From an optimization exercise on the open Yosys and OpenROAD flow, aimed at small area, a short achievable clock period and few clock cycles; shortcuts taken in it are not production practice.
Where RTL was checked, it was by simulation tests only, not by an equivalence proof against the original.
The series may have gaps, and a smaller design here may also do less where the tests do not look.
No functional check of the RTL was part of runs 3 to 8, 11 and 12.

[design/flow/design.v]
module FSM (clk,start,SNumel,kone,nc0,nc2,nc3,nc4,wg,
            ST_ENTERLOOP,ST_DECREMENTK,ST_GETIX,ST_GETSTACKIX,ST_GETnc,
            ST_GETWEIGHTW,ST_CHILD1,ST_CHILD2,ST_CHILD3,ST_CHILD4,ST_DONESTAGE);
input clk,start,SNumel,kone,nc0,nc2,nc3,nc4,wg;
output ST_ENTERLOOP,ST_DECREMENTK,ST_GETIX,ST_GETSTACKIX,ST_GETnc,
       ST_GETWEIGHTW,ST_CHILD1,ST_CHILD2,ST_CHILD3,ST_CHILD4,ST_DONESTAGE;
parameter START     = 12'b000000000001,
          ENTERLOOP = 12'b000000000010,
          DECREMENTK= 12'b000000000100,
          GETIX     = 12'b000000001000,
          GETSTACKIX= 12'b000000010000,
          GETnc     = 12'b000000100000,
          GETWEIGHTW= 12'b000001000000,
          CHILD1    = 12'b000010000000,
          CHILD2    = 12'b000100000000,
          CHILD3    = 12'b001000000000,
          CHILD4    = 12'b010000000000,
          DONESTAGE = 12'b100000000000;
reg [11:0] state,nstate;
always @(posedge clk)
if(start) state<=ENTERLOOP;
else state<=nstate;
assign ST_ENTERLOOP = (state==ENTERLOOP);
assign ST_DECREMENTK= (state==DECREMENTK);
assign ST_GETIX     = (state==GETIX);
assign ST_GETSTACKIX= (state==GETSTACKIX);
assign ST_GETnc     = (state==GETnc);
assign ST_GETWEIGHTW= (state==GETWEIGHTW);
assign ST_CHILD1    = (state==CHILD1);
assign ST_CHILD2    = (state==CHILD2);
assign ST_CHILD3    = (state==CHILD3);
assign ST_CHILD4    = (state==CHILD4);
assign ST_DONESTAGE = (state==DONESTAGE);
always @(*)
begin
nstate=START;
case(state)
START:      nstate=START;
ENTERLOOP:  if(SNumel) nstate=DECREMENTK; else nstate=GETIX;
DECREMENTK: if(kone) nstate=DONESTAGE; else nstate=ENTERLOOP;
GETIX:      nstate=GETSTACKIX;
GETSTACKIX: nstate=GETnc;
GETnc:      nstate=GETWEIGHTW;
GETWEIGHTW: nstate=CHILD1;
CHILD1:     if(wg || nc0 || !nc2) nstate=ENTERLOOP; else nstate=CHILD2;
CHILD2:     if(nc3) nstate=CHILD3; else nstate=ENTERLOOP;
CHILD3:     if(nc4) nstate=CHILD4; else nstate=ENTERLOOP;
CHILD4:     nstate=ENTERLOOP;
DONESTAGE:  nstate=DONESTAGE;
default:    nstate=START;
endcase
end
endmodule
module Datapath #(parameter C = 4,D=8)(clk,start,data,
            ST_ENTERLOOP,ST_DECREMENTK,ST_GETIX,ST_GETSTACKIX,ST_GETnc,
            ST_GETWEIGHTW,ST_CHILD1,ST_CHILD2,ST_CHILD3,ST_CHILD4,ST_DONESTAGE,
            SNumel,kone,nc0,nc2,nc3,nc4,wg,addres,wpathmin,pathm);
input clk,start;
input [17:0] data;
input ST_ENTERLOOP,ST_DECREMENTK,ST_GETIX,ST_GETSTACKIX,ST_GETnc,
      ST_GETWEIGHTW,ST_CHILD1,ST_CHILD2,ST_CHILD3,ST_CHILD4,ST_DONESTAGE;
output SNumel,kone,nc0,nc2,nc3,nc4,wg;
output reg [17:0] addres;
output reg [14:0] wpathmin;
output [17:0] pathm;
reg [3:0] k;
reg [3:0] nextk;                   
reg [2:0] STACK_IX [1:D];          
reg [2:0] STACK_NUMEL [1:D];       
reg [17:0] STACK_ADRS [0:D*C-1];   
reg [14:0] wpath [1:D];            
reg [17:0] path [1:D];             
reg [17:0] pathmin [1:D];          
reg [3:0] minnodes;                
reg [2:0] nc;
reg [11:0] w;
reg [17:0] adrs;
reg [3:0] outk;                    
integer i;
wire [2:0] ixk = STACK_IX[k];
wire [4:0] rdix = {k[2:0]-3'd1, ixk[1:0]-2'd1};
wire [4:0] wrbase = {k[2:0], 2'b00};    
assign SNumel = (STACK_NUMEL[nextk]==0);
assign kone   = (k==1);
assign nc0    = (nc==0);
assign nc2    = (nc>=2);
assign nc3    = (nc>=3);
assign nc4    = (nc>=4);
assign wg     = (wpath[k]>wpathmin);
assign pathm  = (outk<=minnodes) ? pathmin[outk] : 18'h3FFFF;
always @(posedge clk) begin
if(start) begin
    nextk<=1;
    wpathmin<=15'h7FFF;
    minnodes<=0;
    addres<=0;
    for(i=1;i<=D;i=i+1) begin STACK_IX[i]<=1; STACK_NUMEL[i]<=1; end
    for(i=0;i<D*C;i=i+1) STACK_ADRS[i]<=0;
end
else begin
    if(ST_ENTERLOOP) k<=nextk;
    if(ST_DECREMENTK) begin
        nextk<=k-1;
        outk<=1;
    end
    if(ST_GETIX) begin
        adrs<=STACK_ADRS[rdix];
        addres<=STACK_ADRS[rdix];
        path[k]<=STACK_ADRS[rdix];
        STACK_IX[k]<=STACK_IX[k]+1;
        STACK_NUMEL[k]<=STACK_NUMEL[k]-1;
    end
    if(ST_GETSTACKIX) addres<=adrs+2;
    if(ST_GETnc) begin
        w<=data[11:0];
        addres<=adrs+3;
    end
    if(ST_GETWEIGHTW) begin
        nc<=data[2:0];
        if(k==1) wpath[k]<={3'b000,w};
        else wpath[k]<=wpath[k-1]+{3'b000,w};
        addres<=adrs+4;
    end
    if(ST_CHILD1) begin
        addres<=adrs+5;
        if(!wg) begin
            if(nc==0) begin
                if(wpath[k]<wpathmin) begin
                    wpathmin<=wpath[k];
                    minnodes<=k;
                    for(i=1;i<=D;i=i+1) pathmin[i]<=path[i];
                end
            end
            else begin
                nextk<=k+1;
                STACK_IX[k+1]<=1;
                STACK_NUMEL[k+1]<=nc;
                STACK_ADRS[wrbase]<=data;
            end
        end
    end
    if(ST_CHILD2) begin
        addres<=adrs+6;
        STACK_ADRS[wrbase+1]<=data;
    end
    if(ST_CHILD3) STACK_ADRS[wrbase+2]<=data;
    if(ST_CHILD4) STACK_ADRS[wrbase+3]<=data;
    if(ST_DONESTAGE) if(outk<=D) outk<=outk+1;
end
end
endmodule  
module Top_lvl (clk,start,mem_addr,mem_data,MIN_WEIGHT,MIN_PATH_NODES,donee);
input clk,start;
output [17:0] mem_addr;
input [17:0] mem_data;
output reg [14:0] MIN_WEIGHT;
output reg [17:0] MIN_PATH_NODES;  
output reg donee;
wire ST_ENTERLOOP,ST_DECREMENTK,ST_GETIX,ST_GETSTACKIX,ST_GETnc,
     ST_GETWEIGHTW,ST_CHILD1,ST_CHILD2,ST_CHILD3,ST_CHILD4,ST_DONESTAGE;
wire SNumel,kone,nc0,nc2,nc3,nc4,wg;
wire [17:0] pathm;
wire [14:0] wpathmin;
Datapath d(.clk(clk),.start(start),.data(mem_data),
  .ST_ENTERLOOP(ST_ENTERLOOP),.ST_DECREMENTK(ST_DECREMENTK),.ST_GETIX(ST_GETIX),
  .ST_GETSTACKIX(ST_GETSTACKIX),.ST_GETnc(ST_GETnc),.ST_GETWEIGHTW(ST_GETWEIGHTW),
  .ST_CHILD1(ST_CHILD1),.ST_CHILD2(ST_CHILD2),.ST_CHILD3(ST_CHILD3),.ST_CHILD4(ST_CHILD4),
  .ST_DONESTAGE(ST_DONESTAGE),
  .SNumel(SNumel),.kone(kone),.nc0(nc0),.nc2(nc2),.nc3(nc3),.nc4(nc4),.wg(wg),
  .addres(mem_addr),.wpathmin(wpathmin),.pathm(pathm));
FSM f(.clk(clk),.start(start),.SNumel(SNumel),.kone(kone),.nc0(nc0),.nc2(nc2),.nc3(nc3),.nc4(nc4),.wg(wg),
  .ST_ENTERLOOP(ST_ENTERLOOP),.ST_DECREMENTK(ST_DECREMENTK),.ST_GETIX(ST_GETIX),
  .ST_GETSTACKIX(ST_GETSTACKIX),.ST_GETnc(ST_GETnc),.ST_GETWEIGHTW(ST_GETWEIGHTW),
  .ST_CHILD1(ST_CHILD1),.ST_CHILD2(ST_CHILD2),.ST_CHILD3(ST_CHILD3),.ST_CHILD4(ST_CHILD4),
  .ST_DONESTAGE(ST_DONESTAGE));
always @(posedge clk) begin
if(start) donee<=0;
else begin
  donee<=ST_DONESTAGE;
  if(ST_DONESTAGE) begin
    MIN_PATH_NODES<=pathm;
    MIN_WEIGHT<=wpathmin;
  end
end
end
endmodule  
[design/flow/run.sh]
#!/bin/bash
# synth_recipe.tcl (not shown) runs the flow's synth.tcl, then flattens the netlist and writes it again
# the make line also repeats each setting of config.mk as NAME=value (left out here)
make -C /OpenROAD-flow-scripts/flow DESIGN_CONFIG=/design/flow/config.mk WORK_HOME=/design/flow/orfs CLKGATE_MAP_FILE= SYNTH_SCRIPT=/design/flow/synth_recipe.tcl finish
[design/flow/config.mk]
export PLATFORM = sky130hd
export DESIGN_NAME = Top_lvl
export DESIGN_NICKNAME = Top_lvl
export VERILOG_FILES = /design/flow/design.v
export SDC_FILE = /design/flow/constraint.sdc
export NUM_CORES = 4
export LEC_CHECK = 0
export CAP_MARGIN = 20
export CORE_MARGIN = 2
export CORE_UTILIZATION = 40
export SLEW_MARGIN = 20
[design/flow/constraint.sdc]
create_clock -name core_clock -period 7.5 [get_ports {clk}]
set_input_delay 1.5000 -clock core_clock [delete_from_list [all_inputs] [get_ports {clk}]]
set_output_delay 1.5000 -clock core_clock [all_outputs]
set_load 0.01 [all_outputs]
Fig. 1: run 1, the metal 1 layer
Scale: 1 px per µm. Cells faint in the background.
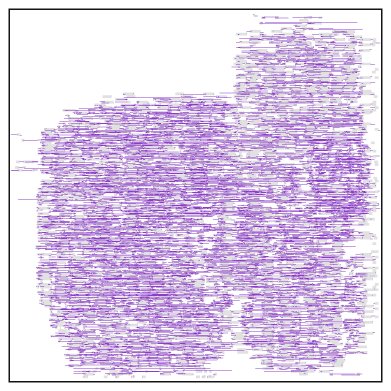
The layer carries 64.4 mm of wire. The wires run mostly horizontal. The layer holds 42% of the routed length. The longest straight run is 140 µm. 4119 nets have wire on it.

Fig. 2: run 1, M2 wires
Scale: 1 px per µm.
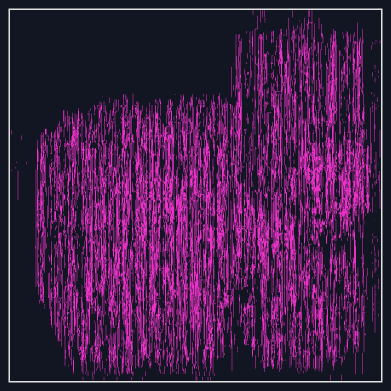
The layer carries 71.0 mm of wire. The wires run mostly vertical.

==> results.py, run 1 <==
metrics = {
    "timing": {
        "worstMarginPinSlew_ns": 1.18,
        "rsz0062_at_grt": "false",
        "period_needed_ns": 6.02,
        "holdWs_ns": 0.395,
        "maxSlewViolCount": 0,
        "hold_viol_final": 0,
        "setup_violations": 0,
        "post-route-period-util": 0.802,
        "fin_ws_ns": 1.48,
        "slew_headroom": 0.212,
        "setup-tns-final_ns": 0,
        "finClkSkew_ns": 0.0280,
        "max_freq_ghz": 0.166,
    },
    "setup_path": {
        "worstPathMaxFanout": 33,
        "path_delay_family": "simple AND/OR/NAND/NOR gates",
        "crit_path_top_delay_cell": "or4_2",
        "crit_path_cell_trace": "mux4_2, mux2_2, ha_1, and4_1, and4_1, nand3_1, o21bai_2, a31oi_2, or4_2, o31ai_1, a222oi_1, or2_1, nand2_1",
        "r2r_end": "d.STACK_NUMEL[6][0]",
        "cpMostUsedCell": "and4_1",
        "crit_arrival_ns": 6.42,
        "cp_slowest_stage_delay_ns": 0.99,
        "critPathBufInv": 0,
        "reg2reg_depth": 13,
        "critPathLaunchType": "register",
        "crit_type": "register to register",
    },
    "flow_run": {
        "drv_cap": 0,
    },
    "yosys": {
        "avgSynthCellArea_um2": 12.7,
        "yosys_register_bits": 1196,
        "synthDistinctLibCells": 85,
        "yosysTopAreaCell": "edfxtp_1",
        "synth_fp_nets": 4297,
        "synth_top_area_share": 0.635,
        "synth_ff_type": "edfxtp_1",
        "ys_top_cells_by_area": "edfxtp_1, and2_1, nand2_1",
        "synth_edf_count": 1138,
        "synth_warnings": 22,
        "yosysSeqAreaShare": 0.656,
        "async_flop_share": 0,
    },
    "floorplan": {
        "io_pins": 72,
        "die-area_mm2": 0.138,
        "die_w_um": 371,
        "start_util": 0.403,
        "core_mm2": 0.133,
        "fp-row-count": 134,
        "fp.dieH_um": 371,
    },
    "hold_path": {
        "hold_path_end": "d.pathmin[8][6]",
        "hold_path.class": "register to register",
        "whs_path_depth": 0,
        "min_from": "d.path[8][6]",
    },
    "clock_network": {
        "cts_tree": "built",
        "ctsHtreeMaxLevel": 4,
        "clk_pin_slew_ns": 0.06,
        "cts_hold_buf": 0,
        "cts_resized": 0,
        "clock_path_buffers": 3,
        "cts_setup_buffers": 0,
        "cts_buffers": 130,
        "cts_sinks": 1196,
        "clockRootBuffer": "clkbuf_16",
    },
    "layout": {
        "final_layout_size_suffix_gt1_frac": 0.118,
        "finalNetCount": 4332,
        "finalNonFillerCells": 6134,
    },
    "placement": {
        "numPortBuffers": 71,
        "place_ws_ns": 1.54,
        "placed_cells": 5895,
        "post-dp-hpwl_mm": 94.3,
        "gp_routability_congestion": 0.915,
    },
    "detailed_routing": {
        "drt_iter0_drc": 4269,
        "viasPerCell": 5.73,
        "ant_nets": 0,
        "vias": 35100,
        "firstDrtPassIters": 6,
        "drc_errors": 0,
        "wirelength_mm": 154,
        "wl_per_cell_um": 25.1,
    },
    "run_status": {
        "status": "complete, no violations",
    },
    "global_route": {
        "grt-ovfl-total": 0,
        "antenna_found_initial": 10,
        "grt_pass1_wl_mm": 227,
        "grt_pass1_vias": 33900,
        "grt_start_max_net_pins": 82,
        "grt_use_total": 0.224,
    },
}
Testbench counts for the RTL of run 1, summed over its fixed seeds: cycles 40,905.
Fig. 3: run 1, signal wires on met3
Scale: 1 px per µm.
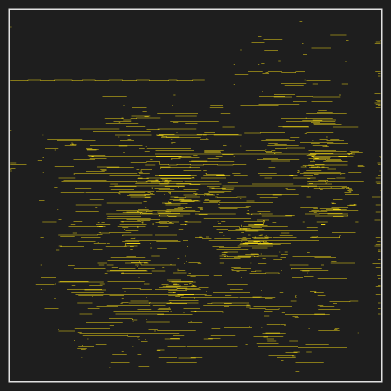
The longest straight run is 200 µm. 438 nets have wire on it. The layer carries 13100 µm of wire.

run 1: cell type report:
cell class / instances / area (µm²) / area share
sequential: 1196 / 35300 / 0.579
multi-input combinational: 2677 / 17300 / 0.283
clock buffer: 155 / 3380 / 0.0554
tap: 1768 / 2210 / 0.0363
timing repair buffer: 206 / 1840 / 0.0301
clock inverter: 80 / 763 / 0.0125
inverter: 51 / 193 / 0.00316
antenna: 1 / 2.50 / 0.0000410
run 1: stage by stage:
stage           util  cell area, µm²
5_1_grt        0.457           61000
3_3_place_gp   0.425           56700
6_report       0.457           61000
3_5_place_dp   0.425           56700
4_1_cts        0.456           60900
2_1_floorplan      -           53800
run 1: worst register-to-register path: stages, from the launching register on:
cell	delay (ns)
dfxtp_4	0.75
mux4_2	0.61
mux2_2	0.29
ha_1	0.30
and4_1	0.18
and4_1	0.22
nand3_1	0.10
o21bai_2	0.22
a31oi_2	0.52
or4_2	1.00
o31ai_1	0.17
a222oi_1	0.90
or2_1	0.26
nand2_1	0.17
run 1: layout by cell type, fill, tap and decap left out, types with 68 or more instances in the layout:
master           count
mux4_2              86
nand2_1            625
clkbuf_16          131
nand3_1            167
edfxtp_1          1138
and3_1              68
a21oi_1            156
clkdlybuf4s50_1     69
buf_4              125
nor2_1             203
and2_1             570
run 1: synth_stat cells, types with 7 or more instances:
| library cell | instances |
|---|---|
| a211o_1 | 21 |
| a211oi_1 | 18 |
| a21o_1 | 13 |
| a21oi_1 | 156 |
| a221oi_1 | 12 |
| a222oi_1 | 19 |
| a22o_1 | 12 |
| a22oi_1 | 59 |
| a311oi_1 | 32 |
| a31oi_1 | 41 |
| a32oi_1 | 8 |
| and2_1 | 570 |
| and3_1 | 69 |
| buf_1 | 30 |
| buf_2 | 60 |
| buf_4 | 17 |
| buf_6 | 11 |
| clkbuf_1 | 185 |
| dfxtp_1 | 58 |
| edfxtp_1 | 1138 |
| ha_1 | 49 |
| inv_1 | 49 |
| mux2_2 | 25 |
| mux2i_1 | 47 |
| mux4_2 | 86 |
| nand2_1 | 625 |
| nand2b_1 | 8 |
| nand3_1 | 168 |
| nand4_1 | 23 |
| nor2_1 | 209 |
| nor2b_1 | 17 |
| nor3_1 | 47 |
| nor4_1 | 20 |
| o211ai_1 | 9 |
| o21a_1 | 7 |
| o21ai_0 | 96 |
| o21ai_1 | 11 |
| o221ai_1 | 21 |
| o22ai_1 | 14 |
| o31ai_1 | 9 |
| or2_2 | 8 |
| xnor2_1 | 31 |
| xor2_1 | 27 |
run 1: routing by layer:
layer | share of wire | track usage
met5 | 0 | 0
met4 | 0.037 | 0.0869
met3 | 0.085 | 0.0375
met2 | 0.46 | 0.349
met1 | 0.42 | 0.312
run 1: cells by family (layout without fill, tap and decap cells):
| family | after synthesis | in the layout | synth area share |
|---|---|---|---|
| buffers and inverters | 354 | 492 | 0.0288 |
| flip-flops | 1196 | 1196 | 0.656 |
| XOR/XNOR | 58 | 58 | 0.00944 |
| AND/OR/NAND/NOR | 1799 | 1799 | 0.166 |
| other | 0 | 1 | 0 |
| multiplexers | 160 | 160 | 0.0504 |
| adder cells (fa/ha/maj) | 50 | 50 | 0.0118 |
| AO/OA/AOI/OAI | 610 | 610 | 0.0771 |
run 1: sequential cells by signal, summed over array words and instances, names as in the netlist, 18 cells and up, named ones only:
name / cells
d.pathmin: 144
d.adrs: 18
d.STACK_NUMEL: 48
d.STACK_ADRS: 576
MIN_PATH_NODES: 18
d.addres: 18
d.wpath: 120
d.STACK_IX: 32
d.path: 144
run 1: worst max path at each step:
stage               startpoint                  end  slack [ns]  cells past startpoint
floorplan             register      d.pathmin[1][0]        0.63                     16
global placement      register  d.STACK_NUMEL[7][1]        1.60                     15
detailed placement    register  d.STACK_NUMEL[4][0]        1.54                     15
CTS                   register  d.STACK_NUMEL[6][0]        1.51                     15
global route          register  d.STACK_NUMEL[7][1]        1.16                     13
finish                register  d.STACK_NUMEL[6][0]        1.48                     13
Fig. 4: run 1, wires after detailed routing
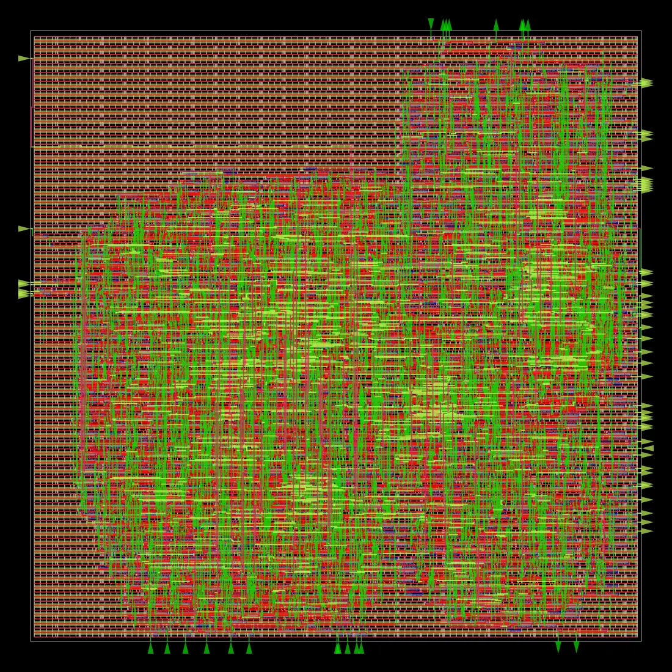

--- run 2 (diff from run 1) ---
==> design/flow/design.v (replaced) <==
module Top_lvl (clk,start,mem_addr,mem_data,MIN_WEIGHT,MIN_PATH_NODES,donee);
input clk,start;
output [17:0] mem_addr;
input [17:0] mem_data;
output [14:0] MIN_WEIGHT;
output [17:0] MIN_PATH_NODES;  
output reg donee;
localparam V0=3'd0, V1=3'd1, V2=3'd2, FIN=3'd3, WK=3'd4, WK2=3'd5, DONE=3'd6;
reg [2:0] st;
reg [3:0] d;             
reg [17:0] x;            
reg [14:0] wcur;         
reg [14:0] bud;          
reg [14:0] wx;           
reg [14:0] wmin;         
reg [17:0] best;         
reg [3:0] bd;            
reg [3:0] oc;            
reg [17:0] S [1:7];      
reg [1:0]  R [1:7];      
reg [14:0] W [1:7];      
reg tv;
reg [2:0] T;
integer l;
always @* begin
  tv = 1'b0; T = 3'd1;
  for (l = 1; l <= 7; l = l + 1)
    if (l < d && R[l] != 2'd0) begin tv = 1'b1; T = l; end
end
wire [2:0] bdm1 = bd[2:0] - 3'd1;    
wire [2:0] ridx = (st == DONE) ? oc[2:0] - 3'd1 : T;
wire [17:0] sT = S[ridx];
wire [14:0] WT = W[T];
wire [11:0] w = mem_data[11:0];
wire [2:0] nc = mem_data[2:0];
wire prune = ({3'b000, w} >= bud);
wire [14:0] wsum = wcur + {3'b000, w};
wire leaf1 = !prune && d[3];             
wire end1 = prune || d[3];
wire end2 = (nc == 3'd0);
reg [17:0] addr;
always @* begin
  case (st)
    V0:  addr = mem_data;
    V1:  addr = end1 ? sT : x + 18'd2;
    V2:  addr = end2 ? sT : x + 18'd3;
    FIN: addr = best + 18'd1;
    WK2: addr = x;
    default: addr = sT;
  endcase
end
assign mem_addr = start ? 18'd0 : addr;
assign MIN_WEIGHT = wmin;
assign MIN_PATH_NODES = (oc == 4'd1) ? 18'd0 : (oc > bd) ? 18'h3FFFF : sT;
always @(posedge clk) begin
  if (start) begin
    st <= V1; d <= 4'd1; x <= 18'd0; wcur <= 15'd0;
    bud <= 15'h7FFF; wmin <= 15'h7FFF; donee <= 1'b0;
  end else begin
    case (st)
      V0: begin
        x <= mem_data;
        bud <= wmin - wcur;
        st <= V1;
      end
      V1: begin
        wx <= wsum;
        if (leaf1) begin wmin <= wsum; best <= x; bd <= d; end
        if (!end1) st <= V2;
      end
      V2: begin
        if (end2) begin
          wmin <= wx; best <= x; bd <= d;
        end else begin
          S[d[2:0]] <= x + 18'd4;
          R[d[2:0]] <= nc - 3'd1;
          W[d[2:0]] <= wx;
          wcur <= wx;
          d <= d + 4'd1;
          st <= V0;
        end
      end
      FIN: begin
        if (bd >= 4'd2) S[bdm1] <= best;
        if (bd >= 4'd3) begin d <= bd - 4'd1; st <= WK; end
        else begin st <= DONE; donee <= 1'b1; oc <= 4'd1; end
      end
      WK: begin
        S[d[2:0] - 3'd1] <= mem_data;
        if (d == 4'd2) begin st <= DONE; donee <= 1'b1; oc <= 4'd1; end
        else begin x <= mem_data + 18'd1; d <= d - 4'd1; st <= WK2; end
      end
      WK2: st <= WK;
      default: if (oc <= 4'd8) oc <= oc + 4'd1;
    endcase
    if ((st == V1 && end1) || (st == V2 && end2)) begin
      if (tv) begin
        S[T] <= sT + 18'd1;
        R[T] <= R[T] - 2'd1;
        W[T] <= WT;
        d <= {1'b0, T} + 4'd1;
        wcur <= WT;
        st <= V0;
      end else st <= FIN;
    end
  end
end
endmodule  
Fig. 5: run 2, wires after detailed routing
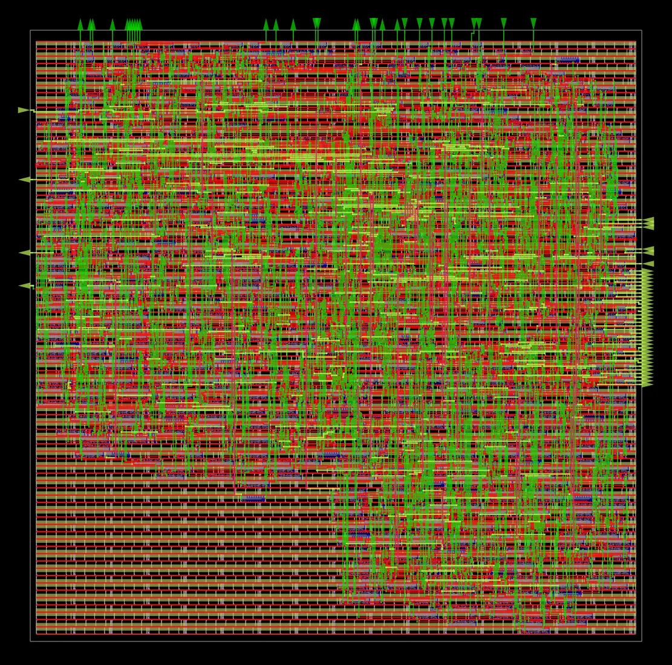
overall routed net length: 62.3 mm
wl on met1: 27.0 mm
drt wl/cell: 22.4 µm
top layer in use: met4
Routed met3 length: 4.21 mm

Fig. 6: run 2, signal wires on met3
Scale: 1.5 px per µm.
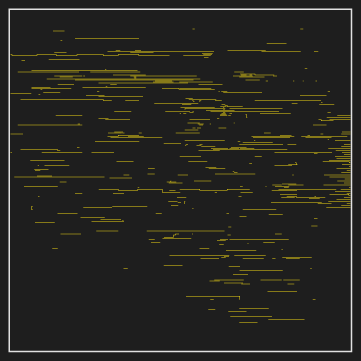
The longest straight run is 102 µm. The wires run mostly horizontal. The layer carries 4210 µm of wire. 214 nets have wire on it.
Vias: 16200
met3 Use GR: 0.0382

==> results.py, run 2 <==
metrics = {
    "yosys": {
        "synth_top_family_by_area": "compound AO/OA/AOI/OAI gates",
        "async_flop_share": 0,
        "synth_compound_area_frac": 0.173,
        "synthXorXnorAreaFrac": 0.0496,
        "yosysMostFrequentCell": "nand2_1",
        "synth_warnings": 1,
        "synth_fp_nets": 2120,
        "yosys_register_bits": 359,
        "yosysTopAreaCell": "edfxtp_1",
        "synthDistinctLibCells": 82,
        "synth_fa_ha_area_frac": 0.0416,
        "yosysSeqAreaShare": 0.505,
        "synth_common_cells": "nand2_1, edfxtp_1, nor2_1, a21oi_1, clkbuf_1",
        "synth_edf_count": 288,
        "yosys.area_share.simple": 0.162,
        "synth_top_area_share": 0.434,
        "synth_ff_type": "edfxtp_1",
        "muxShareOfSynthArea": 0.0263,
        "avgSynthCellArea_um2": 9.80,
    },
    "layout": {
        "mostFrequentLayoutCell": "nand2_1",
        "final_layout_size_suffix_gt1_frac": 0.0904,
        "largest_register_ffs": 126,
        "top_regs": "S (126), W (105)",
        "finalNonFillerCells": 2776,
        "finalNetCount": 2166,
        "diodes": 0,
        "n_fill_cell": 4659,
    },
    "setup_path": {
        "worstPathMaxFanout": 15,
        "cp_slowest_stage_delay_ns": 0.62,
        "crit_path_top_delay_cell": "clkdlybuf4s50_1",
        "crit_arrival_ns": 5.18,
        "reg2reg_depth": 15,
        "r2r_end": "S[6][16]",
        "crit_path_cell_trace": "ha_1, o32ai_1, nand2_1, a311oi_1, nor2_1, buf_4, a311oi_1, or3_1, a221oi_1, a221oi_1, clkdlybuf4s50_1",
        "critPathLaunchType": "register",
        "crit_type": "register to output pin",
    },
    "timing": {
        "maxSlewViolCount": 0,
        "slew_headroom": 0.306,
        "worstMarginPinSlew_ns": 1.03,
        "hold_viol_final": 0,
        "setup-tns-final_ns": 0,
        "setup_violations": 0,
        "finClkSkew_ns": 0.0252,
        "rsz0062_at_grt": "false",
        "post-route-period-util": 0.890,
        "max_freq_ghz": 0.150,
        "period_needed_ns": 6.68,
    },
    "detailed_routing": {
        "drt_iter0_drc": 1412,
        "ant_nets": 0,
        "firstDrtPassIters": 5,
        "viasPerCell": 5.84,
    },
    "hold_path": {
        "hold_path_end": "bud[5]",
        "min_from": "bud[5]",
        "whs_path_depth": 2,
        "hold_path.class": "register to register",
    },
    "placement": {
        "gp_routability_congestion": 0.985,
        "post-dp-hpwl_mm": 42.6,
        "numPortBuffers": 71,
        "placed_cells": 2701,
    },
    "clock_network": {
        "clock_path_buffers": 3,
        "clk_pin_slew_ns": 0.06,
        "cts_hold_buf": 0,
        "cts_sinks": 359,
        "ctsHtreeMaxLevel": 2,
        "cts_setup_buffers": 0,
        "clockRootBuffer": "clkbuf_16",
        "cts_buffers": 41,
        "cts_tree": "built",
        "cts_resized": 0,
    },
    "global_route": {
        "grt-ovfl-total": 0,
        "grt_start_max_net_pins": 52,
        "grt_pass1_vias": 15500,
        "grt_pass1_wl_mm": 95.1,
        "antenna_found_initial": 0,
        "grt_use_total": 0.243,
    },
    "floorplan": {
        "die_w_um": 227,
        "fp-row-count": 81,
        "core_mm2": 0.0491,
        "die-area_mm2": 0.0516,
        "io_pins": 72,
        "start_util": 0.406,
        "fp.dieH_um": 227,
    },
    "run_status": {
        "status": "complete, no violations",
    },
    "flow_run": {
        "drv_cap": 0,
    },
}
Testbench counts for the RTL of run 2, summed over its fixed seeds: cycles 14,360.
[run 2: changes by cell type in the layout (fill, tap and decap cells not counted), moves of 34 or more]
cell       delta
a22oi_1      -58
nand2_1     -322
mux2i_1      -34
buf_4        -55
mux4_2       -86
a211oi_1     +63
edfxtp_1    -850
clkbuf_16    -89
o21ai_0      +35
nand3_1      -88
a21oi_1      -38
and2_1      -556
[run 2: layout make-up]
class                           count  area (µm²)  area share
Clock buffer                       55        1150      0.0503
Clock inverter                     19         196     0.00860
Inverter                           69         259      0.0113
Multi-Input combinational cell   1468        9110       0.399
Sequential cell                   359       10100       0.441
Tap cell                          664         831      0.0364
Timing Repair Buffer              142        1240      0.0541
[run 2: kinds of logic (layout without fill, tap and decap cells)]
family	Yosys count	count (layout)
flops	359	359
xor+xnor	113	113
compound gates	516	516
buf+inv	208	285
mux	48	48
fa+ha+maj	65	65
simple gates	726	726
[run 2: per-stage QoR]
step / hold slack (ns) / worst slack [ns] / area [µm²] / util
global route: 0.533 / 0.580 / 22900 / 0.466
detailed placement: 0.465 / 0.990 / 21500 / 0.438
CTS: 0.479 / 0.871 / 22800 / 0.466
global placement: 0.457 / 1.03 / 21500 / 0.438
finish: 0.479 / 0.822 / 22900 / 0.466
floorplan: 0.406 / 2.00 / 19900 / -
[run 2: how the worst max path moves through the flow]
stage / from / endpoint / cells past startpoint
6_report: d[0] / mem_addr[2] / 11
5_1_grt: d[0] / mem_addr[2] / 11
4_1_cts: d[0] / mem_addr[2] / 11
3_5_place_dp: mem_data[5] / mem_addr[7] / 13
3_3_place_gp: mem_data[6] / mem_addr[7] / 14
2_1_floorplan: mem_data[1] / mem_addr[2] / 10
[run 2: worst max-delay path: cells and delay by family, from the launching register on]
kind                     cells  cell delay, ns
buffers and inverters        2            0.89
AND/OR/NAND/NOR              3            1.13
AO/OA/AOI/OAI                5            1.87
flip-flops                   1            0.41
adder cells (fa/ha/maj)      1            0.32
[run 2: metal layers]
metal  share of wire  global-route usage  up-vias
li1                -                   -     7579
met1            0.43               0.330     7913
met2            0.46               0.392      583
met3           0.068              0.0382      126
met4           0.035              0.0881        0
met5               0                   0        -
Fig. 7: run 2, the metal 1 layer
Scale: 2 px per µm. Cells faint in the background.
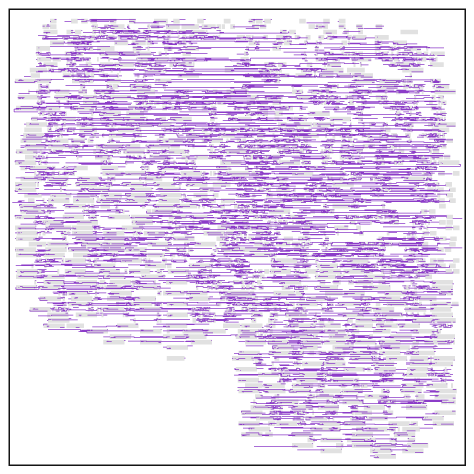

--- run 3 (diff from run 2) ---
==> design/flow/design.v (replaced) <==
module Top_lvl (clk,start,mem_addr,mem_data,MIN_WEIGHT,MIN_PATH_NODES,donee);
input clk,start;
output [17:0] mem_addr;
input [17:0] mem_data;
output [14:0] MIN_WEIGHT;
output [17:0] MIN_PATH_NODES;  
output reg donee;
localparam V0=3'd0, V1=3'd1, V2=3'd2, WK=3'd3, DN=3'd4;
reg [2:0] st;
reg [3:0] d;             
reg [17:0] x;            
reg [14:0] wcur;         
reg [14:0] wmin;         
reg [17:0] best;         
reg [3:0] bd;            
reg [3:0] oc;            
reg [17:0] nx;           
reg [2:0] T;             
reg tv;                  
reg [17:0] S [1:7];      
reg [1:0]  R [1:7];      
reg [14:0] W [1:7];      
reg tv2;
reg [2:0] T2;
integer l;
always @* begin
  tv2 = 1'b0; T2 = 3'd1;
  for (l = 1; l <= 7; l = l + 1)
    if (l < T && R[l] != 2'd0) begin tv2 = 1'b1; T2 = l; end
end
wire [2:0] ridx = donee ? oc[2:0] - 3'd1 : T2;
wire [17:0] sr = S[ridx];
wire [1:0] RT = R[T];
wire [11:0] w = mem_data[11:0];
wire [2:0] nc = mem_data[2:0];
wire [14:0] bud = wmin - wcur;
wire prune = ({3'b000, w} >= bud);
wire [14:0] wsum = wcur + {3'b000, w};
wire leaf1 = !prune && d[3];             
wire end1 = prune || d[3];
wire end2 = (nc == 3'd0);
wire fin = (st == V1 && end1) || (st == V2 && end2);    
wire leaf = (st == V1) ? leaf1 : 1'b1;   
wire [17:0] bst = leaf ? x : best;
wire [3:0] bdn = leaf ? d : bd;
reg [17:0] addr;
always @* begin
  case (st)
    V0:  addr = mem_data;
    V1:  addr = end1 ? (tv ? nx : bst + 18'd1) : x + 18'd2;
    V2:  addr = end2 ? (tv ? nx : bst + 18'd1) : x + 18'd3;
    WK:  addr = mem_data + 18'd1;
    default: addr = nx;
  endcase
end
assign mem_addr = start ? 18'd0 : addr;
assign MIN_WEIGHT = wmin;
assign MIN_PATH_NODES = (oc == 4'd1) ? 18'd0 : (oc > bd) ? 18'h3FFFF : sr;
reg sw, rw, ww;
reg [2:0] si;
reg [17:0] sd;
reg [1:0] rd;
always @* begin
  sw = 1'b0; rw = 1'b0; ww = 1'b0; si = d[2:0]; sd = x + 18'd4; rd = nc[1:0] - 2'd1;
  if (st == V2 && !end2) begin sw = 1'b1; rw = 1'b1; ww = 1'b1; end
  if (fin && tv) begin sw = 1'b1; rw = 1'b1; si = T; sd = nx + 18'd1; rd = RT - 2'd1; end
  if (fin && !tv) begin sw = (bdn >= 4'd2); si = bdn[2:0] - 3'd1; sd = bst; end
  if (st == WK) begin sw = 1'b1; si = d[2:0] - 3'd1; sd = mem_data; end
end
always @(posedge clk) begin
  if (sw) S[si] <= sd;
  if (rw) R[si] <= rd;
  if (ww) W[si] <= wcur;
end
always @(posedge clk) begin
  if (start) begin
    st <= V1; d <= 4'd1; x <= 18'd0; wcur <= 15'd0;
    wmin <= 15'h7FFF; donee <= 1'b0; tv <= 1'b0;
  end else begin
    case (st)
      V0: begin
        x <= mem_data;
        st <= V1;
      end
      V1: begin
        wcur <= wsum;
        if (!end1) st <= V2;
      end
      V2: if (!end2) begin
        d <= d + 4'd1;
        st <= V0;
        if (nc[2:1] != 2'b00) begin nx <= x + 18'd4; T <= d[2:0]; tv <= 1'b1; end
      end
      WK: begin
        d <= d - 4'd1;
        if (d == 4'd3) begin donee <= 1'b1; oc <= 4'd1; end
        if (d == 4'd2) begin st <= DN; oc <= 4'd2; end
      end
      default: if (oc <= 4'd8) oc <= oc + 4'd1;
    endcase
    if (fin) begin
      if (leaf) begin wmin <= (st == V1) ? wsum : wcur; best <= x; bd <= d; end
      if (tv) begin
        d <= {1'b0, T} + 4'd1;
        wcur <= W[T];
        st <= V0;
        if (RT == 2'd1) begin nx <= sr; T <= T2; tv <= tv2; end
        else nx <= nx + 18'd1;
      end else begin
        d <= bdn - 4'd1;
        if (bdn >= 4'd3) begin
          st <= WK;
          if (bdn == 4'd3) begin donee <= 1'b1; oc <= 4'd1; end
        end else begin
          st <= DN; donee <= 1'b1; oc <= 4'd1;
        end
      end
    end
  end
end
endmodule  
--- a/design/flow/config.mk
+++ b/design/flow/config.mk
@@ -6,6 +6,8 @@
 export NUM_CORES = 4
 export LEC_CHECK = 0
+export ABC_CLOCK_PERIOD_IN_PS = 4500
 export CAP_MARGIN = 20
 export CORE_MARGIN = 2
 export CORE_UTILIZATION = 40
+export SETUP_SLACK_MARGIN = 2.5
 export SLEW_MARGIN = 20
Fig. 8: run 3, the metal 1 layer
Scale: 2 px per µm. Cells faint in the background.
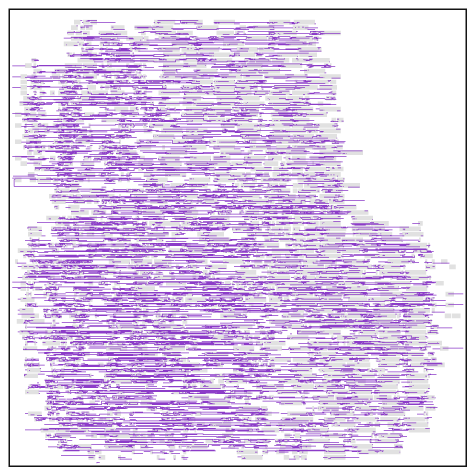
The layer carries 30.9 mm of wire. The layer holds 42% of the routed length. 2150 nets have wire on it. The longest straight run is 63.9 µm. The wires run mostly horizontal.
met1 Usage GRT: 0.381
overall routed net length: 74.1 mm
Vias: 17600

Fig. 9: run 3, M2 wires
Scale: 1.5 px per µm.
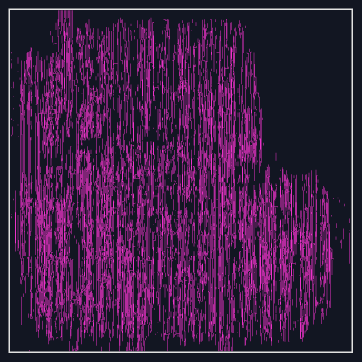
The layer carries 33.2 mm of wire. The wires run mostly vertical.
met2 Use GR: 0.401

==> results.py, run 3 <==
metrics = {
    "yosys": {
        "yosysTopAreaCell": "edfxtp_1",
        "ys_top_cells_by_area": "edfxtp_1, dfxtp_1, nand2_1",
        "avgSynthCellArea_um2": 10.1,
        "synth_top_area_share": 0.441,
        "syn-instance-count": 1987,
        "async_flop_share": 0,
        "yosysMostFrequentCell": "edfxtp_1",
        "synth_warnings": 1,
        "yosysSeqAreaShare": 0.501,
        "synth_ff_type": "edfxtp_1",
        "synthDistinctLibCells": 83,
        "synth_common_cells": "edfxtp_1, nand2_1, nor2_1, a21oi_1, clkbuf_1",
        "synth_fp_nets": 2073,
        "synth_edf_count": 294,
        "yosys_register_bits": 354,
        "synth_area_mm2": 0.0200,
    },
    "global_route": {
        "grt_use_total": 0.268,
        "grt_pass1_wl_mm": 106,
        "antenna_found_initial": 2,
        "grt-ovfl-total": 0,
        "grt_pass1_vias": 16300,
        "grt_start_max_net_pins": 50,
    },
    "detailed_routing": {
        "firstDrtPassIters": 7,
        "wl_per_cell_um": 25.7,
        "drt_iter0_drc": 1891,
        "viasPerCell": 6.10,
        "ant_nets": 0,
        "drc_errors": 0,
    },
    "clock_network": {
        "cts_buffers": 39,
        "ctsHtreeMaxLevel": 2,
        "clockRootBuffer": "clkbuf_16",
        "clk_pin_slew_ns": 0.06,
        "clock_path_buffers": 3,
        "cts_tree": "built",
        "cts_sinks": 354,
        "clkLatencyLatePin_ns": 0.59,
    },
    "floorplan": {
        "fp-row-count": 81,
        "start_util": 0.407,
        "fp.dieH_um": 228,
        "core_mm2": 0.0492,
        "die_w_um": 228,
        "die-area_mm2": 0.0519,
        "io_pins": 72,
    },
    "layout": {
        "seqCellArea_mm2": 0.0100,
        "top_regs": "S (126), W (105)",
        "multi_input_area_mm2": 0.0107,
        "syn_to_final_growth_pct": 31.2,
        "mostFrequentLayoutCell": "edfxtp_1",
        "finalNetCount": 2276,
        "largest_register_ffs": 126,
        "fin_area_mm2": 0.0263,
        "n_fill_cell": 4225,
        "final_layout_size_suffix_gt1_frac": 0.253,
        "regMostFlops": "S",
        "mostFrequentLayoutCells": "edfxtp_1, nand2_1, buf_4",
    },
    "setup_path": {
        "r2r_end": "S[2][8]",
        "crit_arrival_ns": 5.27,
        "r2r-start": "wcur[1]",
        "cpMostUsedCell": "a21oi_2",
        "critPathLaunchType": "register",
        "critPathBufInv": 3,
        "cp_slowest_stage_delay_ns": 0.43,
        "cp-end-kind": "output pin",
        "crit_type": "register to output pin",
        "crit_path_top_delay_cell": "dfxtp_1",
        "path_delay_family": "compound AO/OA/AOI/OAI gates",
        "r2r_slack_ns": 1.61,
        "worstPathRequired_ns": 6.00,
        "worstPathMaxFanout": 6,
        "reg2reg_depth": 34,
        "path_depth": 25,
    },
    "timing": {
        "slew_headroom": 0.296,
        "maxSlewViolCount": 0,
        "finClkSkew_ns": 0.0375,
        "setup_violations": 0,
        "rsz0062_at_grt": "true",
        "post-route-period-util": 0.903,
        "worstMarginPinSlew_ns": 1.06,
        "period_needed_ns": 6.77,
        "holdWs_ns": 0.528,
        "max_freq_ghz": 0.148,
        "setup-tns-final_ns": 0,
        "hold_viol_final": 0,
    },
    "placement": {
        "gp_routability_congestion": 0.958,
        "post-dp-hpwl_mm": 45.2,
        "numPortBuffers": 71,
        "place_area_mm2": 0.0221,
    },
    "hold_path": {
        "min_from": "wmin[11]",
        "whs_path_depth": 1,
        "hold_path_end": "wmin[11]",
        "hold_path.class": "register to register",
    },
    "run_status": {
        "status": "complete, no violations",
    },
    "flow_run": {
        "drv_cap": 0,
    },
}
==> run 3: changes by cell type after synthesis, moves of 13 or more <==
cell,change
nor2_1,-44
nor3_1,+39
a211oi_1,-35
nand2_1,-33
mux2i_1,+25
a21oi_1,+20
mux4_2,+19
and3_1,-17
mux2_1,-16
clkbuf_1,+15
inv_1,-15
o211ai_1,+13
xor2_1,-13
==> run 3: worst max-delay path by stage <==
stage                         endpoint   startpoint
after detailed placement  mem_addr[10]  mem_data[0]
final                     mem_addr[10]      wcur[7]
after global routing      mem_addr[10]      wmin[0]
after CTS                 mem_addr[10]      wmin[0]
after floorplan           mem_addr[10]      wcur[1]
after global placement    mem_addr[10]  mem_data[0]
==> run 3: through the flow <==
stage                     setup WS, ns  std cells  utilization
final                            0.728       2885        0.535
after global routing             0.504       2884        0.535
after CTS                        0.772       2825        0.512
after detailed placement         0.580       2662        0.450
after global placement           0.580       2660        0.450
after floorplan                   1.63       1987            -
==> run 3: cell families (layout without fill, tap and decap cells) <==
logic type / count (synthesis) / in the layout / share of synthesized area
flops: 354 / 354 / 0.501
fa+ha+maj: 66 / 66 / 0.0424
compound gates: 516 / 519 / 0.169
mux: 81 / 85 / 0.0539
xor+xnor: 97 / 97 / 0.0436
simple gates: 679 / 679 / 0.154
other cells: 0 / 1 / 0
buf+inv: 194 / 420 / 0.0367
==> run 3: cell type report <==
cell class / instances / area share
Inverter: 57 / 0.00838
Multi-Input combinational cell: 1446 / 0.408
Clock buffer: 50 / 0.0391
Tap cell: 664 / 0.0316
Antenna cell: 1 / 0.0000952
Sequential cell: 354 / 0.382
Clock inverter: 21 / 0.00862
Timing Repair Buffer: 292 / 0.121
==> run 3: timing repair <==
| item | in CTS | in global routing |
|---|---|---|
| hold buffers | 0 | 0 |
| pin swaps | 60 | 46 |
| gates resized for setup | 232 | 122 |
| setup endpoints to repair | 409 | 414 |
| setup buffers | 74 | 50 |
| endpoints found under the hold margin | 0 | 0 |
| gates cloned | 18 | 7 |
==> run 3: metal layers <==
metal / GRT usage / wire (µm) / vias up
met4: 0.0833 / 2410 / 0
met5: 0 / 0 / -
met1: 0.381 / 30900 / 8662
met2: 0.401 / 33200 / 922
li1: - / - / 7858
met3: 0.0696 / 7550 / 151
Fig. 10: run 3, M4 wires
Scale: 2 px per µm.
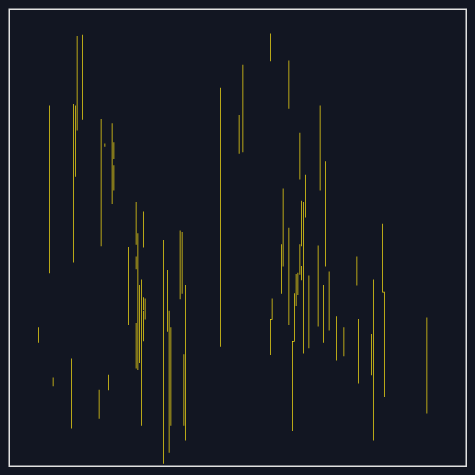

--- run 4 (diff from run 3) ---
--- a/design/flow/config.mk
+++ b/design/flow/config.mk
@@ -6,8 +6,6 @@
 export NUM_CORES = 4
 export LEC_CHECK = 0
-export ABC_CLOCK_PERIOD_IN_PS = 4500
 export CAP_MARGIN = 20
 export CORE_MARGIN = 2
 export CORE_UTILIZATION = 40
-export SETUP_SLACK_MARGIN = 2.5
 export SLEW_MARGIN = 20
Fig. 11: run 4, M4 wires
Scale: 2 px per µm.
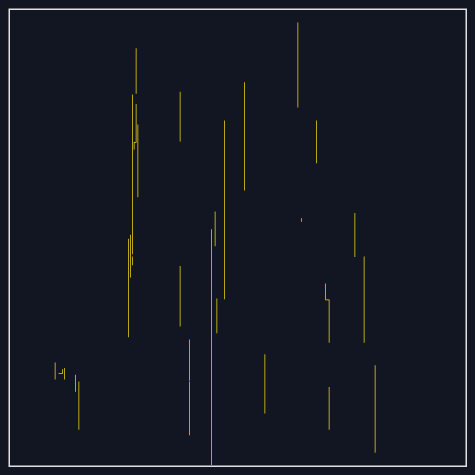
18 nets have wire on it. The longest straight run is 118 µm.

Fig. 12: run 4, M2 wires
Scale: 1.5 px per µm.
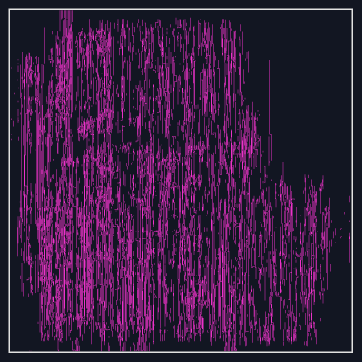
The layer holds 44% of the routed length. The wires run mostly vertical. 1703 nets have wire on it.
Vias: 16500
overall routed net length: 65.5 mm
met2 Use GR: 0.371

==> results.py, run 4 <==
metrics = {
    "run_status": {
        "status": "complete, no violations",
    },
    "detailed_routing": {
        "drc_errors": 0,
        "drt_iter0_drc": 1710,
        "ant_nets": 0,
    },
    "timing": {
        "max_freq_ghz": 0.138,
        "worstMarginPinSlew_ns": 1.13,
        "fin_ws_ns": 0.273,
        "holdWs_ns": 0.490,
        "setup_violations": 0,
        "finClkSkew_ns": 0.0447,
        "period_needed_ns": 7.23,
        "post-route-period-util": 0.964,
    },
    "setup_path": {
        "cp-end-kind": "output pin",
        "crit_path_cell_trace": "ha_1, fa_1, nand2b_1, a21oi_2, nor2b_1, o21bai_1, a21oi_1, xor2_1, ha_1, a21oi_1, o21ai_0, o21ai_0, a21oi_2, o22a_2, buf_4, nand4_4, a21oi_4, buf_6, o21a_1, a21oi_1, o22ai_1, clkdlybuf4s50_1",
        "critPathBufInv": 3,
        "critPathLaunchType": "register",
        "worstPathRequired_ns": 6.00,
        "crit_arrival_ns": 5.73,
        "cpMostUsedCell": "a21oi_1",
        "crit_path_top_delay_cell": "clkdlybuf4s50_1",
    },
    "yosys": {
        "synth_ff_type": "edfxtp_1",
        "yosys_register_bits": 354,
        "avgSynthCellArea_um2": 10.1,
        "synth_fp_nets": 2073,
        "synth_area_mm2": 0.0200,
        "synth_warnings": 1,
        "yosysTopAreaCell": "edfxtp_1",
        "syn-instance-count": 1987,
        "yosysSeqAreaShare": 0.501,
        "async_flop_share": 0,
        "yosysMostFrequentCell": "edfxtp_1",
        "ys_top_cells_by_area": "edfxtp_1, dfxtp_1, nand2_1",
        "synthDistinctLibCells": 83,
    },
    "clock_network": {
        "ctsHtreeMaxLevel": 2,
        "clock_path_buffers": 3,
        "clk_pin_slew_ns": 0.06,
        "clkLatencyLatePin_ns": 0.60,
        "cts_buffers": 40,
        "cts_tree": "built",
    },
    "layout": {
        "syn_to_final_growth_pct": 16.2,
        "diodes": 0,
        "largest_register_ffs": 126,
        "finalNetCount": 2130,
        "regMostFlops": "S",
        "final_layout_size_suffix_gt1_frac": 0.127,
        "top_regs": "S (126), W (105)",
    },
    "global_route": {
        "grt_pass1_vias": 15300,
        "grt_pass1_wl_mm": 98.2,
        "grt_use_total": 0.247,
        "antenna_found_initial": 0,
    },
    "floorplan": {
        "fp.dieH_um": 228,
        "io_pins": 72,
        "start_util": 0.407,
        "fp-row-count": 81,
    },
    "placement": {
        "place_ws_ns": 0.157,
        "numPortBuffers": 71,
    },
    "flow_run": {
        "drv_cap": 0,
    },
    "hold_path": {
        "hold_path.class": "register to register",
    },
}
run 4: final cells by class:
class	count	area (µm²)
Inverter	57	214
Clock inverter	23	239
Tap cell	664	831
Multi-Input combinational cell	1439	9510
Clock buffer	50	1090
Sequential cell	354	10000
Fill cell	4582	25900
Timing Repair Buffer	152	1360
run 4: what timing repair did:
action                                  in CTS  in global routing
endpoints found under the setup margin       5                 18
gates resized for setup                      8                 37
endpoints found under the hold margin        0                  0
buffers inserted                             0                  5
pin swaps                                    0                  6
run 4: worst paths after layout:
path	cells past startpoint	slack, ns	startpoint	to
worst max-delay path	22	0.27	wcur[0]	mem_addr[4]
worst min-delay path	1	0.49	wmin[0]	wmin[0]
worst max register to register	27	0.86	wcur[0]	S[3][12]
worst min register to register	1	0.49	wmin[0]	wmin[0]
run 4: per-stage QoR:
stage	cells	TNS [ns]	area, µm²	util
final	2739	0	23300	0.473
after global routing	2739	-0.0443	23300	0.473
after CTS	2734	0	23100	0.470
after detailed placement	2661	0	21700	0.442
after global placement	2661	0	21700	0.442
after floorplan	1987	0	20000	-
run 4: cells by family after synthesis:
| kind of cell | count (synthesis) | synth area share |
|---|---|---|
| AND/OR/NAND/NOR | 679 | 0.154 |
| AO/OA/AOI/OAI | 516 | 0.169 |
| flip-flops | 354 | 0.501 |
| buffers and inverters | 194 | 0.0367 |
| XOR/XNOR | 97 | 0.0436 |
| multiplexers | 81 | 0.0539 |
| adder cells (fa/ha/maj) | 66 | 0.0424 |
run 4: routing by layer:
layer / vias up / GRT usage / wire length (µm)
li1: 7512 / - / -
met5: - / 0 / 0
met4: 0 / 0.0481 / 934
met1: 8189 / 0.372 / 30200
met2: 714 / 0.371 / 28700
met3: 73 / 0.0451 / 5700
Fig. 13: run 4, wires after detailed routing
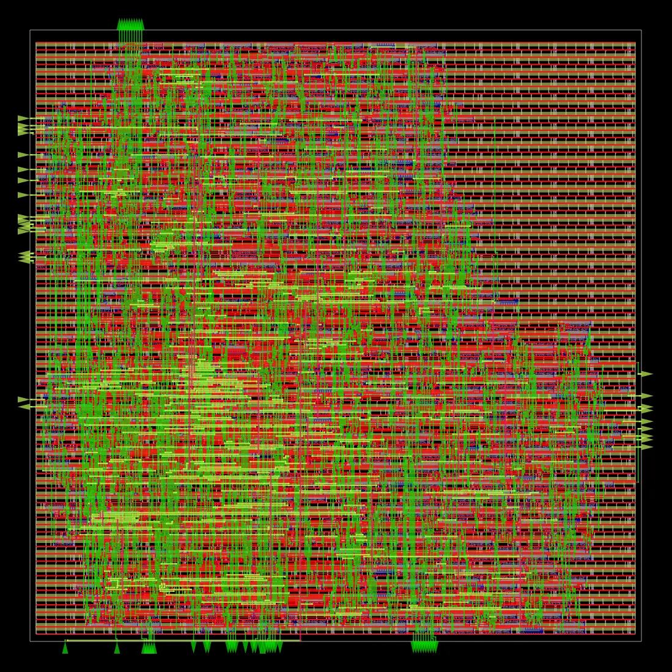

--- run 5 (diff from run 4) ---
==> design/flow/design.v (replaced) <==
module Top_lvl (clk,start,mem_addr,mem_data,MIN_WEIGHT,MIN_PATH_NODES,donee);
input clk,start;
output [17:0] mem_addr;
input [17:0] mem_data;
output [14:0] MIN_WEIGHT;
output [17:0] MIN_PATH_NODES;  
output reg donee;
localparam V0=3'd0, V1=3'd1, V2=3'd2, WK=3'd3, DN=3'd4, FIN=3'd5;
reg [2:0] st;
reg [3:0] d;             
reg [17:0] x;            
reg [14:0] wcur;         
reg [14:0] bud;          
reg [14:0] wmin;         
reg [17:0] best;         
reg [3:0] bd;            
reg [3:0] oc;            
reg [17:0] nx;           
reg [2:0] T;             
reg tv;                  
reg [17:0] S [1:7];      
reg [1:0]  R [1:7];      
reg [14:0] W [1:7];      
reg tv2;
reg [2:0] T2;
integer l;
always @* begin
  tv2 = 1'b0; T2 = 3'd1;
  for (l = 1; l <= 7; l = l + 1)
    if (l < T && R[l] != 2'd0) begin tv2 = 1'b1; T2 = l; end
end
wire [2:0] bdm1 = bd[2:0] - 3'd1;       
wire [2:0] ridx = donee ? oc[2:0] - 3'd1 : T2;
wire [17:0] sr = S[ridx];
wire [1:0] RT = R[T];
wire [17:0] nx1 = nx + 18'd1;           
wire [17:0] xk = x + {16'd0, 1'b1, st == V2};    
wire [17:0] best1 = best + 18'd1;       
wire [11:0] w = mem_data[11:0];
wire [2:0] nc = mem_data[2:0];
wire prune = (bud[14:12] == 3'd0) && (w >= bud[11:0]);
wire [14:0] wsum = wcur + {3'b000, w};
wire end1 = prune || d[3];              
wire end2 = (nc == 3'd0);
wire v1 = (st == V1), v2 = (st == V2);
wire fin = (v1 && end1) || (v2 && end2);    
wire leaf = fin && !(v1 && prune);          
wire over = (fin && !tv && !leaf) || (st == FIN);    
reg [17:0] addr;
always @* begin
  if (st == V0) addr = mem_data;
  else if (st == WK) addr = mem_data + 18'd1;
  else if (!(v1 || v2) || fin) addr = tv ? nx1 : best1;
  else addr = xk;
end
assign mem_addr = start ? 18'd0 : addr;
assign MIN_WEIGHT = wmin;
assign MIN_PATH_NODES = (oc == 4'd1) ? 18'd0 : (oc > bd) ? 18'h3FFFF : sr;
reg sw, rw, ww;
reg [2:0] si;
reg [17:0] sd;
reg [1:0] rd;
always @* begin
  sw = 1'b0; rw = 1'b0; ww = 1'b0; si = d[2:0]; sd = xk; rd = nc[1:0] - 2'd1;
  if (v2 && !end2) begin sw = 1'b1; rw = 1'b1; ww = 1'b1; end
  if (fin && tv) begin sw = 1'b1; rw = 1'b1; si = T; sd = nx1; rd = RT - 2'd1; end
  if (over) begin sw = (bd >= 4'd2); si = bdm1; sd = best; end
  if (st == WK) begin sw = 1'b1; si = d[2:0] - 3'd1; sd = mem_data; end
end
always @(posedge clk) begin
  if (sw) S[si] <= sd;
  if (rw) R[si] <= rd;
  if (ww) W[si] <= wcur;
end
always @(posedge clk) begin
  if (start) begin
    st <= V1; d <= 4'd1; x <= 18'd0; wcur <= 15'd0;
    bud <= 15'h7FFF; wmin <= 15'h7FFF; donee <= 1'b0; tv <= 1'b0;
  end else begin
    case (st)
      V0: begin
        x <= mem_data;
        bud <= wmin - wcur;
        st <= V1;
      end
      V1: begin
        wcur <= wsum;
        if (!end1) st <= V2;
      end
      V2: if (!end2) begin
        d <= d + 4'd1;
        st <= V0;
        if (nc[2:1] != 2'b00) begin nx <= xk; T <= d[2:0]; tv <= 1'b1; end
      end
      WK: begin
        d <= d - 4'd1;
        if (d == 4'd3) begin donee <= 1'b1; oc <= 4'd1; end
        if (d == 4'd2) begin st <= DN; oc <= 4'd2; end
      end
      DN: if (oc <= 4'd8) oc <= oc + 4'd1;
      default: ;
    endcase
    if (leaf) begin wmin <= v1 ? wsum : wcur; best <= x; bd <= d; end
    if (fin) begin
      if (tv) begin
        d <= {1'b0, T} + 4'd1;
        wcur <= W[T];
        st <= V0;
        if (RT == 2'd1) begin nx <= sr; T <= T2; tv <= tv2; end
        else nx <= nx1;
      end else if (leaf) st <= FIN;
    end
    if (over) begin
      d <= bd - 4'd1;
      if (bd >= 4'd3) begin
        st <= WK;
        if (bd == 4'd3) begin donee <= 1'b1; oc <= 4'd1; end
      end else begin
        st <= DN; donee <= 1'b1; oc <= 4'd1;
      end
    end
  end
end
endmodule  
--- a/design/flow/config.mk
+++ b/design/flow/config.mk
@@ -9,3 +9,4 @@
 export CORE_MARGIN = 2
 export CORE_UTILIZATION = 40
+export SETUP_SLACK_MARGIN = 3.0
 export SLEW_MARGIN = 20
Fig. 14: run 5, wires after detailed routing
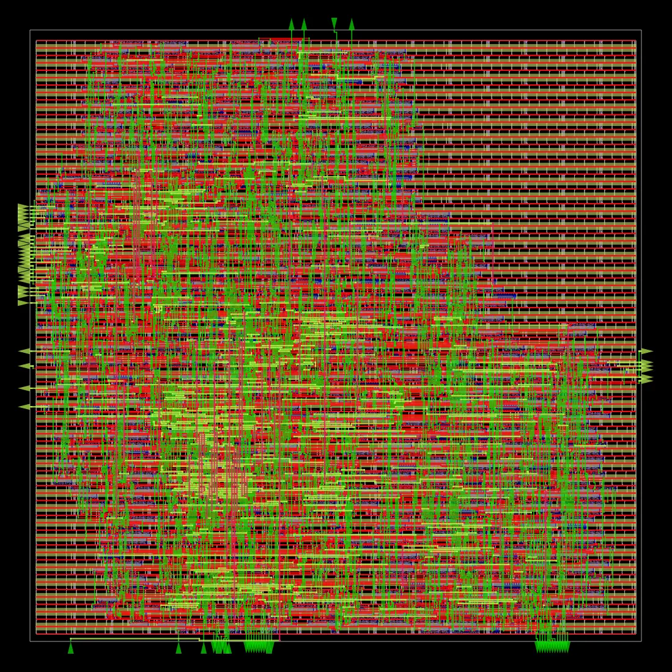
met2 wire len: 26.6 mm
wl on met1: 27.0 mm
All-Layer GR Usage: 0.240
drt wl/cell: 23.2 µm
Vias: 15700

==> results.py, run 5 <==
metrics = {
    "hold_path": {
        "min_from": "bud[14]",
    },
    "yosys": {
        "synth_area_mm2": 0.0194,
        "yosysTopAreaCell": "edfxtp_1",
        "yosysMostFrequentCell": "edfxtp_1",
        "synth_top_area_share": 0.455,
        "synthDistinctLibCells": 79,
        "syn-instance-count": 1800,
        "ys_top_cells_by_area": "edfxtp_1, dfxtp_1, mux4_2",
        "yosysSeqAreaShare": 0.533,
        "synth_common_cells": "edfxtp_1, nand2_1, nor2_1, a21oi_1, o21ai_0",
        "synth_fp_nets": 1881,
        "synth_warnings": 1,
        "synth_ff_type": "edfxtp_1",
    },
    "timing": {
        "period_needed_ns": 5.36,
        "hold_viol_final": 0,
        "setup-tns-final_ns": 0,
        "max_freq_ghz": 0.187,
        "slew_headroom": 0.287,
        "finClkSkew_ns": 0.0356,
        "post-route-period-util": 0.715,
        "maxSlewViolCount": 0,
        "rsz0062_at_grt": "true",
        "worstMarginPinSlew_ns": 1.06,
    },
    "clock_network": {
        "clockRootBuffer": "clkbuf_16",
        "cts_tree": "built",
        "cts_buffers": 40,
        "ctsHtreeMaxLevel": 2,
    },
    "layout": {
        "n_fill_cell": 4265,
        "mostFrequentLayoutCell": "edfxtp_1",
        "final_layout_size_suffix_gt1_frac": 0.235,
        "finalNonFillerCells": 2612,
        "fin_util": 0.501,
        "regMostFlops": "S",
        "syn_to_final_growth_pct": 23.6,
        "top_regs": "S (126), W (105)",
    },
    "setup_path": {
        "crit_type": "input port to output pin",
        "worstPathRequired_ns": 6.00,
        "crit_arrival_ns": 3.86,
        "worstPathMaxFanout": 3,
        "startpoint": "mem_data[10]",
        "r2r-start": "bud[2]",
        "critPathLaunchType": "input port",
    },
    "detailed_routing": {
        "viasPerCell": 6.00,
        "maxUsedRoutingLayer": "met4",
        "dr_wl_met3_mm": 5.34,
        "drc_errors": 0,
    },
    "placement": {
        "post-dp-hpwl_mm": 38.3,
        "gp_routability_congestion": 0.929,
        "place_ws_ns": 0.977,
        "numPortBuffers": 71,
    },
    "run_status": {
        "status": "complete, no violations",
    },
    "global_route": {
        "grt-ovfl-total": 0,
        "grt_start_max_net_pins": 65,
    },
    "flow_run": {
        "drv_cap": 0,
    },
    "floorplan": {
        "core_mm2": 0.0478,
    },
}
Fig. 15: run 5, the whole layout, all layers
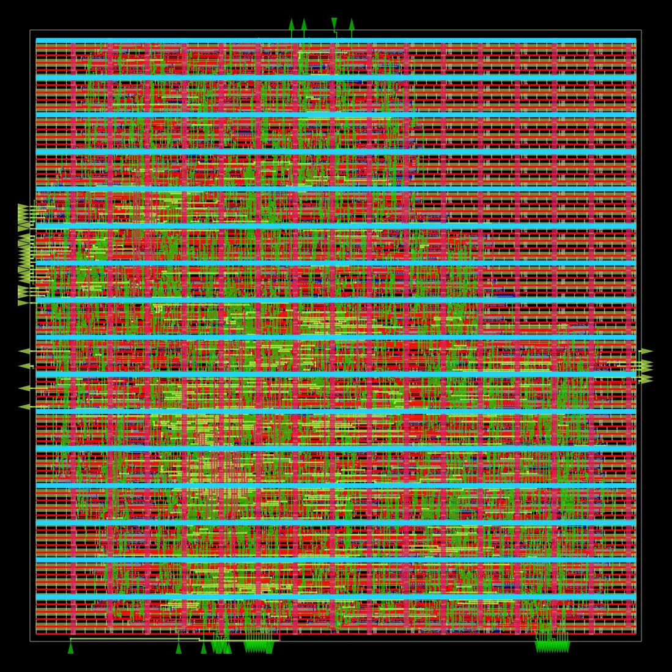
chip height: 224 µm
row count: 80
# IOs: 72
die area: 0.0503 mm²

## run 5: cell count changes after synthesis, moves of 17 or more
cell / before / now
o21ai_0: 105 / 82
o21ai_1: 7 / 31
mux4_2: 19 / 37
a21oi_1: 139 / 108
a211oi_1: 47 / 68
xnor2_1: 56 / 35
clkbuf_1: 121 / 68
a311oi_1: 25 / 5
nor2_1: 147 / 174
nor3_1: 69 / 52
mux2_2: 24 / 6
nand3_1: 81 / 56
nand2_1: 270 / 192
## run 5: worst max-delay path, cell delays in order
cell	delay, ns
buf_6	0.09
buf_6	0.12
ha_4	0.26
and4_4	0.27
a21oi_4	0.07
a21oi_4	0.20
a211oi_4	0.07
buf_6	0.14
a21oi_4	0.23
buf_12	0.14
mux2_4	0.30
a211oi_2	0.20
a211oi_2	0.07
buf_2	0.18
## run 5: metal layers
| layer | global-route usage | vias up |
|---|---|---|
| li1 | - | 7116 |
| met1 | 0.354 | 7672 |
| met2 | 0.361 | 762 |
| met3 | 0.0393 | 113 |
| met4 | 0.0722 | 0 |
| met5 | 0 | - |
## run 5: logic make-up after synthesis
kind of cell / after synthesis / synth area share
and+or+nand+nor: 592 / 0.140
AOI/OAI and AO/OA: 468 / 0.158
DFF: 369 / 0.533
buffers and inverters: 165 / 0.0352
xor gates and xnor gates: 73 / 0.0330
muxes: 72 / 0.0616
adders and majority gates: 61 / 0.0401
## run 5: what timing repair did
item                                    CTS  global route
endpoints found under the setup margin  433           170
resized for setup                       330            31
buffers inserted                         93            15
endpoints found under the hold margin     0             0
pin swaps                                74            32
gates cloned                              5             0
## run 5: cell type report
| class | instances | area [µm²] | share of cell area |
|---|---|---|---|
| Inverter | 61 | 231 | 0.00965 |
| Tap cell | 615 | 769 | 0.0321 |
| Clock inverter | 22 | 228 | 0.00950 |
| Clock buffer | 52 | 1060 | 0.0440 |
| Timing Repair Buffer | 222 | 1850 | 0.0772 |
| Sequential cell | 369 | 10300 | 0.431 |
| Multi-Input combinational cell | 1271 | 9510 | 0.396 |
## run 5: worst paths after layout
| kind | endpoint | slack, ns | depth (start not counted) |
|---|---|---|---|
| setup / recovery | mem_addr[0] | 2.14 | 14 |
| hold / removal | bud[14] | 0.48 | 2 |
| setup reg to reg | S[7][0] | 3.74 | 13 |
| hold reg to reg | bud[14] | 0.48 | 2 |
Fig. 16: run 5, M4 wires
Scale: 2 px per µm.
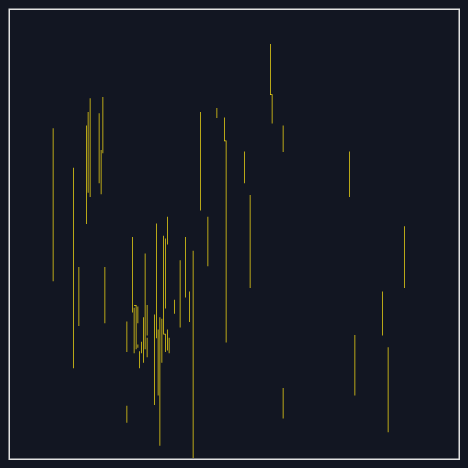

--- run 6 (diff from run 5) ---
--- a/design/flow/config.mk
+++ b/design/flow/config.mk
@@ -9,4 +9,3 @@
 export CORE_MARGIN = 2
 export CORE_UTILIZATION = 40
-export SETUP_SLACK_MARGIN = 3.0
 export SLEW_MARGIN = 20
Fig. 17: run 6, M4 wires
Scale: 2 px per µm.
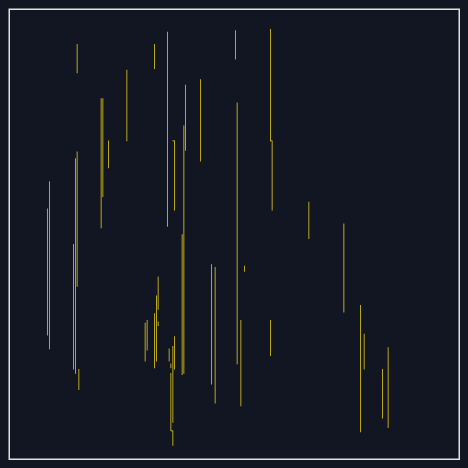
The layer holds 3.2% of the routed length. The wires run mostly vertical. The longest straight run is 131 µm.

Fig. 18: run 6, signal wires on met3
Scale: 1.5 px per µm.
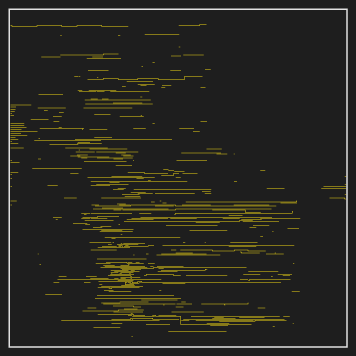
The longest straight run is 92.7 µm. The layer carries 5410 µm of wire.

==> results.py, run 6 <==
metrics = {
    "run_status": {
        "status": "complete, no violations",
    },
    "timing": {
        "period_needed_ns": 6.77,
        "rsz0062_at_grt": "false",
        "fin_ws_ns": 0.730,
        "maxSlewViolCount": 0,
        "post-route-period-util": 0.903,
        "hold_viol_final": 0,
        "setup-tns-final_ns": 0,
        "finClkSkew_ns": 0.0238,
        "max_freq_ghz": 0.148,
        "slew_headroom": 0.278,
        "worstMarginPinSlew_ns": 1.08,
        "setup_violations": 0,
    },
    "global_route": {
        "busiest_layer": "met2",
        "met2_usage": 0.333,
        "grt_use_total": 0.228,
        "antenna_found_initial": 3,
        "gr-usage-met3": 0.0578,
        "grt_start_max_net_pins": 60,
        "grt_pass1_wl_mm": 87.5,
        "grt_pass1_vias": 14300,
        "grt.met1_usage": 0.332,
        "grt-ovfl-total": 0,
    },
    "clock_network": {
        "cts_sinks": 369,
        "ctsHtreeMaxLevel": 2,
        "clockRootBuffer": "clkbuf_16",
        "cts_tree": "built",
        "clkLatencyLatePin_ns": 0.58,
        "clock_path_buffers": 3,
        "cts_hold_buf": 0,
        "cts_setup_buffers": 0,
        "cts_buffers": 40,
        "clk_pin_slew_ns": 0.06,
        "cts_resized": 0,
    },
    "floorplan": {
        "die_w_um": 224,
        "core_mm2": 0.0478,
        "die-area_mm2": 0.0503,
        "fp.dieH_um": 224,
        "io_pins": 72,
        "fp-row-count": 80,
    },
    "hold_path": {
        "whs_path_depth": 2,
        "hold_path.class": "register to register",
        "hold_path_end": "bud[13]",
    },
    "setup_path": {
        "worstPathMaxFanout": 11,
        "r2r_end": "S[3][14]",
        "cp-end-kind": "output pin",
        "cp_slowest_stage_delay_ns": 0.64,
        "path_depth": 11,
        "crit_path_cell_trace": "clkdlybuf4s50_1, ha_1, and4_1, a21oi_1, a21oi_1, a211oi_2, a21oi_2, nor2_1, o31ai_1, a211oi_1, clkdlybuf4s50_1",
        "reg2reg_depth": 12,
        "crit_arrival_ns": 5.27,
        "critPathLaunchType": "input port",
        "r2r_slack_ns": 3.20,
        "crit_path_top_delay_cell": "clkdlybuf4s50_1",
        "crit_type": "input port to output pin",
        "worstPathRequired_ns": 6.00,
        "critPathBufInv": 2,
        "path_delay_family": "compound AO/OA/AOI/OAI gates",
        "r2r-start": "st[1]",
    },
    "yosys": {
        "synthDistinctLibCells": 79,
        "yosys_register_bits": 369,
        "synth_warnings": 1,
        "ys_top_cells_by_area": "edfxtp_1, dfxtp_1, mux4_2",
        "async_flop_share": 0,
        "synth_ff_type": "edfxtp_1",
        "yosysTopAreaCell": "edfxtp_1",
        "synth_top_area_share": 0.455,
        "synth_fp_nets": 1881,
        "yosysMostFrequentCell": "edfxtp_1",
        "syn-instance-count": 1800,
        "avgSynthCellArea_um2": 10.8,
        "synth_common_cells": "edfxtp_1, nand2_1, nor2_1, a21oi_1, o21ai_0",
        "synth_area_mm2": 0.0194,
        "yosysSeqAreaShare": 0.533,
        "synth_edf_count": 294,
    },
    "layout": {
        "n_fill_cell": 4340,
        "finalNetCount": 1943,
        "mostFrequentLayoutCell": "edfxtp_1",
        "largest_register_ffs": 126,
        "syn_to_final_growth_pct": 15.3,
        "mostFrequentLayoutCells": "edfxtp_1, nand2_1, nor2_1",
        "final_layout_size_suffix_gt1_frac": 0.112,
        "finalNonFillerCells": 2510,
        "top_regs": "S (126), W (105)",
        "regMostFlops": "S",
    },
    "placement": {
        "place_ws_ns": 0.773,
        "gp_routability_congestion": 0.976,
        "post-dp-hpwl_mm": 39.4,
        "numPortBuffers": 71,
        "placed_cells": 2435,
    },
    "detailed_routing": {
        "wl_per_cell_um": 22.8,
        "vias": 14900,
        "drt_iter0_drc": 1520,
        "viasPerCell": 5.95,
        "ant_nets": 0,
        "drc_errors": 0,
        "firstDrtPassIters": 5,
        "wirelength_mm": 57.3,
    },
    "flow_run": {
        "drv_cap": 0,
    },
}
run 6: cell counts after synthesis:
No cell type changed its count.
run 6: logic make-up after synthesis:
group	after synthesis	share of synthesized area
AOI/OAI and AO/OA	468	0.158
xor gates and xnor gates	73	0.0330
adders and majority gates	61	0.0401
buffers and inverters	165	0.0352
DFF	369	0.533
muxes	72	0.0616
and+or+nand+nor	592	0.140
run 6: area by class of cell:
type / count / area (µm²) / area share
diodes: 1 / 2.50 / 0.000112
clock buffers: 46 / 1030 / 0.0462
clock inverters: 28 / 387 / 0.0173
inverters: 61 / 229 / 0.0102
multi-input cells: 1266 / 8500 / 0.380
flip-flops and latches: 369 / 10300 / 0.462
well taps: 615 / 769 / 0.0344
repair buffers: 124 / 1100 / 0.0494
run 6: through the flow:
step	hold slack (ns)	area [µm²]	utilization
2_1_floorplan	0.406	19400	-
3_3_place_gp	0.443	20900	0.437
3_5_place_dp	0.455	20900	0.437
4_1_cts	0.467	22300	0.467
5_1_grt	0.483	22400	0.467
6_report	0.464	22400	0.467
run 6: worst max path at each step:
stage	endpoint	startpoint
floorplan	S[5][0]	mem_data[0]
global placement	mem_addr[0]	mem_data[11]
detailed placement	mem_addr[0]	mem_data[11]
CTS	mem_addr[0]	mem_data[11]
global route	mem_addr[0]	mem_data[0]
finish	mem_addr[8]	mem_data[11]
run 6: worst register-to-register path, cell delays in order (launching register included):
cell and delay (ns):
dfxtp_1 0.62, nand2b_1 0.32, nor2_1 0.34, ha_1 0.28, inv_1 0.06, ha_1 0.23
nor4b_1 0.64, nand4_1 0.21, or2_2 0.32, xor2_1 0.21, nand2_1 0.11, nand3_1 0.08
a31oi_1 0.59
run 6: layer usage:
layer,up-vias,share of wire
li1,6891,-
met1,7298,0.45
met2,628,0.43
met3,106,0.094
met4,2,0.032
met5,-,0.00014
Fig. 19: run 6, wires after detailed routing
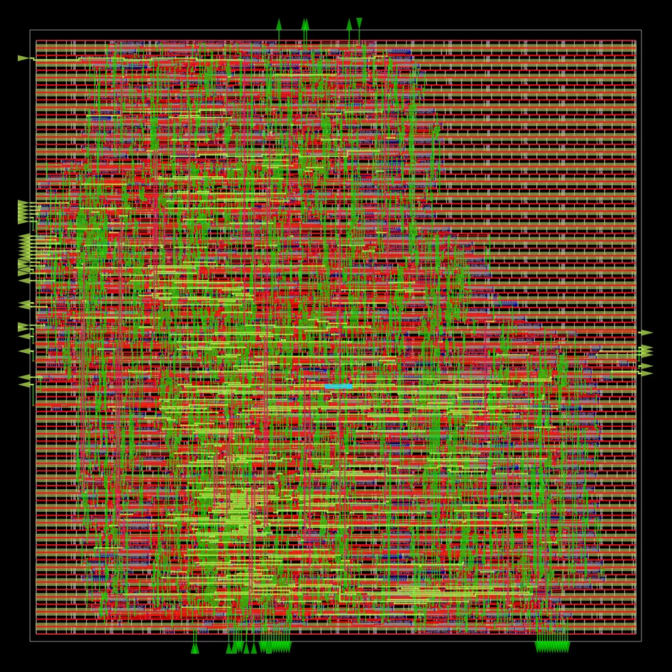

--- run 7 (diff from run 6) ---
--- a/design/flow/design.v
+++ b/design/flow/design.v
@@ -16,5 +16,4 @@
 reg [3:0] bd;            
 reg [3:0] oc;            
-reg [17:0] nx;           
 reg [2:0] T;             
 reg tv;                  
@@ -31,8 +30,8 @@
 end
 wire [2:0] bdm1 = bd[2:0] - 3'd1;       
-wire [2:0] ridx = donee ? oc[2:0] - 3'd1 : T2;
+wire [2:0] ridx = donee ? oc[2:0] - 3'd1 : T;
 wire [17:0] sr = S[ridx];
 wire [1:0] RT = R[T];
-wire [17:0] nx1 = nx + 18'd1;           
+wire [17:0] nx1 = sr + 18'd1;           
 wire [17:0] xk = x + {16'd0, 1'b1, st == V2};    
 wire [17:0] best1 = best + 18'd1;       
@@ -91,5 +90,5 @@
         d <= d + 4'd1;
         st <= V0;
-        if (nc[2:1] != 2'b00) begin nx <= xk; T <= d[2:0]; tv <= 1'b1; end
+        if (nc[2:1] != 2'b00) begin T <= d[2:0]; tv <= 1'b1; end
       end
       WK: begin
@@ -107,6 +106,5 @@
         wcur <= W[T];
         st <= V0;
-        if (RT == 2'd1) begin nx <= sr; T <= T2; tv <= tv2; end
-        else nx <= nx1;
+        if (RT == 2'd1) begin T <= T2; tv <= tv2; end
       end else if (leaf) st <= FIN;
     end
--- a/design/flow/config.mk
+++ b/design/flow/config.mk
@@ -9,3 +9,4 @@
 export CORE_MARGIN = 2
 export CORE_UTILIZATION = 40
+export SETUP_SLACK_MARGIN = 3.0
 export SLEW_MARGIN = 20
Fig. 20: run 7, wires after detailed routing
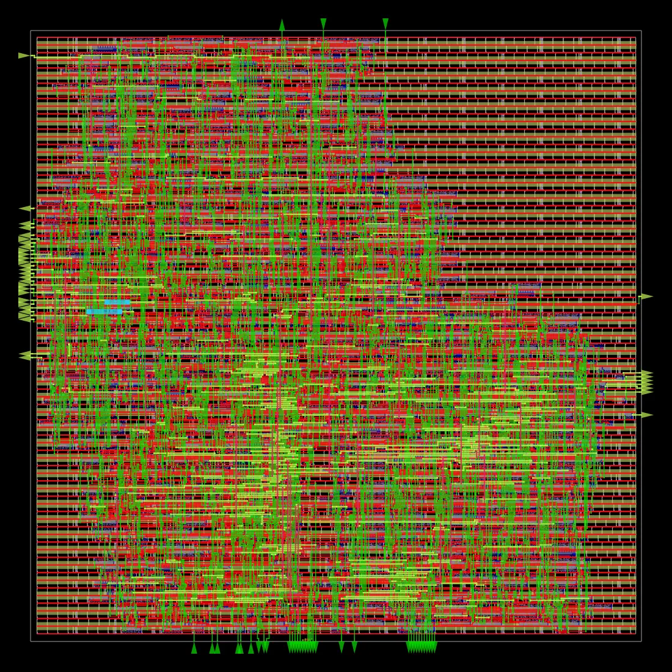
overall routed net length: 56.6 mm
Routed met3 length: 4.70 mm
Vias: 14800

Fig. 21: run 7, M2 wires
Scale: 1.5 px per µm.
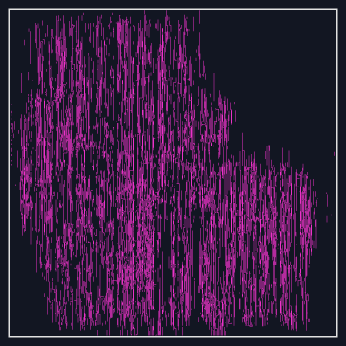
1636 nets have wire on it. The wires run mostly vertical.

==> results.py, run 7 <==
metrics = {
    "detailed_routing": {
        "viasPerCell": 5.91,
        "ant_nets": 0,
        "drt_iter0_drc": 1385,
        "firstDrtPassIters": 6,
        "drc_errors": 0,
    },
    "yosys": {
        "synthDistinctLibCells": 74,
        "synth_area_mm2": 0.0182,
        "yosysSeqAreaShare": 0.538,
        "synth_top_family_by_area": "compound AO/OA/AOI/OAI gates",
        "muxShareOfSynthArea": 0.0456,
        "synth_ff_type": "edfxtp_1",
        "yosys_register_bits": 351,
        "synth_edf_count": 276,
        "async_flop_share": 0,
        "synth_fa_ha_area_frac": 0.0428,
        "yosys.area_share.simple": 0.144,
        "yosysMostFrequentCell": "edfxtp_1",
        "synth_common_cells": "edfxtp_1, nand2_1, nor2_1, a21oi_1, nand3_1",
        "synth_fp_nets": 1808,
    },
    "floorplan": {
        "die_w_um": 217,
        "io_pins": 72,
        "start_util": 0.403,
        "core_mm2": 0.0452,
        "die-area_mm2": 0.0472,
    },
    "timing": {
        "slew_headroom": 0.246,
        "period_needed_ns": 5.48,
        "setup-tns-final_ns": 0,
        "hold_viol_final": 0,
    },
    "run_status": {
        "status": "complete, no violations",
    },
    "setup_path": {
        "cp-end-kind": "output pin",
        "crit_type": "register to output pin",
        "r2r-start": "tv",
        "critPathLaunchType": "register",
    },
    "clock_network": {
        "ctsHtreeMaxLevel": 2,
    },
    "placement": {
        "numPortBuffers": 71,
        "place_ws_ns": 0.834,
        "placed_cells": 2327,
        "gp_routability_congestion": 0.866,
    },
    "hold_path": {
        "min_from": "bud[4]",
        "hold_path.class": "register to register",
    },
    "global_route": {
        "grt_start_max_net_pins": 50,
        "antenna_found_initial": 2,
        "grt_pass1_wl_mm": 86.6,
        "grt_use_total": 0.239,
    },
    "flow_run": {
        "drv_cap": 0,
    },
    "layout": {
        "mostFrequentLayoutCell": "edfxtp_1",
        "largest_register_ffs": 126,
        "mostFrequentLayoutCells": "edfxtp_1, nand2_1, nor2_1",
        "diodes": 0,
    },
}
run 7: changes by cell type after synthesis, moves of 14 or more:
cell      previous run  this run
a311oi_1             5        24
edfxtp_1           294       276
o21ai_1             31         7
a21oi_1            108       135
nor2_1             174       154
mux4_2              37        20
and3_1              33        18
a221oi_1             3        17
nand2_1            192       174
nand3_1             56        97
run 7: final cells by class:
| class | instances | area (µm²) |
|---|---|---|
| clock buffers | 48 | 1050 |
| clock inverters | 26 | 298 |
| fillers | 3976 | 22100 |
| inverters | 57 | 218 |
| multi-input cells | 1212 | 8940 |
| flip-flops and latches | 351 | 9800 |
| well taps | 600 | 751 |
| repair buffers | 208 | 1990 |
run 7: cells by family (layout without fill, tap and decap cells):
logic type	after synthesis	count (layout)
xor gates and xnor gates	74	74
and+or+nand+nor	566	567
muxes	57	57
buffers and inverters	166	339
adders and majority gates	61	61
AOI/OAI and AO/OA	452	453
DFF	351	351
run 7: worst max-delay path, stage by stage (launching register included):
cell	delay, ns
edfxtp_1	0.42
inv_2	0.08
ha_4	0.30
and2_4	0.19
nor2_4	0.06
buf_12	0.16
a311oi_2	0.23
a31oi_1	0.07
buf_4	0.18
or3_4	0.41
nand4bb_4	0.28
nor3_4	0.23
xor2_2	0.12
a211o_1	0.31
a31oi_2	0.20
buf_2	0.16
run 7: per-layer routing:
metal / part of all wire / GRT usage / vias to the layer above
met1: 0.44 / 0.343 / 7290
met5: 0.00032 / 0 / -
met4: 0.021 / 0.0635 / 4
li1: - / - / 6750
met3: 0.083 / 0.0437 / 98
met2: 0.46 / 0.370 / 633
run 7: worst paths after layout:
check / to / cells after the start
worst max-delay path: mem_addr[17] / 15
worst min-delay path: bud[4] / 2
worst max register to register: S[1][10] / 8
worst min register to register: bud[4] / 2
run 7: timing repair:
action | 4_1_cts | 5_1_grt
hold buffers | 0 | 0
gates cloned | 7 | 0
endpoints found under the setup margin | 411 | 260
pin swaps | 41 | 24
gates resized for setup | 287 | 64
buffers inserted | 72 | 22
run 7: metrics by stage:
step           area (µm²)  utilization
2_1_floorplan       18500            -
5_1_grt             23000        0.510
6_report            23000        0.510
3_3_place_gp        19800        0.438
4_1_cts             22600        0.499
3_5_place_dp        19800        0.438
--- run 8 (diff from run 7) ---
--- a/design/flow/config.mk
+++ b/design/flow/config.mk
@@ -6,4 +6,5 @@
 export NUM_CORES = 4
 export LEC_CHECK = 0
+export ABC_CLOCK_PERIOD_IN_PS = 2500
 export CAP_MARGIN = 20
 export CORE_MARGIN = 2
Fig. 22: run 8, signal wires on met3
Scale: 1.5 px per µm.
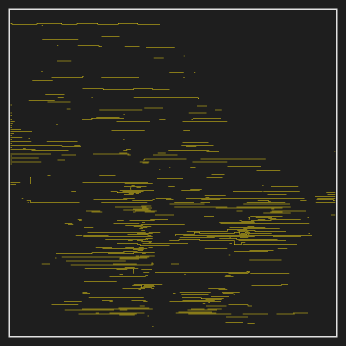
The layer carries 4700 µm of wire. The layer holds 8.3% of the routed length. 235 nets have wire on it.
met3 Use GR: 0.0437

==> results.py, run 8 <==
metrics = {
    "yosys": {
        "synth_top_area_share": 0.455,
        "synthDistinctLibCells": 74,
        "synth_area_mm2": 0.0182,
        "synth_fp_nets": 1808,
        "synth_common_cells": "edfxtp_1, nand2_1, nor2_1, a21oi_1, nand3_1",
        "synth_ff_type": "edfxtp_1",
        "async_flop_share": 0,
        "synth_edf_count": 276,
        "yosys_register_bits": 351,
        "yosysMostFrequentCell": "edfxtp_1",
        "synth_warnings": 1,
    },
    "global_route": {
        "antenna_found_initial": 2,
        "grt_pass1_wl_mm": 86.6,
        "grt_pass1_vias": 14200,
        "grt_use_total": 0.239,
        "grt_start_max_net_pins": 50,
        "grt-ovfl-total": 0,
    },
    "timing": {
        "hold_viol_final": 0,
        "finClkSkew_ns": 0.0274,
        "setup_violations": 0,
        "maxSlewViolCount": 0,
        "slew_headroom": 0.246,
        "period_needed_ns": 5.48,
        "worstMarginPinSlew_ns": 1.13,
    },
    "detailed_routing": {
        "firstDrtPassIters": 6,
        "wirelength_mm": 56.6,
        "viasPerCell": 5.91,
        "drt_iter0_drc": 1385,
        "drc_errors": 0,
        "vias": 14800,
    },
    "clock_network": {
        "cts_tree": "built",
        "ctsHtreeMaxLevel": 2,
        "cts_sinks": 351,
        "clockRootBuffer": "clkbuf_16",
        "clkLatencyLatePin_ns": 0.57,
    },
    "floorplan": {
        "start_util": 0.403,
        "core_mm2": 0.0452,
        "die-area_mm2": 0.0472,
    },
    "run_status": {
        "status": "complete, no violations",
    },
    "setup_path": {
        "critPathBufInv": 4,
        "crit_path_top_delay_cell": "edfxtp_1",
        "worstPathRequired_ns": 6.00,
        "cp-end-kind": "output pin",
        "path_delay_family": "simple AND/OR/NAND/NOR gates",
        "worstPathMaxFanout": 13,
        "cp_slowest_stage_delay_ns": 0.42,
        "r2r-start": "tv",
        "startpoint": "oc[0]",
    },
    "layout": {
        "top_regs": "S (126), W (105)",
        "largest_register_ffs": 126,
        "diodes": 0,
        "final_layout_size_suffix_gt1_frac": 0.229,
        "mostFrequentLayoutCells": "edfxtp_1, nand2_1, nor2_1",
    },
    "placement": {
        "gp_routability_congestion": 0.866,
    },
}
Fig. 23: run 8, the whole layout, all layers
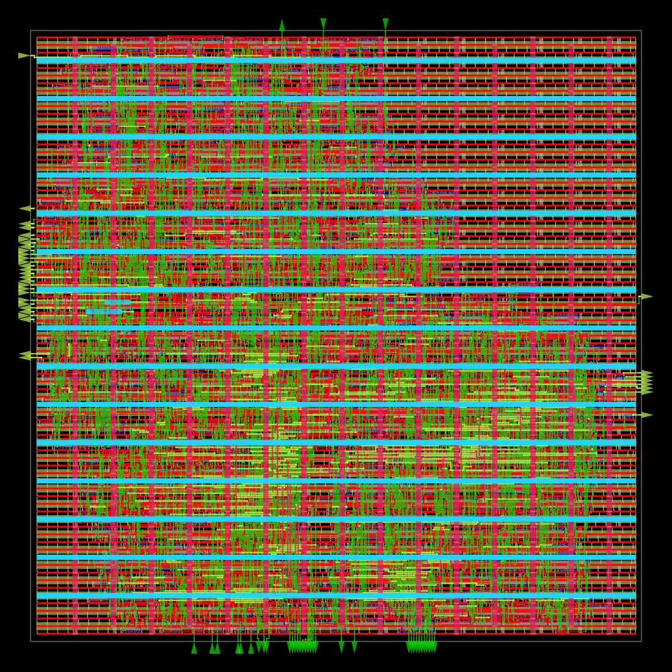
final core utilization: 0.510
chip height: 217 µm
Layout Cells excl Fill: 2502
Final Instance Area: 0.0230 mm²
row count: 78

==> run 8: cell counts in the layout (fill, tap and decap cells not counted) <==
No cell type changed its count.
==> run 8: routing by layer <==
layer	track usage	share of wire
met5	0	0.00032
met4	0.0635	0.021
met3	0.0437	0.083
met2	0.370	0.46
met1	0.343	0.44
==> run 8: timing repair <==
action,in CTS,in global routing
cloned,7,0
gates resized for setup,287,64
pin swaps,41,24
endpoints found under the hold margin,0,0
setup buffers,72,22
endpoints found under the setup margin,411,260
==> run 8: path summary, 6_finish.rpt <==
| path | to | slack [ns] | cells after the start |
|---|---|---|---|
| max | mem_addr[17] | 2.02 | 15 |
| min | bud[4] | 0.47 | 2 |
| max reg2reg | S[1][10] | 2.92 | 8 |
| min reg2reg | bud[4] | 0.47 | 2 |
==> run 8: per-stage QoR <==
stage / std cells / cell area (µm²)
final: 2502 / 23000
after global routing: 2502 / 23000
after CTS: 2480 / 22600
after detailed placement: 2327 / 19800
after global placement: 2327 / 19800
after floorplan: 1727 / 18500
==> run 8: layout make-up <==
class,instances,area (µm²)
timing repair buffer,208,1990
clock inverter,26,298
sequential,351,9800
inverter,57,218
tap,600,751
clock buffer,48,1050
fill,3976,22100
multi-input combinational,1212,8940
==> run 8: cells by family after synthesis <==
| kind of cell | after synthesis | synth area share |
|---|---|---|
| compound gates | 452 | 0.157 |
| xor+xnor | 74 | 0.0360 |
| fa+ha+maj | 61 | 0.0428 |
| buf+inv | 166 | 0.0373 |
| flops | 351 | 0.538 |
| mux | 57 | 0.0456 |
| simple gates | 566 | 0.144 |
==> run 8: worst register-to-register path: cells and delay by family, from the launching register on <==
kind                   cells  cell delay (ns)
and+or+nand+nor            4             1.28
DFF                        1             1.06
buffers and inverters      2             1.00
AOI/OAI and AO/OA          2             0.90
Fig. 24: run 8, M4 wires
Scale: 2 px per µm.
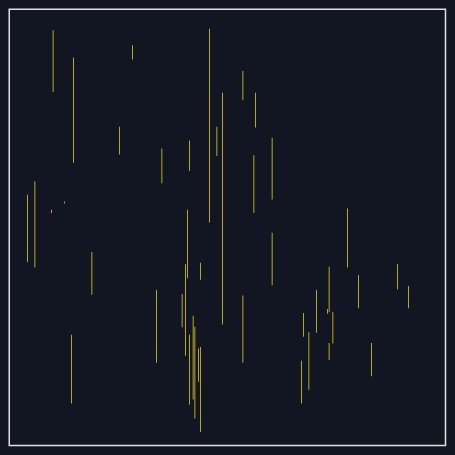

--- run 9 (diff from run 8) ---
--- a/design/flow/design.v
+++ b/design/flow/design.v
@@ -15,5 +15,4 @@
 reg [17:0] best;         
 reg [3:0] bd;            
-reg [3:0] oc;            
 reg [2:0] T;             
 reg tv;                  
@@ -30,6 +29,5 @@
 end
 wire [2:0] bdm1 = bd[2:0] - 3'd1;       
-wire [2:0] ridx = donee ? oc[2:0] - 3'd1 : T;
-wire [17:0] sr = S[ridx];
+wire [17:0] sr = S[T];
 wire [1:0] RT = R[T];
 wire [17:0] nx1 = sr + 18'd1;           
@@ -55,5 +53,5 @@
 assign mem_addr = start ? 18'd0 : addr;
 assign MIN_WEIGHT = wmin;
-assign MIN_PATH_NODES = (oc == 4'd1) ? 18'd0 : (oc > bd) ? 18'h3FFFF : sr;
+assign MIN_PATH_NODES = (st != DN || d == 4'd1) ? 18'd0 : (d > bd) ? 18'h3FFFF : sr;
 reg sw, rw, ww;
 reg [2:0] si;
@@ -94,8 +92,11 @@
       WK: begin
         d <= d - 4'd1;
-        if (d == 4'd3) begin donee <= 1'b1; oc <= 4'd1; end
-        if (d == 4'd2) begin st <= DN; oc <= 4'd2; end
+        if (d == 4'd3) donee <= 1'b1;
+        if (d == 4'd2) begin st <= DN; d <= 4'd2; T <= 3'd1; end
       end
-      DN: if (oc <= 4'd8) oc <= oc + 4'd1;
+      DN: begin
+        if (d <= 4'd8) d <= d + 4'd1;
+        T <= T + 3'd1;
+      end
       default: ;
     endcase
@@ -113,7 +114,7 @@
       if (bd >= 4'd3) begin
         st <= WK;
-        if (bd == 4'd3) begin donee <= 1'b1; oc <= 4'd1; end
+        if (bd == 4'd3) donee <= 1'b1;
       end else begin
-        st <= DN; donee <= 1'b1; oc <= 4'd1;
+        st <= DN; donee <= 1'b1; d <= 4'd1; T <= 3'd0;
       end
     end
--- a/design/flow/config.mk
+++ b/design/flow/config.mk
@@ -6,8 +6,7 @@
 export NUM_CORES = 4
 export LEC_CHECK = 0
-export ABC_CLOCK_PERIOD_IN_PS = 2500
 export CAP_MARGIN = 20
 export CORE_MARGIN = 2
 export CORE_UTILIZATION = 40
-export SETUP_SLACK_MARGIN = 3.0
+export SETUP_SLACK_MARGIN = 4.0
 export SLEW_MARGIN = 20
Fig. 25: run 9, M4 wires
Scale: 2 px per µm.
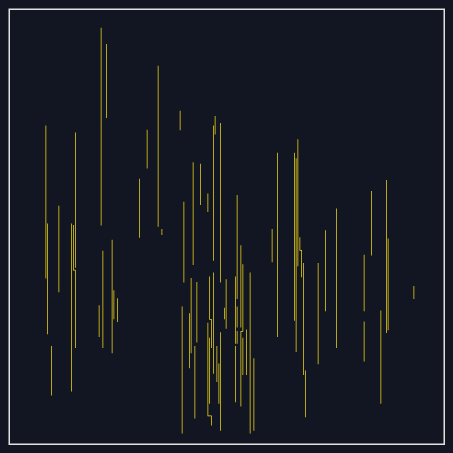
59 nets have wire on it. The layer carries 2860 µm of wire. The layer holds 4.7% of the routed length. The longest straight run is 98.6 µm. The wires run mostly vertical.
Vias: 14700
overall routed net length: 60.9 mm

==> results.py, run 9 <==
metrics = {
    "timing": {
        "rsz0062_at_grt": "true",
        "period_needed_ns": 5.35,
        "maxSlewViolCount": 0,
        "max_freq_ghz": 0.187,
        "setup_violations": 0,
        "post-route-period-util": 0.713,
        "hold_viol_final": 0,
        "slew_headroom": 0.377,
        "finClkSkew_ns": 0.0288,
        "setup-tns-final_ns": 0,
        "worstMarginPinSlew_ns": 0.934,
    },
    "layout": {
        "largest_register_ffs": 126,
        "regMostFlops": "S",
        "final_layout_size_suffix_gt1_frac": 0.341,
        "finalNonFillerCells": 2476,
        "syn_to_final_growth_pct": 37.2,
        "diodes": 0,
        "top_regs": "S (126), W (105)",
        "mostFrequentLayoutCells": "edfxtp_1, nand2_1, nor2_1",
        "mostFrequentLayoutCell": "edfxtp_1",
        "finalNetCount": 1932,
    },
    "clock_network": {
        "cts_buffers": 39,
        "cts_tree": "built",
        "cts_sinks": 347,
        "clkLatencyLatePin_ns": 0.57,
        "clock_path_buffers": 3,
        "ctsHtreeMaxLevel": 2,
        "clockRootBuffer": "clkbuf_16",
        "clk_pin_slew_ns": 0.05,
    },
    "yosys": {
        "avgSynthCellArea_um2": 11.3,
        "synth_fa_ha_area_frac": 0.0416,
        "synth_edf_count": 272,
        "synth_top_family_by_area": "compound AO/OA/AOI/OAI gates",
        "synth_fp_nets": 1681,
        "synth_warnings": 1,
        "yosys.area_share.simple": 0.124,
        "synthDistinctLibCells": 88,
        "synth_compound_area_frac": 0.151,
        "yosysSeqAreaShare": 0.534,
        "synth_area_mm2": 0.0181,
        "synthXorXnorAreaFrac": 0.0339,
        "synth_ff_type": "edfxtp_1",
        "yosysTopAreaCell": "edfxtp_1",
        "async_flop_share": 0,
        "synth_top_area_share": 0.451,
        "muxShareOfSynthArea": 0.0820,
        "ys_top_cells_by_area": "edfxtp_1, dfxtp_1, ha_1",
        "synth_common_cells": "edfxtp_1, nand2_1, nor2_1, a21oi_1, dfxtp_1",
        "yosysMostFrequentCell": "edfxtp_1",
        "syn-instance-count": 1602,
        "yosys_register_bits": 347,
    },
    "global_route": {
        "grt_pass1_wl_mm": 89.1,
        "grt_pass1_vias": 14300,
        "grt-ovfl-total": 0,
        "grt_use_total": 0.252,
        "antenna_found_initial": 2,
        "grt_start_max_net_pins": 69,
    },
    "floorplan": {
        "io_pins": 72,
        "die_w_um": 217,
        "start_util": 0.408,
        "die-area_mm2": 0.0470,
        "fp-row-count": 77,
        "fp.dieH_um": 217,
        "core_mm2": 0.0444,
    },
    "detailed_routing": {
        "ant_nets": 0,
        "dr_wl_met3_mm": 5.14,
        "wl_met2_mm": 28.8,
        "firstDrtPassIters": 5,
        "maxUsedRoutingLayer": "met5",
        "drc_errors": 0,
        "viasPerCell": 5.95,
        "drt_iter0_drc": 1327,
        "met1_length_mm": 24.0,
        "wl_per_cell_um": 24.6,
    },
    "setup_path": {
        "critPathBufInv": 4,
        "cp-end-kind": "output pin",
        "path_delay_family": "compound AO/OA/AOI/OAI gates",
        "worstPathRequired_ns": 6.00,
        "crit_path_top_delay_cell": "mux2_4",
        "crit_path_cell_trace": "buf_6, buf_6, ha_4, nand2_4, o21ai_4, o21ai_4, a21oi_4, o31a_1, buf_4, mux2_4, a211oi_4, nor3_4, buf_2",
        "crit_type": "input port to output pin",
        "cp_slowest_stage_delay_ns": 0.33,
        "worstPathMaxFanout": 4,
        "crit_arrival_ns": 3.85,
        "critPathLaunchType": "input port",
    },
    "placement": {
        "post-dp-hpwl_mm": 36.0,
        "numPortBuffers": 71,
        "placed_cells": 2204,
        "gp_routability_congestion": 0.879,
    },
    "hold_path": {
        "hold_path.class": "register to register",
    },
    "run_status": {
        "status": "complete, no violations",
    },
    "flow_run": {
        "drv_cap": 0,
    },
}
Testbench counts for the RTL of run 9, summed over its fixed seeds: cycles 13,924.
Fig. 26: run 9, signal wires on met3
Scale: 1.5 px per µm.
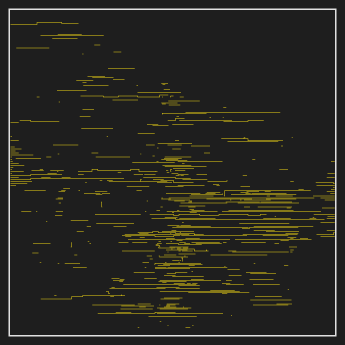
The layer holds 8.4% of the routed length. 268 nets have wire on it. The layer carries 5140 µm of wire. The wires run mostly horizontal. The longest straight run is 99.1 µm.

-- run 9: changes by cell type in the layout (fill, tap and decap cells not counted), moves of 13 or more --
cell      change
buf_6        +62
nand3_1      -62
a21oi_1      -52
nand2_1      -36
o21ai_0      -31
nor2_1       -30
buf_2        +18
a21oi_2      +15
a221oi_1     -14
buf_12       +14
mux2i_1      +14
nor3_4       +14
mux2_4       +13
-- run 9: metal layers --
layer  GRT usage  up-vias
li1            -     6618
met1       0.321     7235
met2       0.412      711
met3      0.0562      152
met4       0.114        4
met5           0        -
-- run 9: cell type report --
class	instances	area (µm²)
clock buffers	52	1070
well taps	592	741
fillers	3603	19600
inverters	53	214
multi-input cells	1112	9630
repair buffers	300	3320
flip-flops and latches	347	9700
clock inverters	20	169
-- run 9: worst paths after layout --
kind | startpoint | to | slack (ns) | depth (start not counted)
max | mem_data[11] | mem_addr[0] | 2.15 | 13
max reg2reg | st[0] | S[1][6] | 3.58 | 12
min reg2reg | bud[13] | bud[13] | 0.47 | 2
min | bud[13] | bud[13] | 0.47 | 2
-- run 9: logic make-up (layout without fill, tap and decap cells) --
group | after synthesis | after routing
adders and majority gates | 59 | 59
and+or+nand+nor | 468 | 469
DFF | 347 | 347
muxes | 105 | 105
AOI/OAI and AO/OA | 406 | 409
buffers and inverters | 147 | 425
xor gates and xnor gates | 70 | 70
-- run 9: per-stage QoR --
step | setup WS, ns | hold slack, ns | util | area, µm²
after floorplan | 2.80 | 0.437 | - | 18800
after global placement | 1.09 | 0.447 | 0.452 | 20100
after detailed placement | 1.06 | 0.460 | 0.452 | 20100
after CTS | 2.22 | 0.479 | 0.541 | 24000
after global routing | 2.08 | 0.495 | 0.559 | 24800
final | 2.15 | 0.473 | 0.559 | 24800
-- run 9: what timing repair did --
action,4_1_cts,5_1_grt
cloned,16,4
setup buffers,143,37
hold buffers,0,0
resized for setup,464,103
pin swaps,80,60
endpoints found under the setup margin,492,474
-- run 9: worst reg2reg max path, stage by stage (launching register included) --
cell,delay (ns)
dfxtp_1,0.69
nor2b_1,0.36
nand2_2,0.38
a211o_4,0.44
buf_6,0.15
o22ai_4,0.12
buf_6,0.14
nor3_4,0.04
buf_4,0.15
a221o_4,0.48
nor3_4,0.25
buf_6,0.17
bufbuf_16,0.27
Fig. 27: run 9, M2 wires
Scale: 1.5 px per µm.
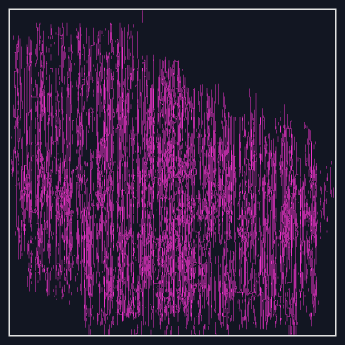

--- run 10 (diff from run 9) ---
--- a/design/flow/config.mk
+++ b/design/flow/config.mk
@@ -9,4 +9,4 @@
 export CORE_MARGIN = 2
 export CORE_UTILIZATION = 40
-export SETUP_SLACK_MARGIN = 4.0
+export SETUP_SLACK_MARGIN = 3.0
 export SLEW_MARGIN = 20
Fig. 28: run 10, M2 wires
Scale: 1.5 px per µm.
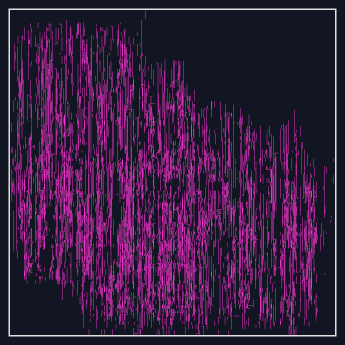
1507 nets have wire on it. The layer carries 26.0 mm of wire. The longest straight run is 94.5 µm.
Vias: 14000
met2 Use GR: 0.373

Fig. 29: run 10, M4 wires
Scale: 2 px per µm.
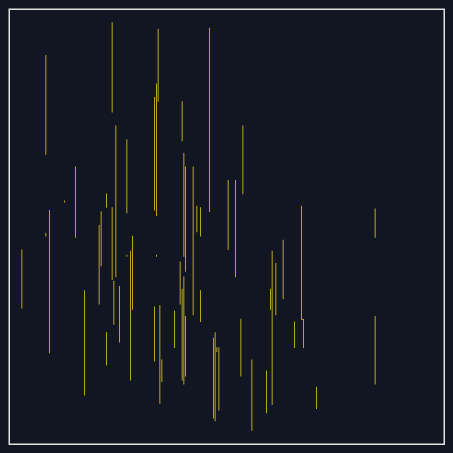
The wires run mostly vertical. The longest straight run is 91.8 µm. The layer carries 2030 µm of wire.

==> results.py, run 10 <==
metrics = {
    "timing": {
        "period_needed_ns": 5.28,
        "rsz0062_at_grt": "true",
        "finClkSkew_ns": 0.0206,
        "hold_viol_final": 0,
        "setup-tns-final_ns": 0,
        "max_freq_ghz": 0.189,
        "holdWs_ns": 0.473,
        "slew_headroom": 0.222,
        "setup_violations": 0,
        "post-route-period-util": 0.704,
        "maxSlewViolCount": 0,
        "worstMarginPinSlew_ns": 1.16,
    },
    "floorplan": {
        "die-area_mm2": 0.0470,
        "fp.dieH_um": 217,
        "fp-row-count": 77,
        "core_mm2": 0.0444,
        "start_util": 0.408,
        "die_w_um": 217,
    },
    "setup_path": {
        "crit_type": "input port to output pin",
        "critPathLaunchType": "input port",
        "reg2reg_depth": 9,
        "worstPathMaxFanout": 4,
        "startpoint": "mem_data[11]",
        "cp-endpoint": "mem_addr[1]",
        "r2r_end": "S[7][14]",
        "worstPathRequired_ns": 6.00,
        "r2r-start": "st[0]",
        "crit_arrival_ns": 3.78,
        "r2r_slack_ns": 3.62,
        "cp-end-kind": "output pin",
    },
    "layout": {
        "n_fill_cell": 3882,
        "syn_to_final_growth_pct": 22.8,
        "mostFrequentLayoutCell": "edfxtp_1",
        "regMostFlops": "S",
        "top_regs": "S (126), W (105)",
        "mostFrequentLayoutCells": "edfxtp_1, nand2_1, nor2_1",
        "final_layout_size_suffix_gt1_frac": 0.217,
        "finalNetCount": 1796,
        "fin_area_mm2": 0.0222,
        "diodes": 0,
        "largest_register_ffs": 126,
        "fin_util": 0.500,
    },
    "yosys": {
        "synth_compound_area_frac": 0.151,
        "synth_warnings": 1,
        "muxShareOfSynthArea": 0.0820,
        "yosysMostFrequentCell": "edfxtp_1",
        "yosys.area_share.simple": 0.124,
        "synth_area_mm2": 0.0181,
        "avgSynthCellArea_um2": 11.3,
        "syn-instance-count": 1602,
        "synth_edf_count": 272,
        "async_flop_share": 0,
        "yosys_register_bits": 347,
        "ys_top_cells_by_area": "edfxtp_1, dfxtp_1, ha_1",
        "synth_fa_ha_area_frac": 0.0416,
        "synthXorXnorAreaFrac": 0.0339,
        "synth_common_cells": "edfxtp_1, nand2_1, nor2_1, a21oi_1, dfxtp_1",
        "synth_fp_nets": 1681,
        "synth_ff_type": "edfxtp_1",
        "synthDistinctLibCells": 88,
        "synth_top_area_share": 0.451,
        "yosysTopAreaCell": "edfxtp_1",
        "synth_top_family_by_area": "compound AO/OA/AOI/OAI gates",
        "yosysSeqAreaShare": 0.534,
    },
    "global_route": {
        "grt_start_max_net_pins": 50,
        "antenna_found_initial": 5,
        "busiest_layer": "met2",
        "grt_use_total": 0.231,
        "grt.met1_usage": 0.308,
        "grt_pass1_vias": 13300,
        "grt-ovfl-total": 0,
        "gr-usage-met3": 0.0444,
        "grt_pass1_wl_mm": 82.1,
    },
    "placement": {
        "gp_routability_congestion": 0.914,
        "numPortBuffers": 71,
        "place_area_mm2": 0.0199,
        "post-dp-hpwl_mm": 36.4,
    },
    "detailed_routing": {
        "wl_per_cell_um": 23.9,
        "viasPerCell": 5.98,
        "drc_errors": 0,
        "drt_iter0_drc": 1366,
        "firstDrtPassIters": 7,
        "ant_nets": 0,
        "wirelength_mm": 55.9,
    },
    "clock_network": {
        "cts_buffers": 40,
        "ctsHtreeMaxLevel": 2,
        "clk_pin_slew_ns": 0.06,
        "clock_path_buffers": 3,
        "clockRootBuffer": "clkbuf_16",
        "cts_tree": "built",
        "cts_hold_buf": 0,
        "clkLatencyLatePin_ns": 0.57,
        "cts_sinks": 347,
    },
    "flow_run": {
        "drv_cap": 0,
    },
    "run_status": {
        "status": "complete, no violations",
    },
    "hold_path": {
        "hold_path.class": "register to register",
    },
}
run 10: cell counts after synthesis:
Identical to the previous run, type by type.
run 10: how the worst min path moves through the flow:
| stage | startpoint | end | depth (start not counted) |
|---|---|---|---|
| 6_report | x[0] | best[0] | 0 |
| 5_1_grt | bud[3] | bud[3] | 2 |
| 4_1_cts | x[0] | best[0] | 0 |
| 3_5_place_dp | x[0] | best[0] | 0 |
| 3_3_place_gp | x[0] | best[0] | 0 |
| 2_1_floorplan | x[0] | best[0] | 0 |
run 10: metal layers:
| metal | wire length [µm] | vias to the layer above |
|---|---|---|
| met5 | 51 | - |
| met4 | 2030 | 8 |
| met3 | 4510 | 128 |
| met2 | 26000 | 642 |
| met1 | 23300 | 6881 |
| li1 | - | 6341 |
run 10: cell type report:
cell class | instances | area, µm² | share of cell area
flip-flops and latches | 347 | 9690 | 0.436
multi-input cells | 1111 | 8720 | 0.392
repair buffers | 164 | 1510 | 0.0681
clock buffers | 51 | 1060 | 0.0478
well taps | 592 | 741 | 0.0333
clock inverters | 22 | 295 | 0.0133
inverters | 53 | 206 | 0.00929
run 10: worst max-delay path: stages:
cell	delay (ns)
buf_6	0.09
buf_6	0.12
ha_4	0.29
nand2_4	0.05
o21ai_4	0.23
o21ai_4	0.09
a21oi_4	0.20
buf_6	0.13
o31ai_4	0.05
buf_6	0.16
buf_6	0.12
nand2_2	0.06
nand3_2	0.09
a221oi_4	0.38
buf_2	0.20
run 10: repair_timing:
item	CTS	global route
gates resized for setup	204	66
cloned	1	4
setup endpoints to repair	382	305
buffers inserted	22	28
pin swaps	31	23
run 10: stage by stage:
| stage | setup slack [ns] | cells |
|---|---|---|
| floorplan | 2.55 | 1602 |
| global placement | 0.844 | 2212 |
| detailed placement | 0.797 | 2212 |
| CTS | 2.24 | 2308 |
| global route | 2.12 | 2340 |
| finish | 2.22 | 2340 |
run 10: cell families (layout without fill, tap and decap cells):
group,after synthesis,in the layout
and+or+nand+nor,468,468
AOI/OAI and AO/OA,406,409
DFF,347,347
buffers and inverters,147,290
muxes,105,105
xor gates and xnor gates,70,70
adders and majority gates,59,59
Fig. 30: run 10, the metal 1 layer
Scale: 2 px per µm. Cells faint in the background.
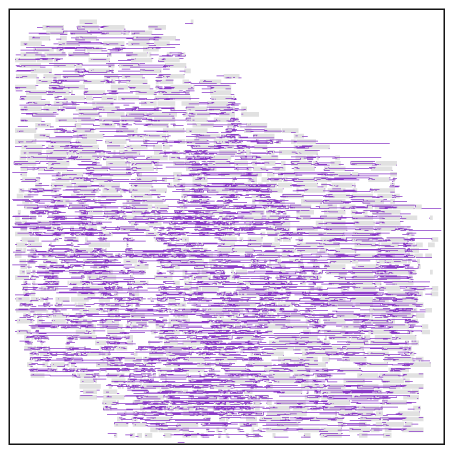

--- run 11 (diff from run 10) ---
--- a/design/flow/design.v
+++ b/design/flow/design.v
@@ -10,5 +10,4 @@
 reg [3:0] d;             
 reg [17:0] x;            
-reg [14:0] wcur;         
 reg [14:0] bud;          
 reg [14:0] wmin;         
@@ -37,8 +36,10 @@
 wire [2:0] nc = mem_data[2:0];
 wire prune = (bud[14:12] == 3'd0) && (w >= bud[11:0]);
-wire [14:0] wsum = wcur + {3'b000, w};
 wire end1 = prune || d[3];              
 wire end2 = (nc == 3'd0);
 wire v1 = (st == V1), v2 = (st == V2);
+wire [14:0] bw = bud - {3'b000, w};     
+wire [2:0] dm1 = d[2:0] - 3'd1;         
+wire [14:0] wp = wmin - ((st == V0) ? W[dm1] : v1 ? bw : bud);
 wire fin = (v1 && end1) || (v2 && end2);    
 wire leaf = fin && !(v1 && prune);          
@@ -63,14 +64,14 @@
   if (fin && tv) begin sw = 1'b1; rw = 1'b1; si = T; sd = nx1; rd = RT - 2'd1; end
   if (over) begin sw = (bd >= 4'd2); si = bdm1; sd = best; end
-  if (st == WK) begin sw = 1'b1; si = d[2:0] - 3'd1; sd = mem_data; end
+  if (st == WK) begin sw = 1'b1; si = dm1; sd = mem_data; end
 end
 always @(posedge clk) begin
   if (sw) S[si] <= sd;
   if (rw) R[si] <= rd;
-  if (ww) W[si] <= wcur;
+  if (ww) W[si] <= wp;
 end
 always @(posedge clk) begin
   if (start) begin
-    st <= V1; d <= 4'd1; x <= 18'd0; wcur <= 15'd0;
+    st <= V1; d <= 4'd1; x <= 18'd0;
     bud <= 15'h7FFF; wmin <= 15'h7FFF; donee <= 1'b0; tv <= 1'b0;
   end else begin
@@ -78,9 +79,9 @@
       V0: begin
         x <= mem_data;
-        bud <= wmin - wcur;
+        bud <= wp;
         st <= V1;
       end
       V1: begin
-        wcur <= wsum;
+        bud <= bw;
         if (!end1) st <= V2;
       end
@@ -101,9 +102,8 @@
       default: ;
     endcase
-    if (leaf) begin wmin <= v1 ? wsum : wcur; best <= x; bd <= d; end
+    if (leaf) begin wmin <= wp; best <= x; bd <= d; end
     if (fin) begin
       if (tv) begin
         d <= {1'b0, T} + 4'd1;
-        wcur <= W[T];
         st <= V0;
         if (RT == 2'd1) begin T <= T2; tv <= tv2; end
--- a/design/flow/config.mk
+++ b/design/flow/config.mk
@@ -9,4 +9,5 @@
 export CORE_MARGIN = 2
 export CORE_UTILIZATION = 40
+export CTS_BUF_LIST = sky130_fd_sc_hd__clkbuf_4 sky130_fd_sc_hd__clkbuf_8
 export SETUP_SLACK_MARGIN = 3.0
 export SLEW_MARGIN = 20
Fig. 31: run 11, the metal 1 layer
Scale: 2 px per µm. Cells faint in the background.
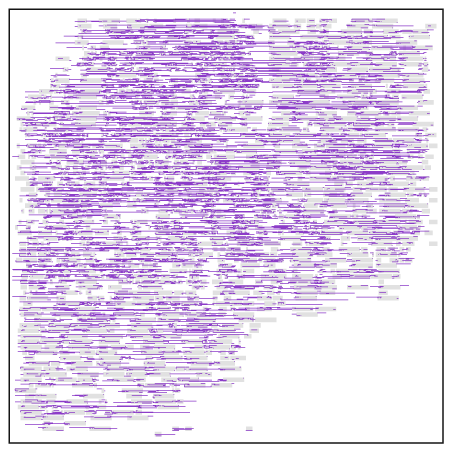
The layer carries 23.9 mm of wire. 1806 nets have wire on it. The layer holds 42% of the routed length.
Vias: 14500
met1 Usage GRT: 0.314

Fig. 32: run 11, wires after detailed routing
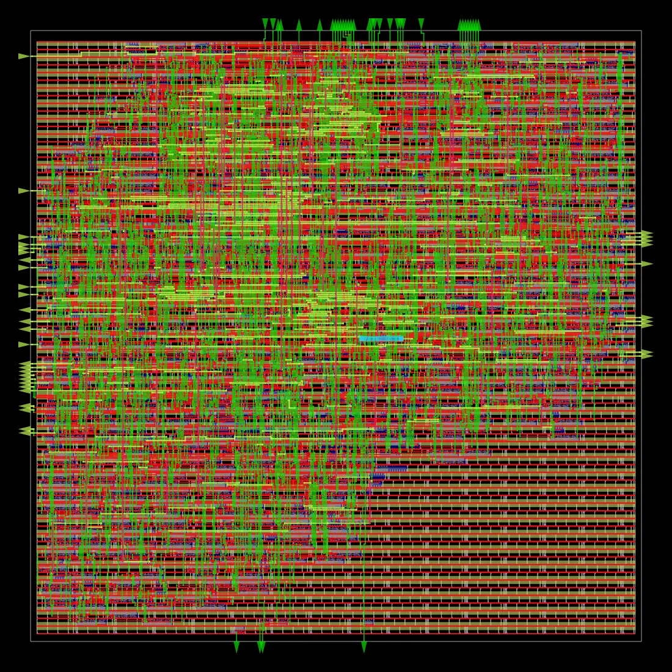
Routed met3 length: 5.13 mm
drt wl/cell: 23.1 µm

==> results.py, run 11 <==
metrics = {
    "run_status": {
        "status": "complete, no violations",
    },
    "hold_path": {
        "hold_path.class": "register to register",
        "whs_path_depth": 2,
    },
    "detailed_routing": {
        "wl_met2_mm": 26.8,
        "drc_errors": 0,
        "viasPerCell": 5.83,
        "maxUsedRoutingLayer": "met5",
        "wirelength_mm": 57.5,
        "met1_length_mm": 23.9,
        "drt_iter0_drc": 1350,
        "ant_nets": 0,
        "firstDrtPassIters": 7,
    },
    "global_route": {
        "antenna_found_initial": 3,
        "grt_use_total": 0.238,
        "grt_pass1_wl_mm": 84.1,
        "grt_pass1_vias": 14000,
        "grt_start_max_net_pins": 42,
        "grt-ovfl-total": 0,
    },
    "yosys": {
        "yosys_register_bits": 332,
        "avgSynthCellArea_um2": 10.9,
        "async_flop_share": 0,
        "synth_edf_count": 272,
        "synth_warnings": 1,
        "syn-instance-count": 1658,
        "yosysMostFrequentCell": "edfxtp_1",
        "synth_common_cells": "edfxtp_1, nand2_1, a21oi_1, nor2_1, o21ai_0",
        "synth_fp_nets": 1737,
        "synth_area_mm2": 0.0180,
        "synthDistinctLibCells": 78,
        "synth_top_area_share": 0.454,
        "synth_ff_type": "edfxtp_1",
        "yosysTopAreaCell": "edfxtp_1",
        "yosysSeqAreaShare": 0.520,
        "ys_top_cells_by_area": "edfxtp_1, dfxtp_1, mux4_2",
    },
    "floorplan": {
        "start_util": 0.406,
        "fp-row-count": 77,
        "core_mm2": 0.0443,
        "die_w_um": 216,
        "die-area_mm2": 0.0467,
        "fp.dieH_um": 216,
        "io_pins": 72,
    },
    "timing": {
        "setup-tns-final_ns": 0,
        "max_freq_ghz": 0.188,
        "setup_violations": 0,
        "maxSlewViolCount": 0,
        "rsz0062_at_grt": "true",
        "hold_viol_final": 0,
        "slew_headroom": 0.174,
        "period_needed_ns": 5.32,
        "worstMarginPinSlew_ns": 1.23,
        "holdWs_ns": 0.495,
        "post-route-period-util": 0.709,
        "finClkSkew_ns": 0.0466,
    },
    "layout": {
        "final_layout_size_suffix_gt1_frac": 0.306,
        "multi_input_area_mm2": 0.00959,
        "mostFrequentLayoutCell": "edfxtp_1",
        "mostFrequentLayoutCells": "edfxtp_1, nand2_1, a21oi_1",
        "seqCellArea_mm2": 0.00939,
        "n_fill_cell": 3850,
        "finalNonFillerCells": 2494,
        "syn_to_final_growth_pct": 30.0,
        "top_regs": "S (126), W (105)",
        "largest_register_ffs": 126,
        "regMostFlops": "S",
        "finalNetCount": 1933,
        "diodes": 0,
    },
    "setup_path": {
        "worstPathRequired_ns": 6.00,
        "path_delay_family": "simple AND/OR/NAND/NOR gates",
        "crit_type": "input port to output pin",
        "reg2reg_depth": 20,
        "cp_slowest_stage_delay_ns": 0.43,
        "worstPathMaxFanout": 6,
        "crit_arrival_ns": 3.82,
        "startpoint": "mem_data[9]",
        "crit_path_top_delay_cell": "or4_4",
        "path_depth": 12,
        "cp-end-kind": "output pin",
        "critPathBufInv": 4,
        "cp-endpoint": "mem_addr[0]",
        "r2r_end": "W[5][14]",
        "critPathLaunchType": "input port",
        "r2r-start": "d[1]",
        "crit_path_cell_trace": "buf_12, inv_12, ha_4, nand4_1, or4_4, o31a_1, buf_6, nand2_8, mux2_4, a211oi_4, a211oi_2, buf_2",
        "r2r_slack_ns": 2.98,
    },
    "clock_network": {
        "cts_tree": "built",
        "clk_pin_slew_ns": 0.06,
        "cts_sinks": 332,
        "clock_path_buffers": 3,
        "clkLatencyLatePin_ns": 0.66,
        "clockRootBuffer": "clkbuf_8",
        "cts_buffers": 56,
        "ctsHtreeMaxLevel": 2,
    },
    "placement": {
        "post-dp-hpwl_mm": 37.0,
        "gp_routability_congestion": 0.953,
        "placed_cells": 2266,
        "numPortBuffers": 71,
    },
    "flow_run": {
        "drv_cap": 0,
    },
}
-- run 11: cell types whose count changed in the layout (fill, tap and decap cells not counted), moves of 14 or more --
cell       previous run  this run
nand2_1             137       160
clkbuf_8              2        58
dfxtp_1              68        52
buf_4                67       113
o21ai_0              55        74
clkbuf_16            41         1
mux2i_1              44        64
xnor2_1              42        28
a211oi_1             57        20
clkinv_2              2        16
clkbuf_4              1        15
a21oi_1              90       118
-- run 11: layer usage --
| metal | track usage | vias up |
|---|---|---|
| met4 | 0.0779 | 2 |
| met5 | 0 | - |
| met1 | 0.314 | 7201 |
| met2 | 0.382 | 570 |
| li1 | - | 6645 |
| met3 | 0.0612 | 122 |
-- run 11: kinds of logic after synthesis --
logic type	count (synthesis)	synth area share
simple gates	486	0.125
compound gates	425	0.150
flops	332	0.520
buf+inv	163	0.0359
mux	122	0.0923
xor+xnor	71	0.0345
fa+ha+maj	59	0.0418
-- run 11: worst min-delay path by stage --
stage                    to   from  slack (ns)
global route        best[0]   x[0]        0.51
finish                x[17]  x[17]        0.49
global placement    best[0]   x[0]        0.45
CTS                 best[0]   x[0]        0.48
detailed placement  best[0]   x[0]        0.47
floorplan           best[0]   x[0]        0.44
-- run 11: through the flow --
stage	utilization	area, µm²	worst slack [ns]
final	0.528	23400	2.18
after global routing	0.528	23400	2.10
after CTS	0.508	22500	2.21
after detailed placement	0.450	20000	0.561
after global placement	0.450	20000	0.654
after floorplan	-	18600	2.31
-- run 11: timing repair --
| action | in CTS | in global routing |
|---|---|---|
| hold buffers | 0 | 0 |
| pin swaps | 51 | 65 |
| buffers inserted | 87 | 30 |
| resized for setup | 303 | 150 |
| gates cloned | 3 | 2 |
| setup endpoints to repair | 536 | 376 |
-- run 11: worst reg2reg max path, delay by kind of cell, from the launching register on --
family | cells | cell delay, ns
buf+inv | 6 | 0.81
compound gates | 6 | 1.10
flops | 1 | 0.40
fa+ha+maj | 2 | 0.65
simple gates | 3 | 0.51
xor+xnor | 2 | 0.46
mux | 1 | 0.30
-- run 11: layout make-up --
class	instances	area share
multi-input cells	1166	0.409
flip-flops and latches	332	0.401
repair buffers	232	0.0943
clock buffers	70	0.0377
well taps	592	0.0316
inverters	66	0.0131
clock inverters	36	0.0128
Fig. 33: run 11, signal wires on met3
Scale: 1.5 px per µm.
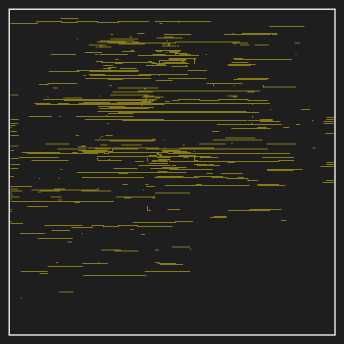

--- run 12 (diff from run 11) ---
--- a/design/flow/config.mk
+++ b/design/flow/config.mk
@@ -9,5 +9,4 @@
 export CORE_MARGIN = 2
 export CORE_UTILIZATION = 40
-export CTS_BUF_LIST = sky130_fd_sc_hd__clkbuf_4 sky130_fd_sc_hd__clkbuf_8
-export SETUP_SLACK_MARGIN = 3.0
+export SETUP_SLACK_MARGIN = 2.5
 export SLEW_MARGIN = 20
Fig. 34: run 12, signal wires on met3
Scale: 1.5 px per µm.
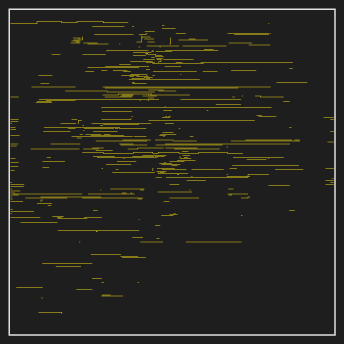
The longest straight run is 113 µm. The wires run mostly horizontal.

==> results.py, run 12 <==
metrics = {
    "detailed_routing": {
        "drt_iter0_drc": 1353,
        "viasPerCell": 5.86,
        "ant_nets": 0,
        "drc_errors": 0,
    },
    "yosys": {
        "synth_fp_nets": 1737,
        "synth_warnings": 1,
        "yosysMostFrequentCell": "edfxtp_1",
        "avgSynthCellArea_um2": 10.9,
        "yosys_register_bits": 332,
        "synthXorXnorAreaFrac": 0.0345,
        "async_flop_share": 0,
        "yosys.area_share.simple": 0.125,
        "yosysTopAreaCell": "edfxtp_1",
        "yosysSeqAreaShare": 0.520,
        "muxShareOfSynthArea": 0.0923,
        "synth_ff_type": "edfxtp_1",
    },
    "timing": {
        "maxSlewViolCount": 0,
        "holdWs_ns": 0.488,
        "slew_headroom": 0.288,
        "post-route-period-util": 0.707,
        "finClkSkew_ns": 0.0220,
        "setup_violations": 0,
        "rsz0062_at_grt": "true",
    },
    "flow_run": {
        "drv_cap": 0,
    },
    "layout": {
        "mostFrequentLayoutCells": "edfxtp_1, nand2_1, a21oi_1",
        "regMostFlops": "S",
    },
    "placement": {
        "numPortBuffers": 71,
        "post-dp-hpwl_mm": 37.3,
        "gp_routability_congestion": 0.933,
        "place_ws_ns": 0.564,
    },
    "setup_path": {
        "crit_path_top_delay_cell": "or4_4",
        "cp_slowest_stage_delay_ns": 0.45,
        "critPathLaunchType": "input port",
        "r2r_slack_ns": 2.68,
        "crit_type": "input port to output pin",
    },
    "hold_path": {
        "hold_path.class": "register to register",
    },
    "clock_network": {
        "clockRootBuffer": "clkbuf_16",
        "cts_tree": "built",
        "clk_pin_slew_ns": 0.06,
    },
    "floorplan": {
        "io_pins": 72,
        "fp.dieH_um": 216,
    },
    "global_route": {
        "grt_start_max_net_pins": 42,
        "antenna_found_initial": 1,
    },
    "run_status": {
        "status": "complete, no violations",
    },
}
Fig. 35: run 12, M2 wires
Scale: 1.5 px per µm.
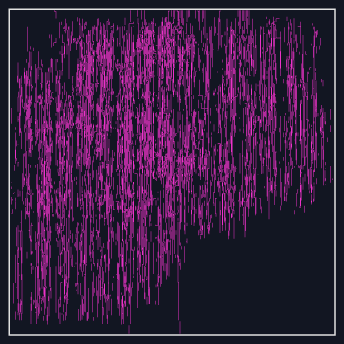
The layer carries 25.8 mm of wire. The wires run mostly vertical. 1557 nets have wire on it. The longest straight run is 76.5 µm. The layer holds 46% of the routed length.
met2 Use GR: 0.372
Vias: 14100

-- run 12: cells by family (layout without fill, tap and decap cells) --
group / after synthesis / in the layout
AOI/OAI and AO/OA: 425 / 425
adders and majority gates: 59 / 59
DFF: 332 / 332
muxes: 122 / 122
buffers and inverters: 163 / 313
xor gates and xnor gates: 71 / 71
and+or+nand+nor: 486 / 489
-- run 12: final cells by class --
cell class / instances / area [µm²]
clock buffer: 45 / 997
clock inverter: 24 / 164
fill: 3952 / 22000
inverter: 66 / 283
multi-input combinational: 1166 / 9150
sequential: 332 / 9380
tap: 592 / 741
timing repair buffer: 178 / 1570
-- run 12: worst max-delay path, delay by kind of cell --
kind | cells | cell delay (ns)
adder cells (fa/ha/maj) | 1 | 0.26
AND/OR/NAND/NOR | 5 | 0.94
AO/OA/AOI/OAI | 2 | 0.66
buffers and inverters | 4 | 0.43
-- run 12: timing repair --
action / 4_1_cts / 5_1_grt
gates cloned: 2 / 1
pin swaps: 44 / 31
hold buffers: 0 / 0
buffers inserted: 51 / 14
setup endpoints to repair: 417 / 139
gates resized for setup: 265 / 53
-- run 12: per-layer routing --
metal  wire length (µm)  vias up  track usage
met5                  0        -            0
met4               1460        0       0.0685
met3               4180      101       0.0394
met2              25800      548        0.372
met1              24000     6961        0.331
li1                   -     6476            -
-- run 12: final timing paths --
check | from | endpoint | cells past startpoint
worst max-delay path | mem_data[11] | mem_addr[1] | 12
worst min-delay path | x[0] | best[0] | 0
worst max register to register | d[1] | W[1][14] | 18
worst min register to register | x[0] | best[0] | 0
-- run 12: metrics by stage --
| stage | area (µm²) | utilization | instances |
|---|---|---|---|
| 2_1_floorplan | 18400 | - | 1658 |
| 3_3_place_gp | 19900 | 0.448 | 2266 |
| 3_5_place_dp | 19900 | 0.448 | 2266 |
| 4_1_cts | 21900 | 0.494 | 2388 |
| 5_1_grt | 22300 | 0.503 | 2403 |
| 6_report | 22300 | 0.503 | 2403 |

what the ideal ports hide:
The flow's constraints put no driver on any port. The routed layouts listed below were extracted and timed again, unchanged, in two steps.
Step 1 sets driving cells, clkbuf_16 on the clock port and buf_2 on the other inputs (assumed; they add their load-dependent delay and slew).
Step 2 moves the port delays by t, midway between the first and last clock arrival at a register: inputs arrive t later, outputs are due t later. That takes back most of the time a late clock gives input paths.
a / b / c = no drivers / after step 1 / after step 2; a / b = the first two.
| run | shift t [ns] | setup slack, ns | worst setup path at the end |
|---|---|---|---|
| run 1 | 0.816 | 1.482 / 1.482 / 1.482 | register to register |
| run 2 | 0.621 | 0.822 / 0.763 / 0.933 | input to output |
| run 3 | 0.627 | 0.728 / 0.672 / 0.942 | input to output |
| run 4 | 0.631 | 0.273 / 0.218 / 0.740 | input to output |
| run 5 | 0.615 | 2.140 / 2.109 / 2.109 | input to output |
| run 6 | 0.625 | 0.730 / 0.705 / 0.705 | input to output |
| run 7 | 0.619 | 2.020 / 1.959 / 2.111 | input to output |
| run 8 | 0.619 | 2.020 / 1.959 / 2.111 | input to output |
| run 9 | 0.619 | 2.153 / 2.121 / 2.121 | input to output |
| run 10 | 0.615 | 2.220 / 2.189 / 2.189 | input to output |
| run 11 | 0.688 | 2.182 / 2.098 / 2.012 | input to register |
| run 12 | 0.608 | 2.199 / 2.130 / 1.916 | input to register |
After both steps setup and hold are still met in every run listed. For run 12, which loses most, drivers alone change the setup slack by -0.069 ns; drivers and shift together by -0.283 ns.
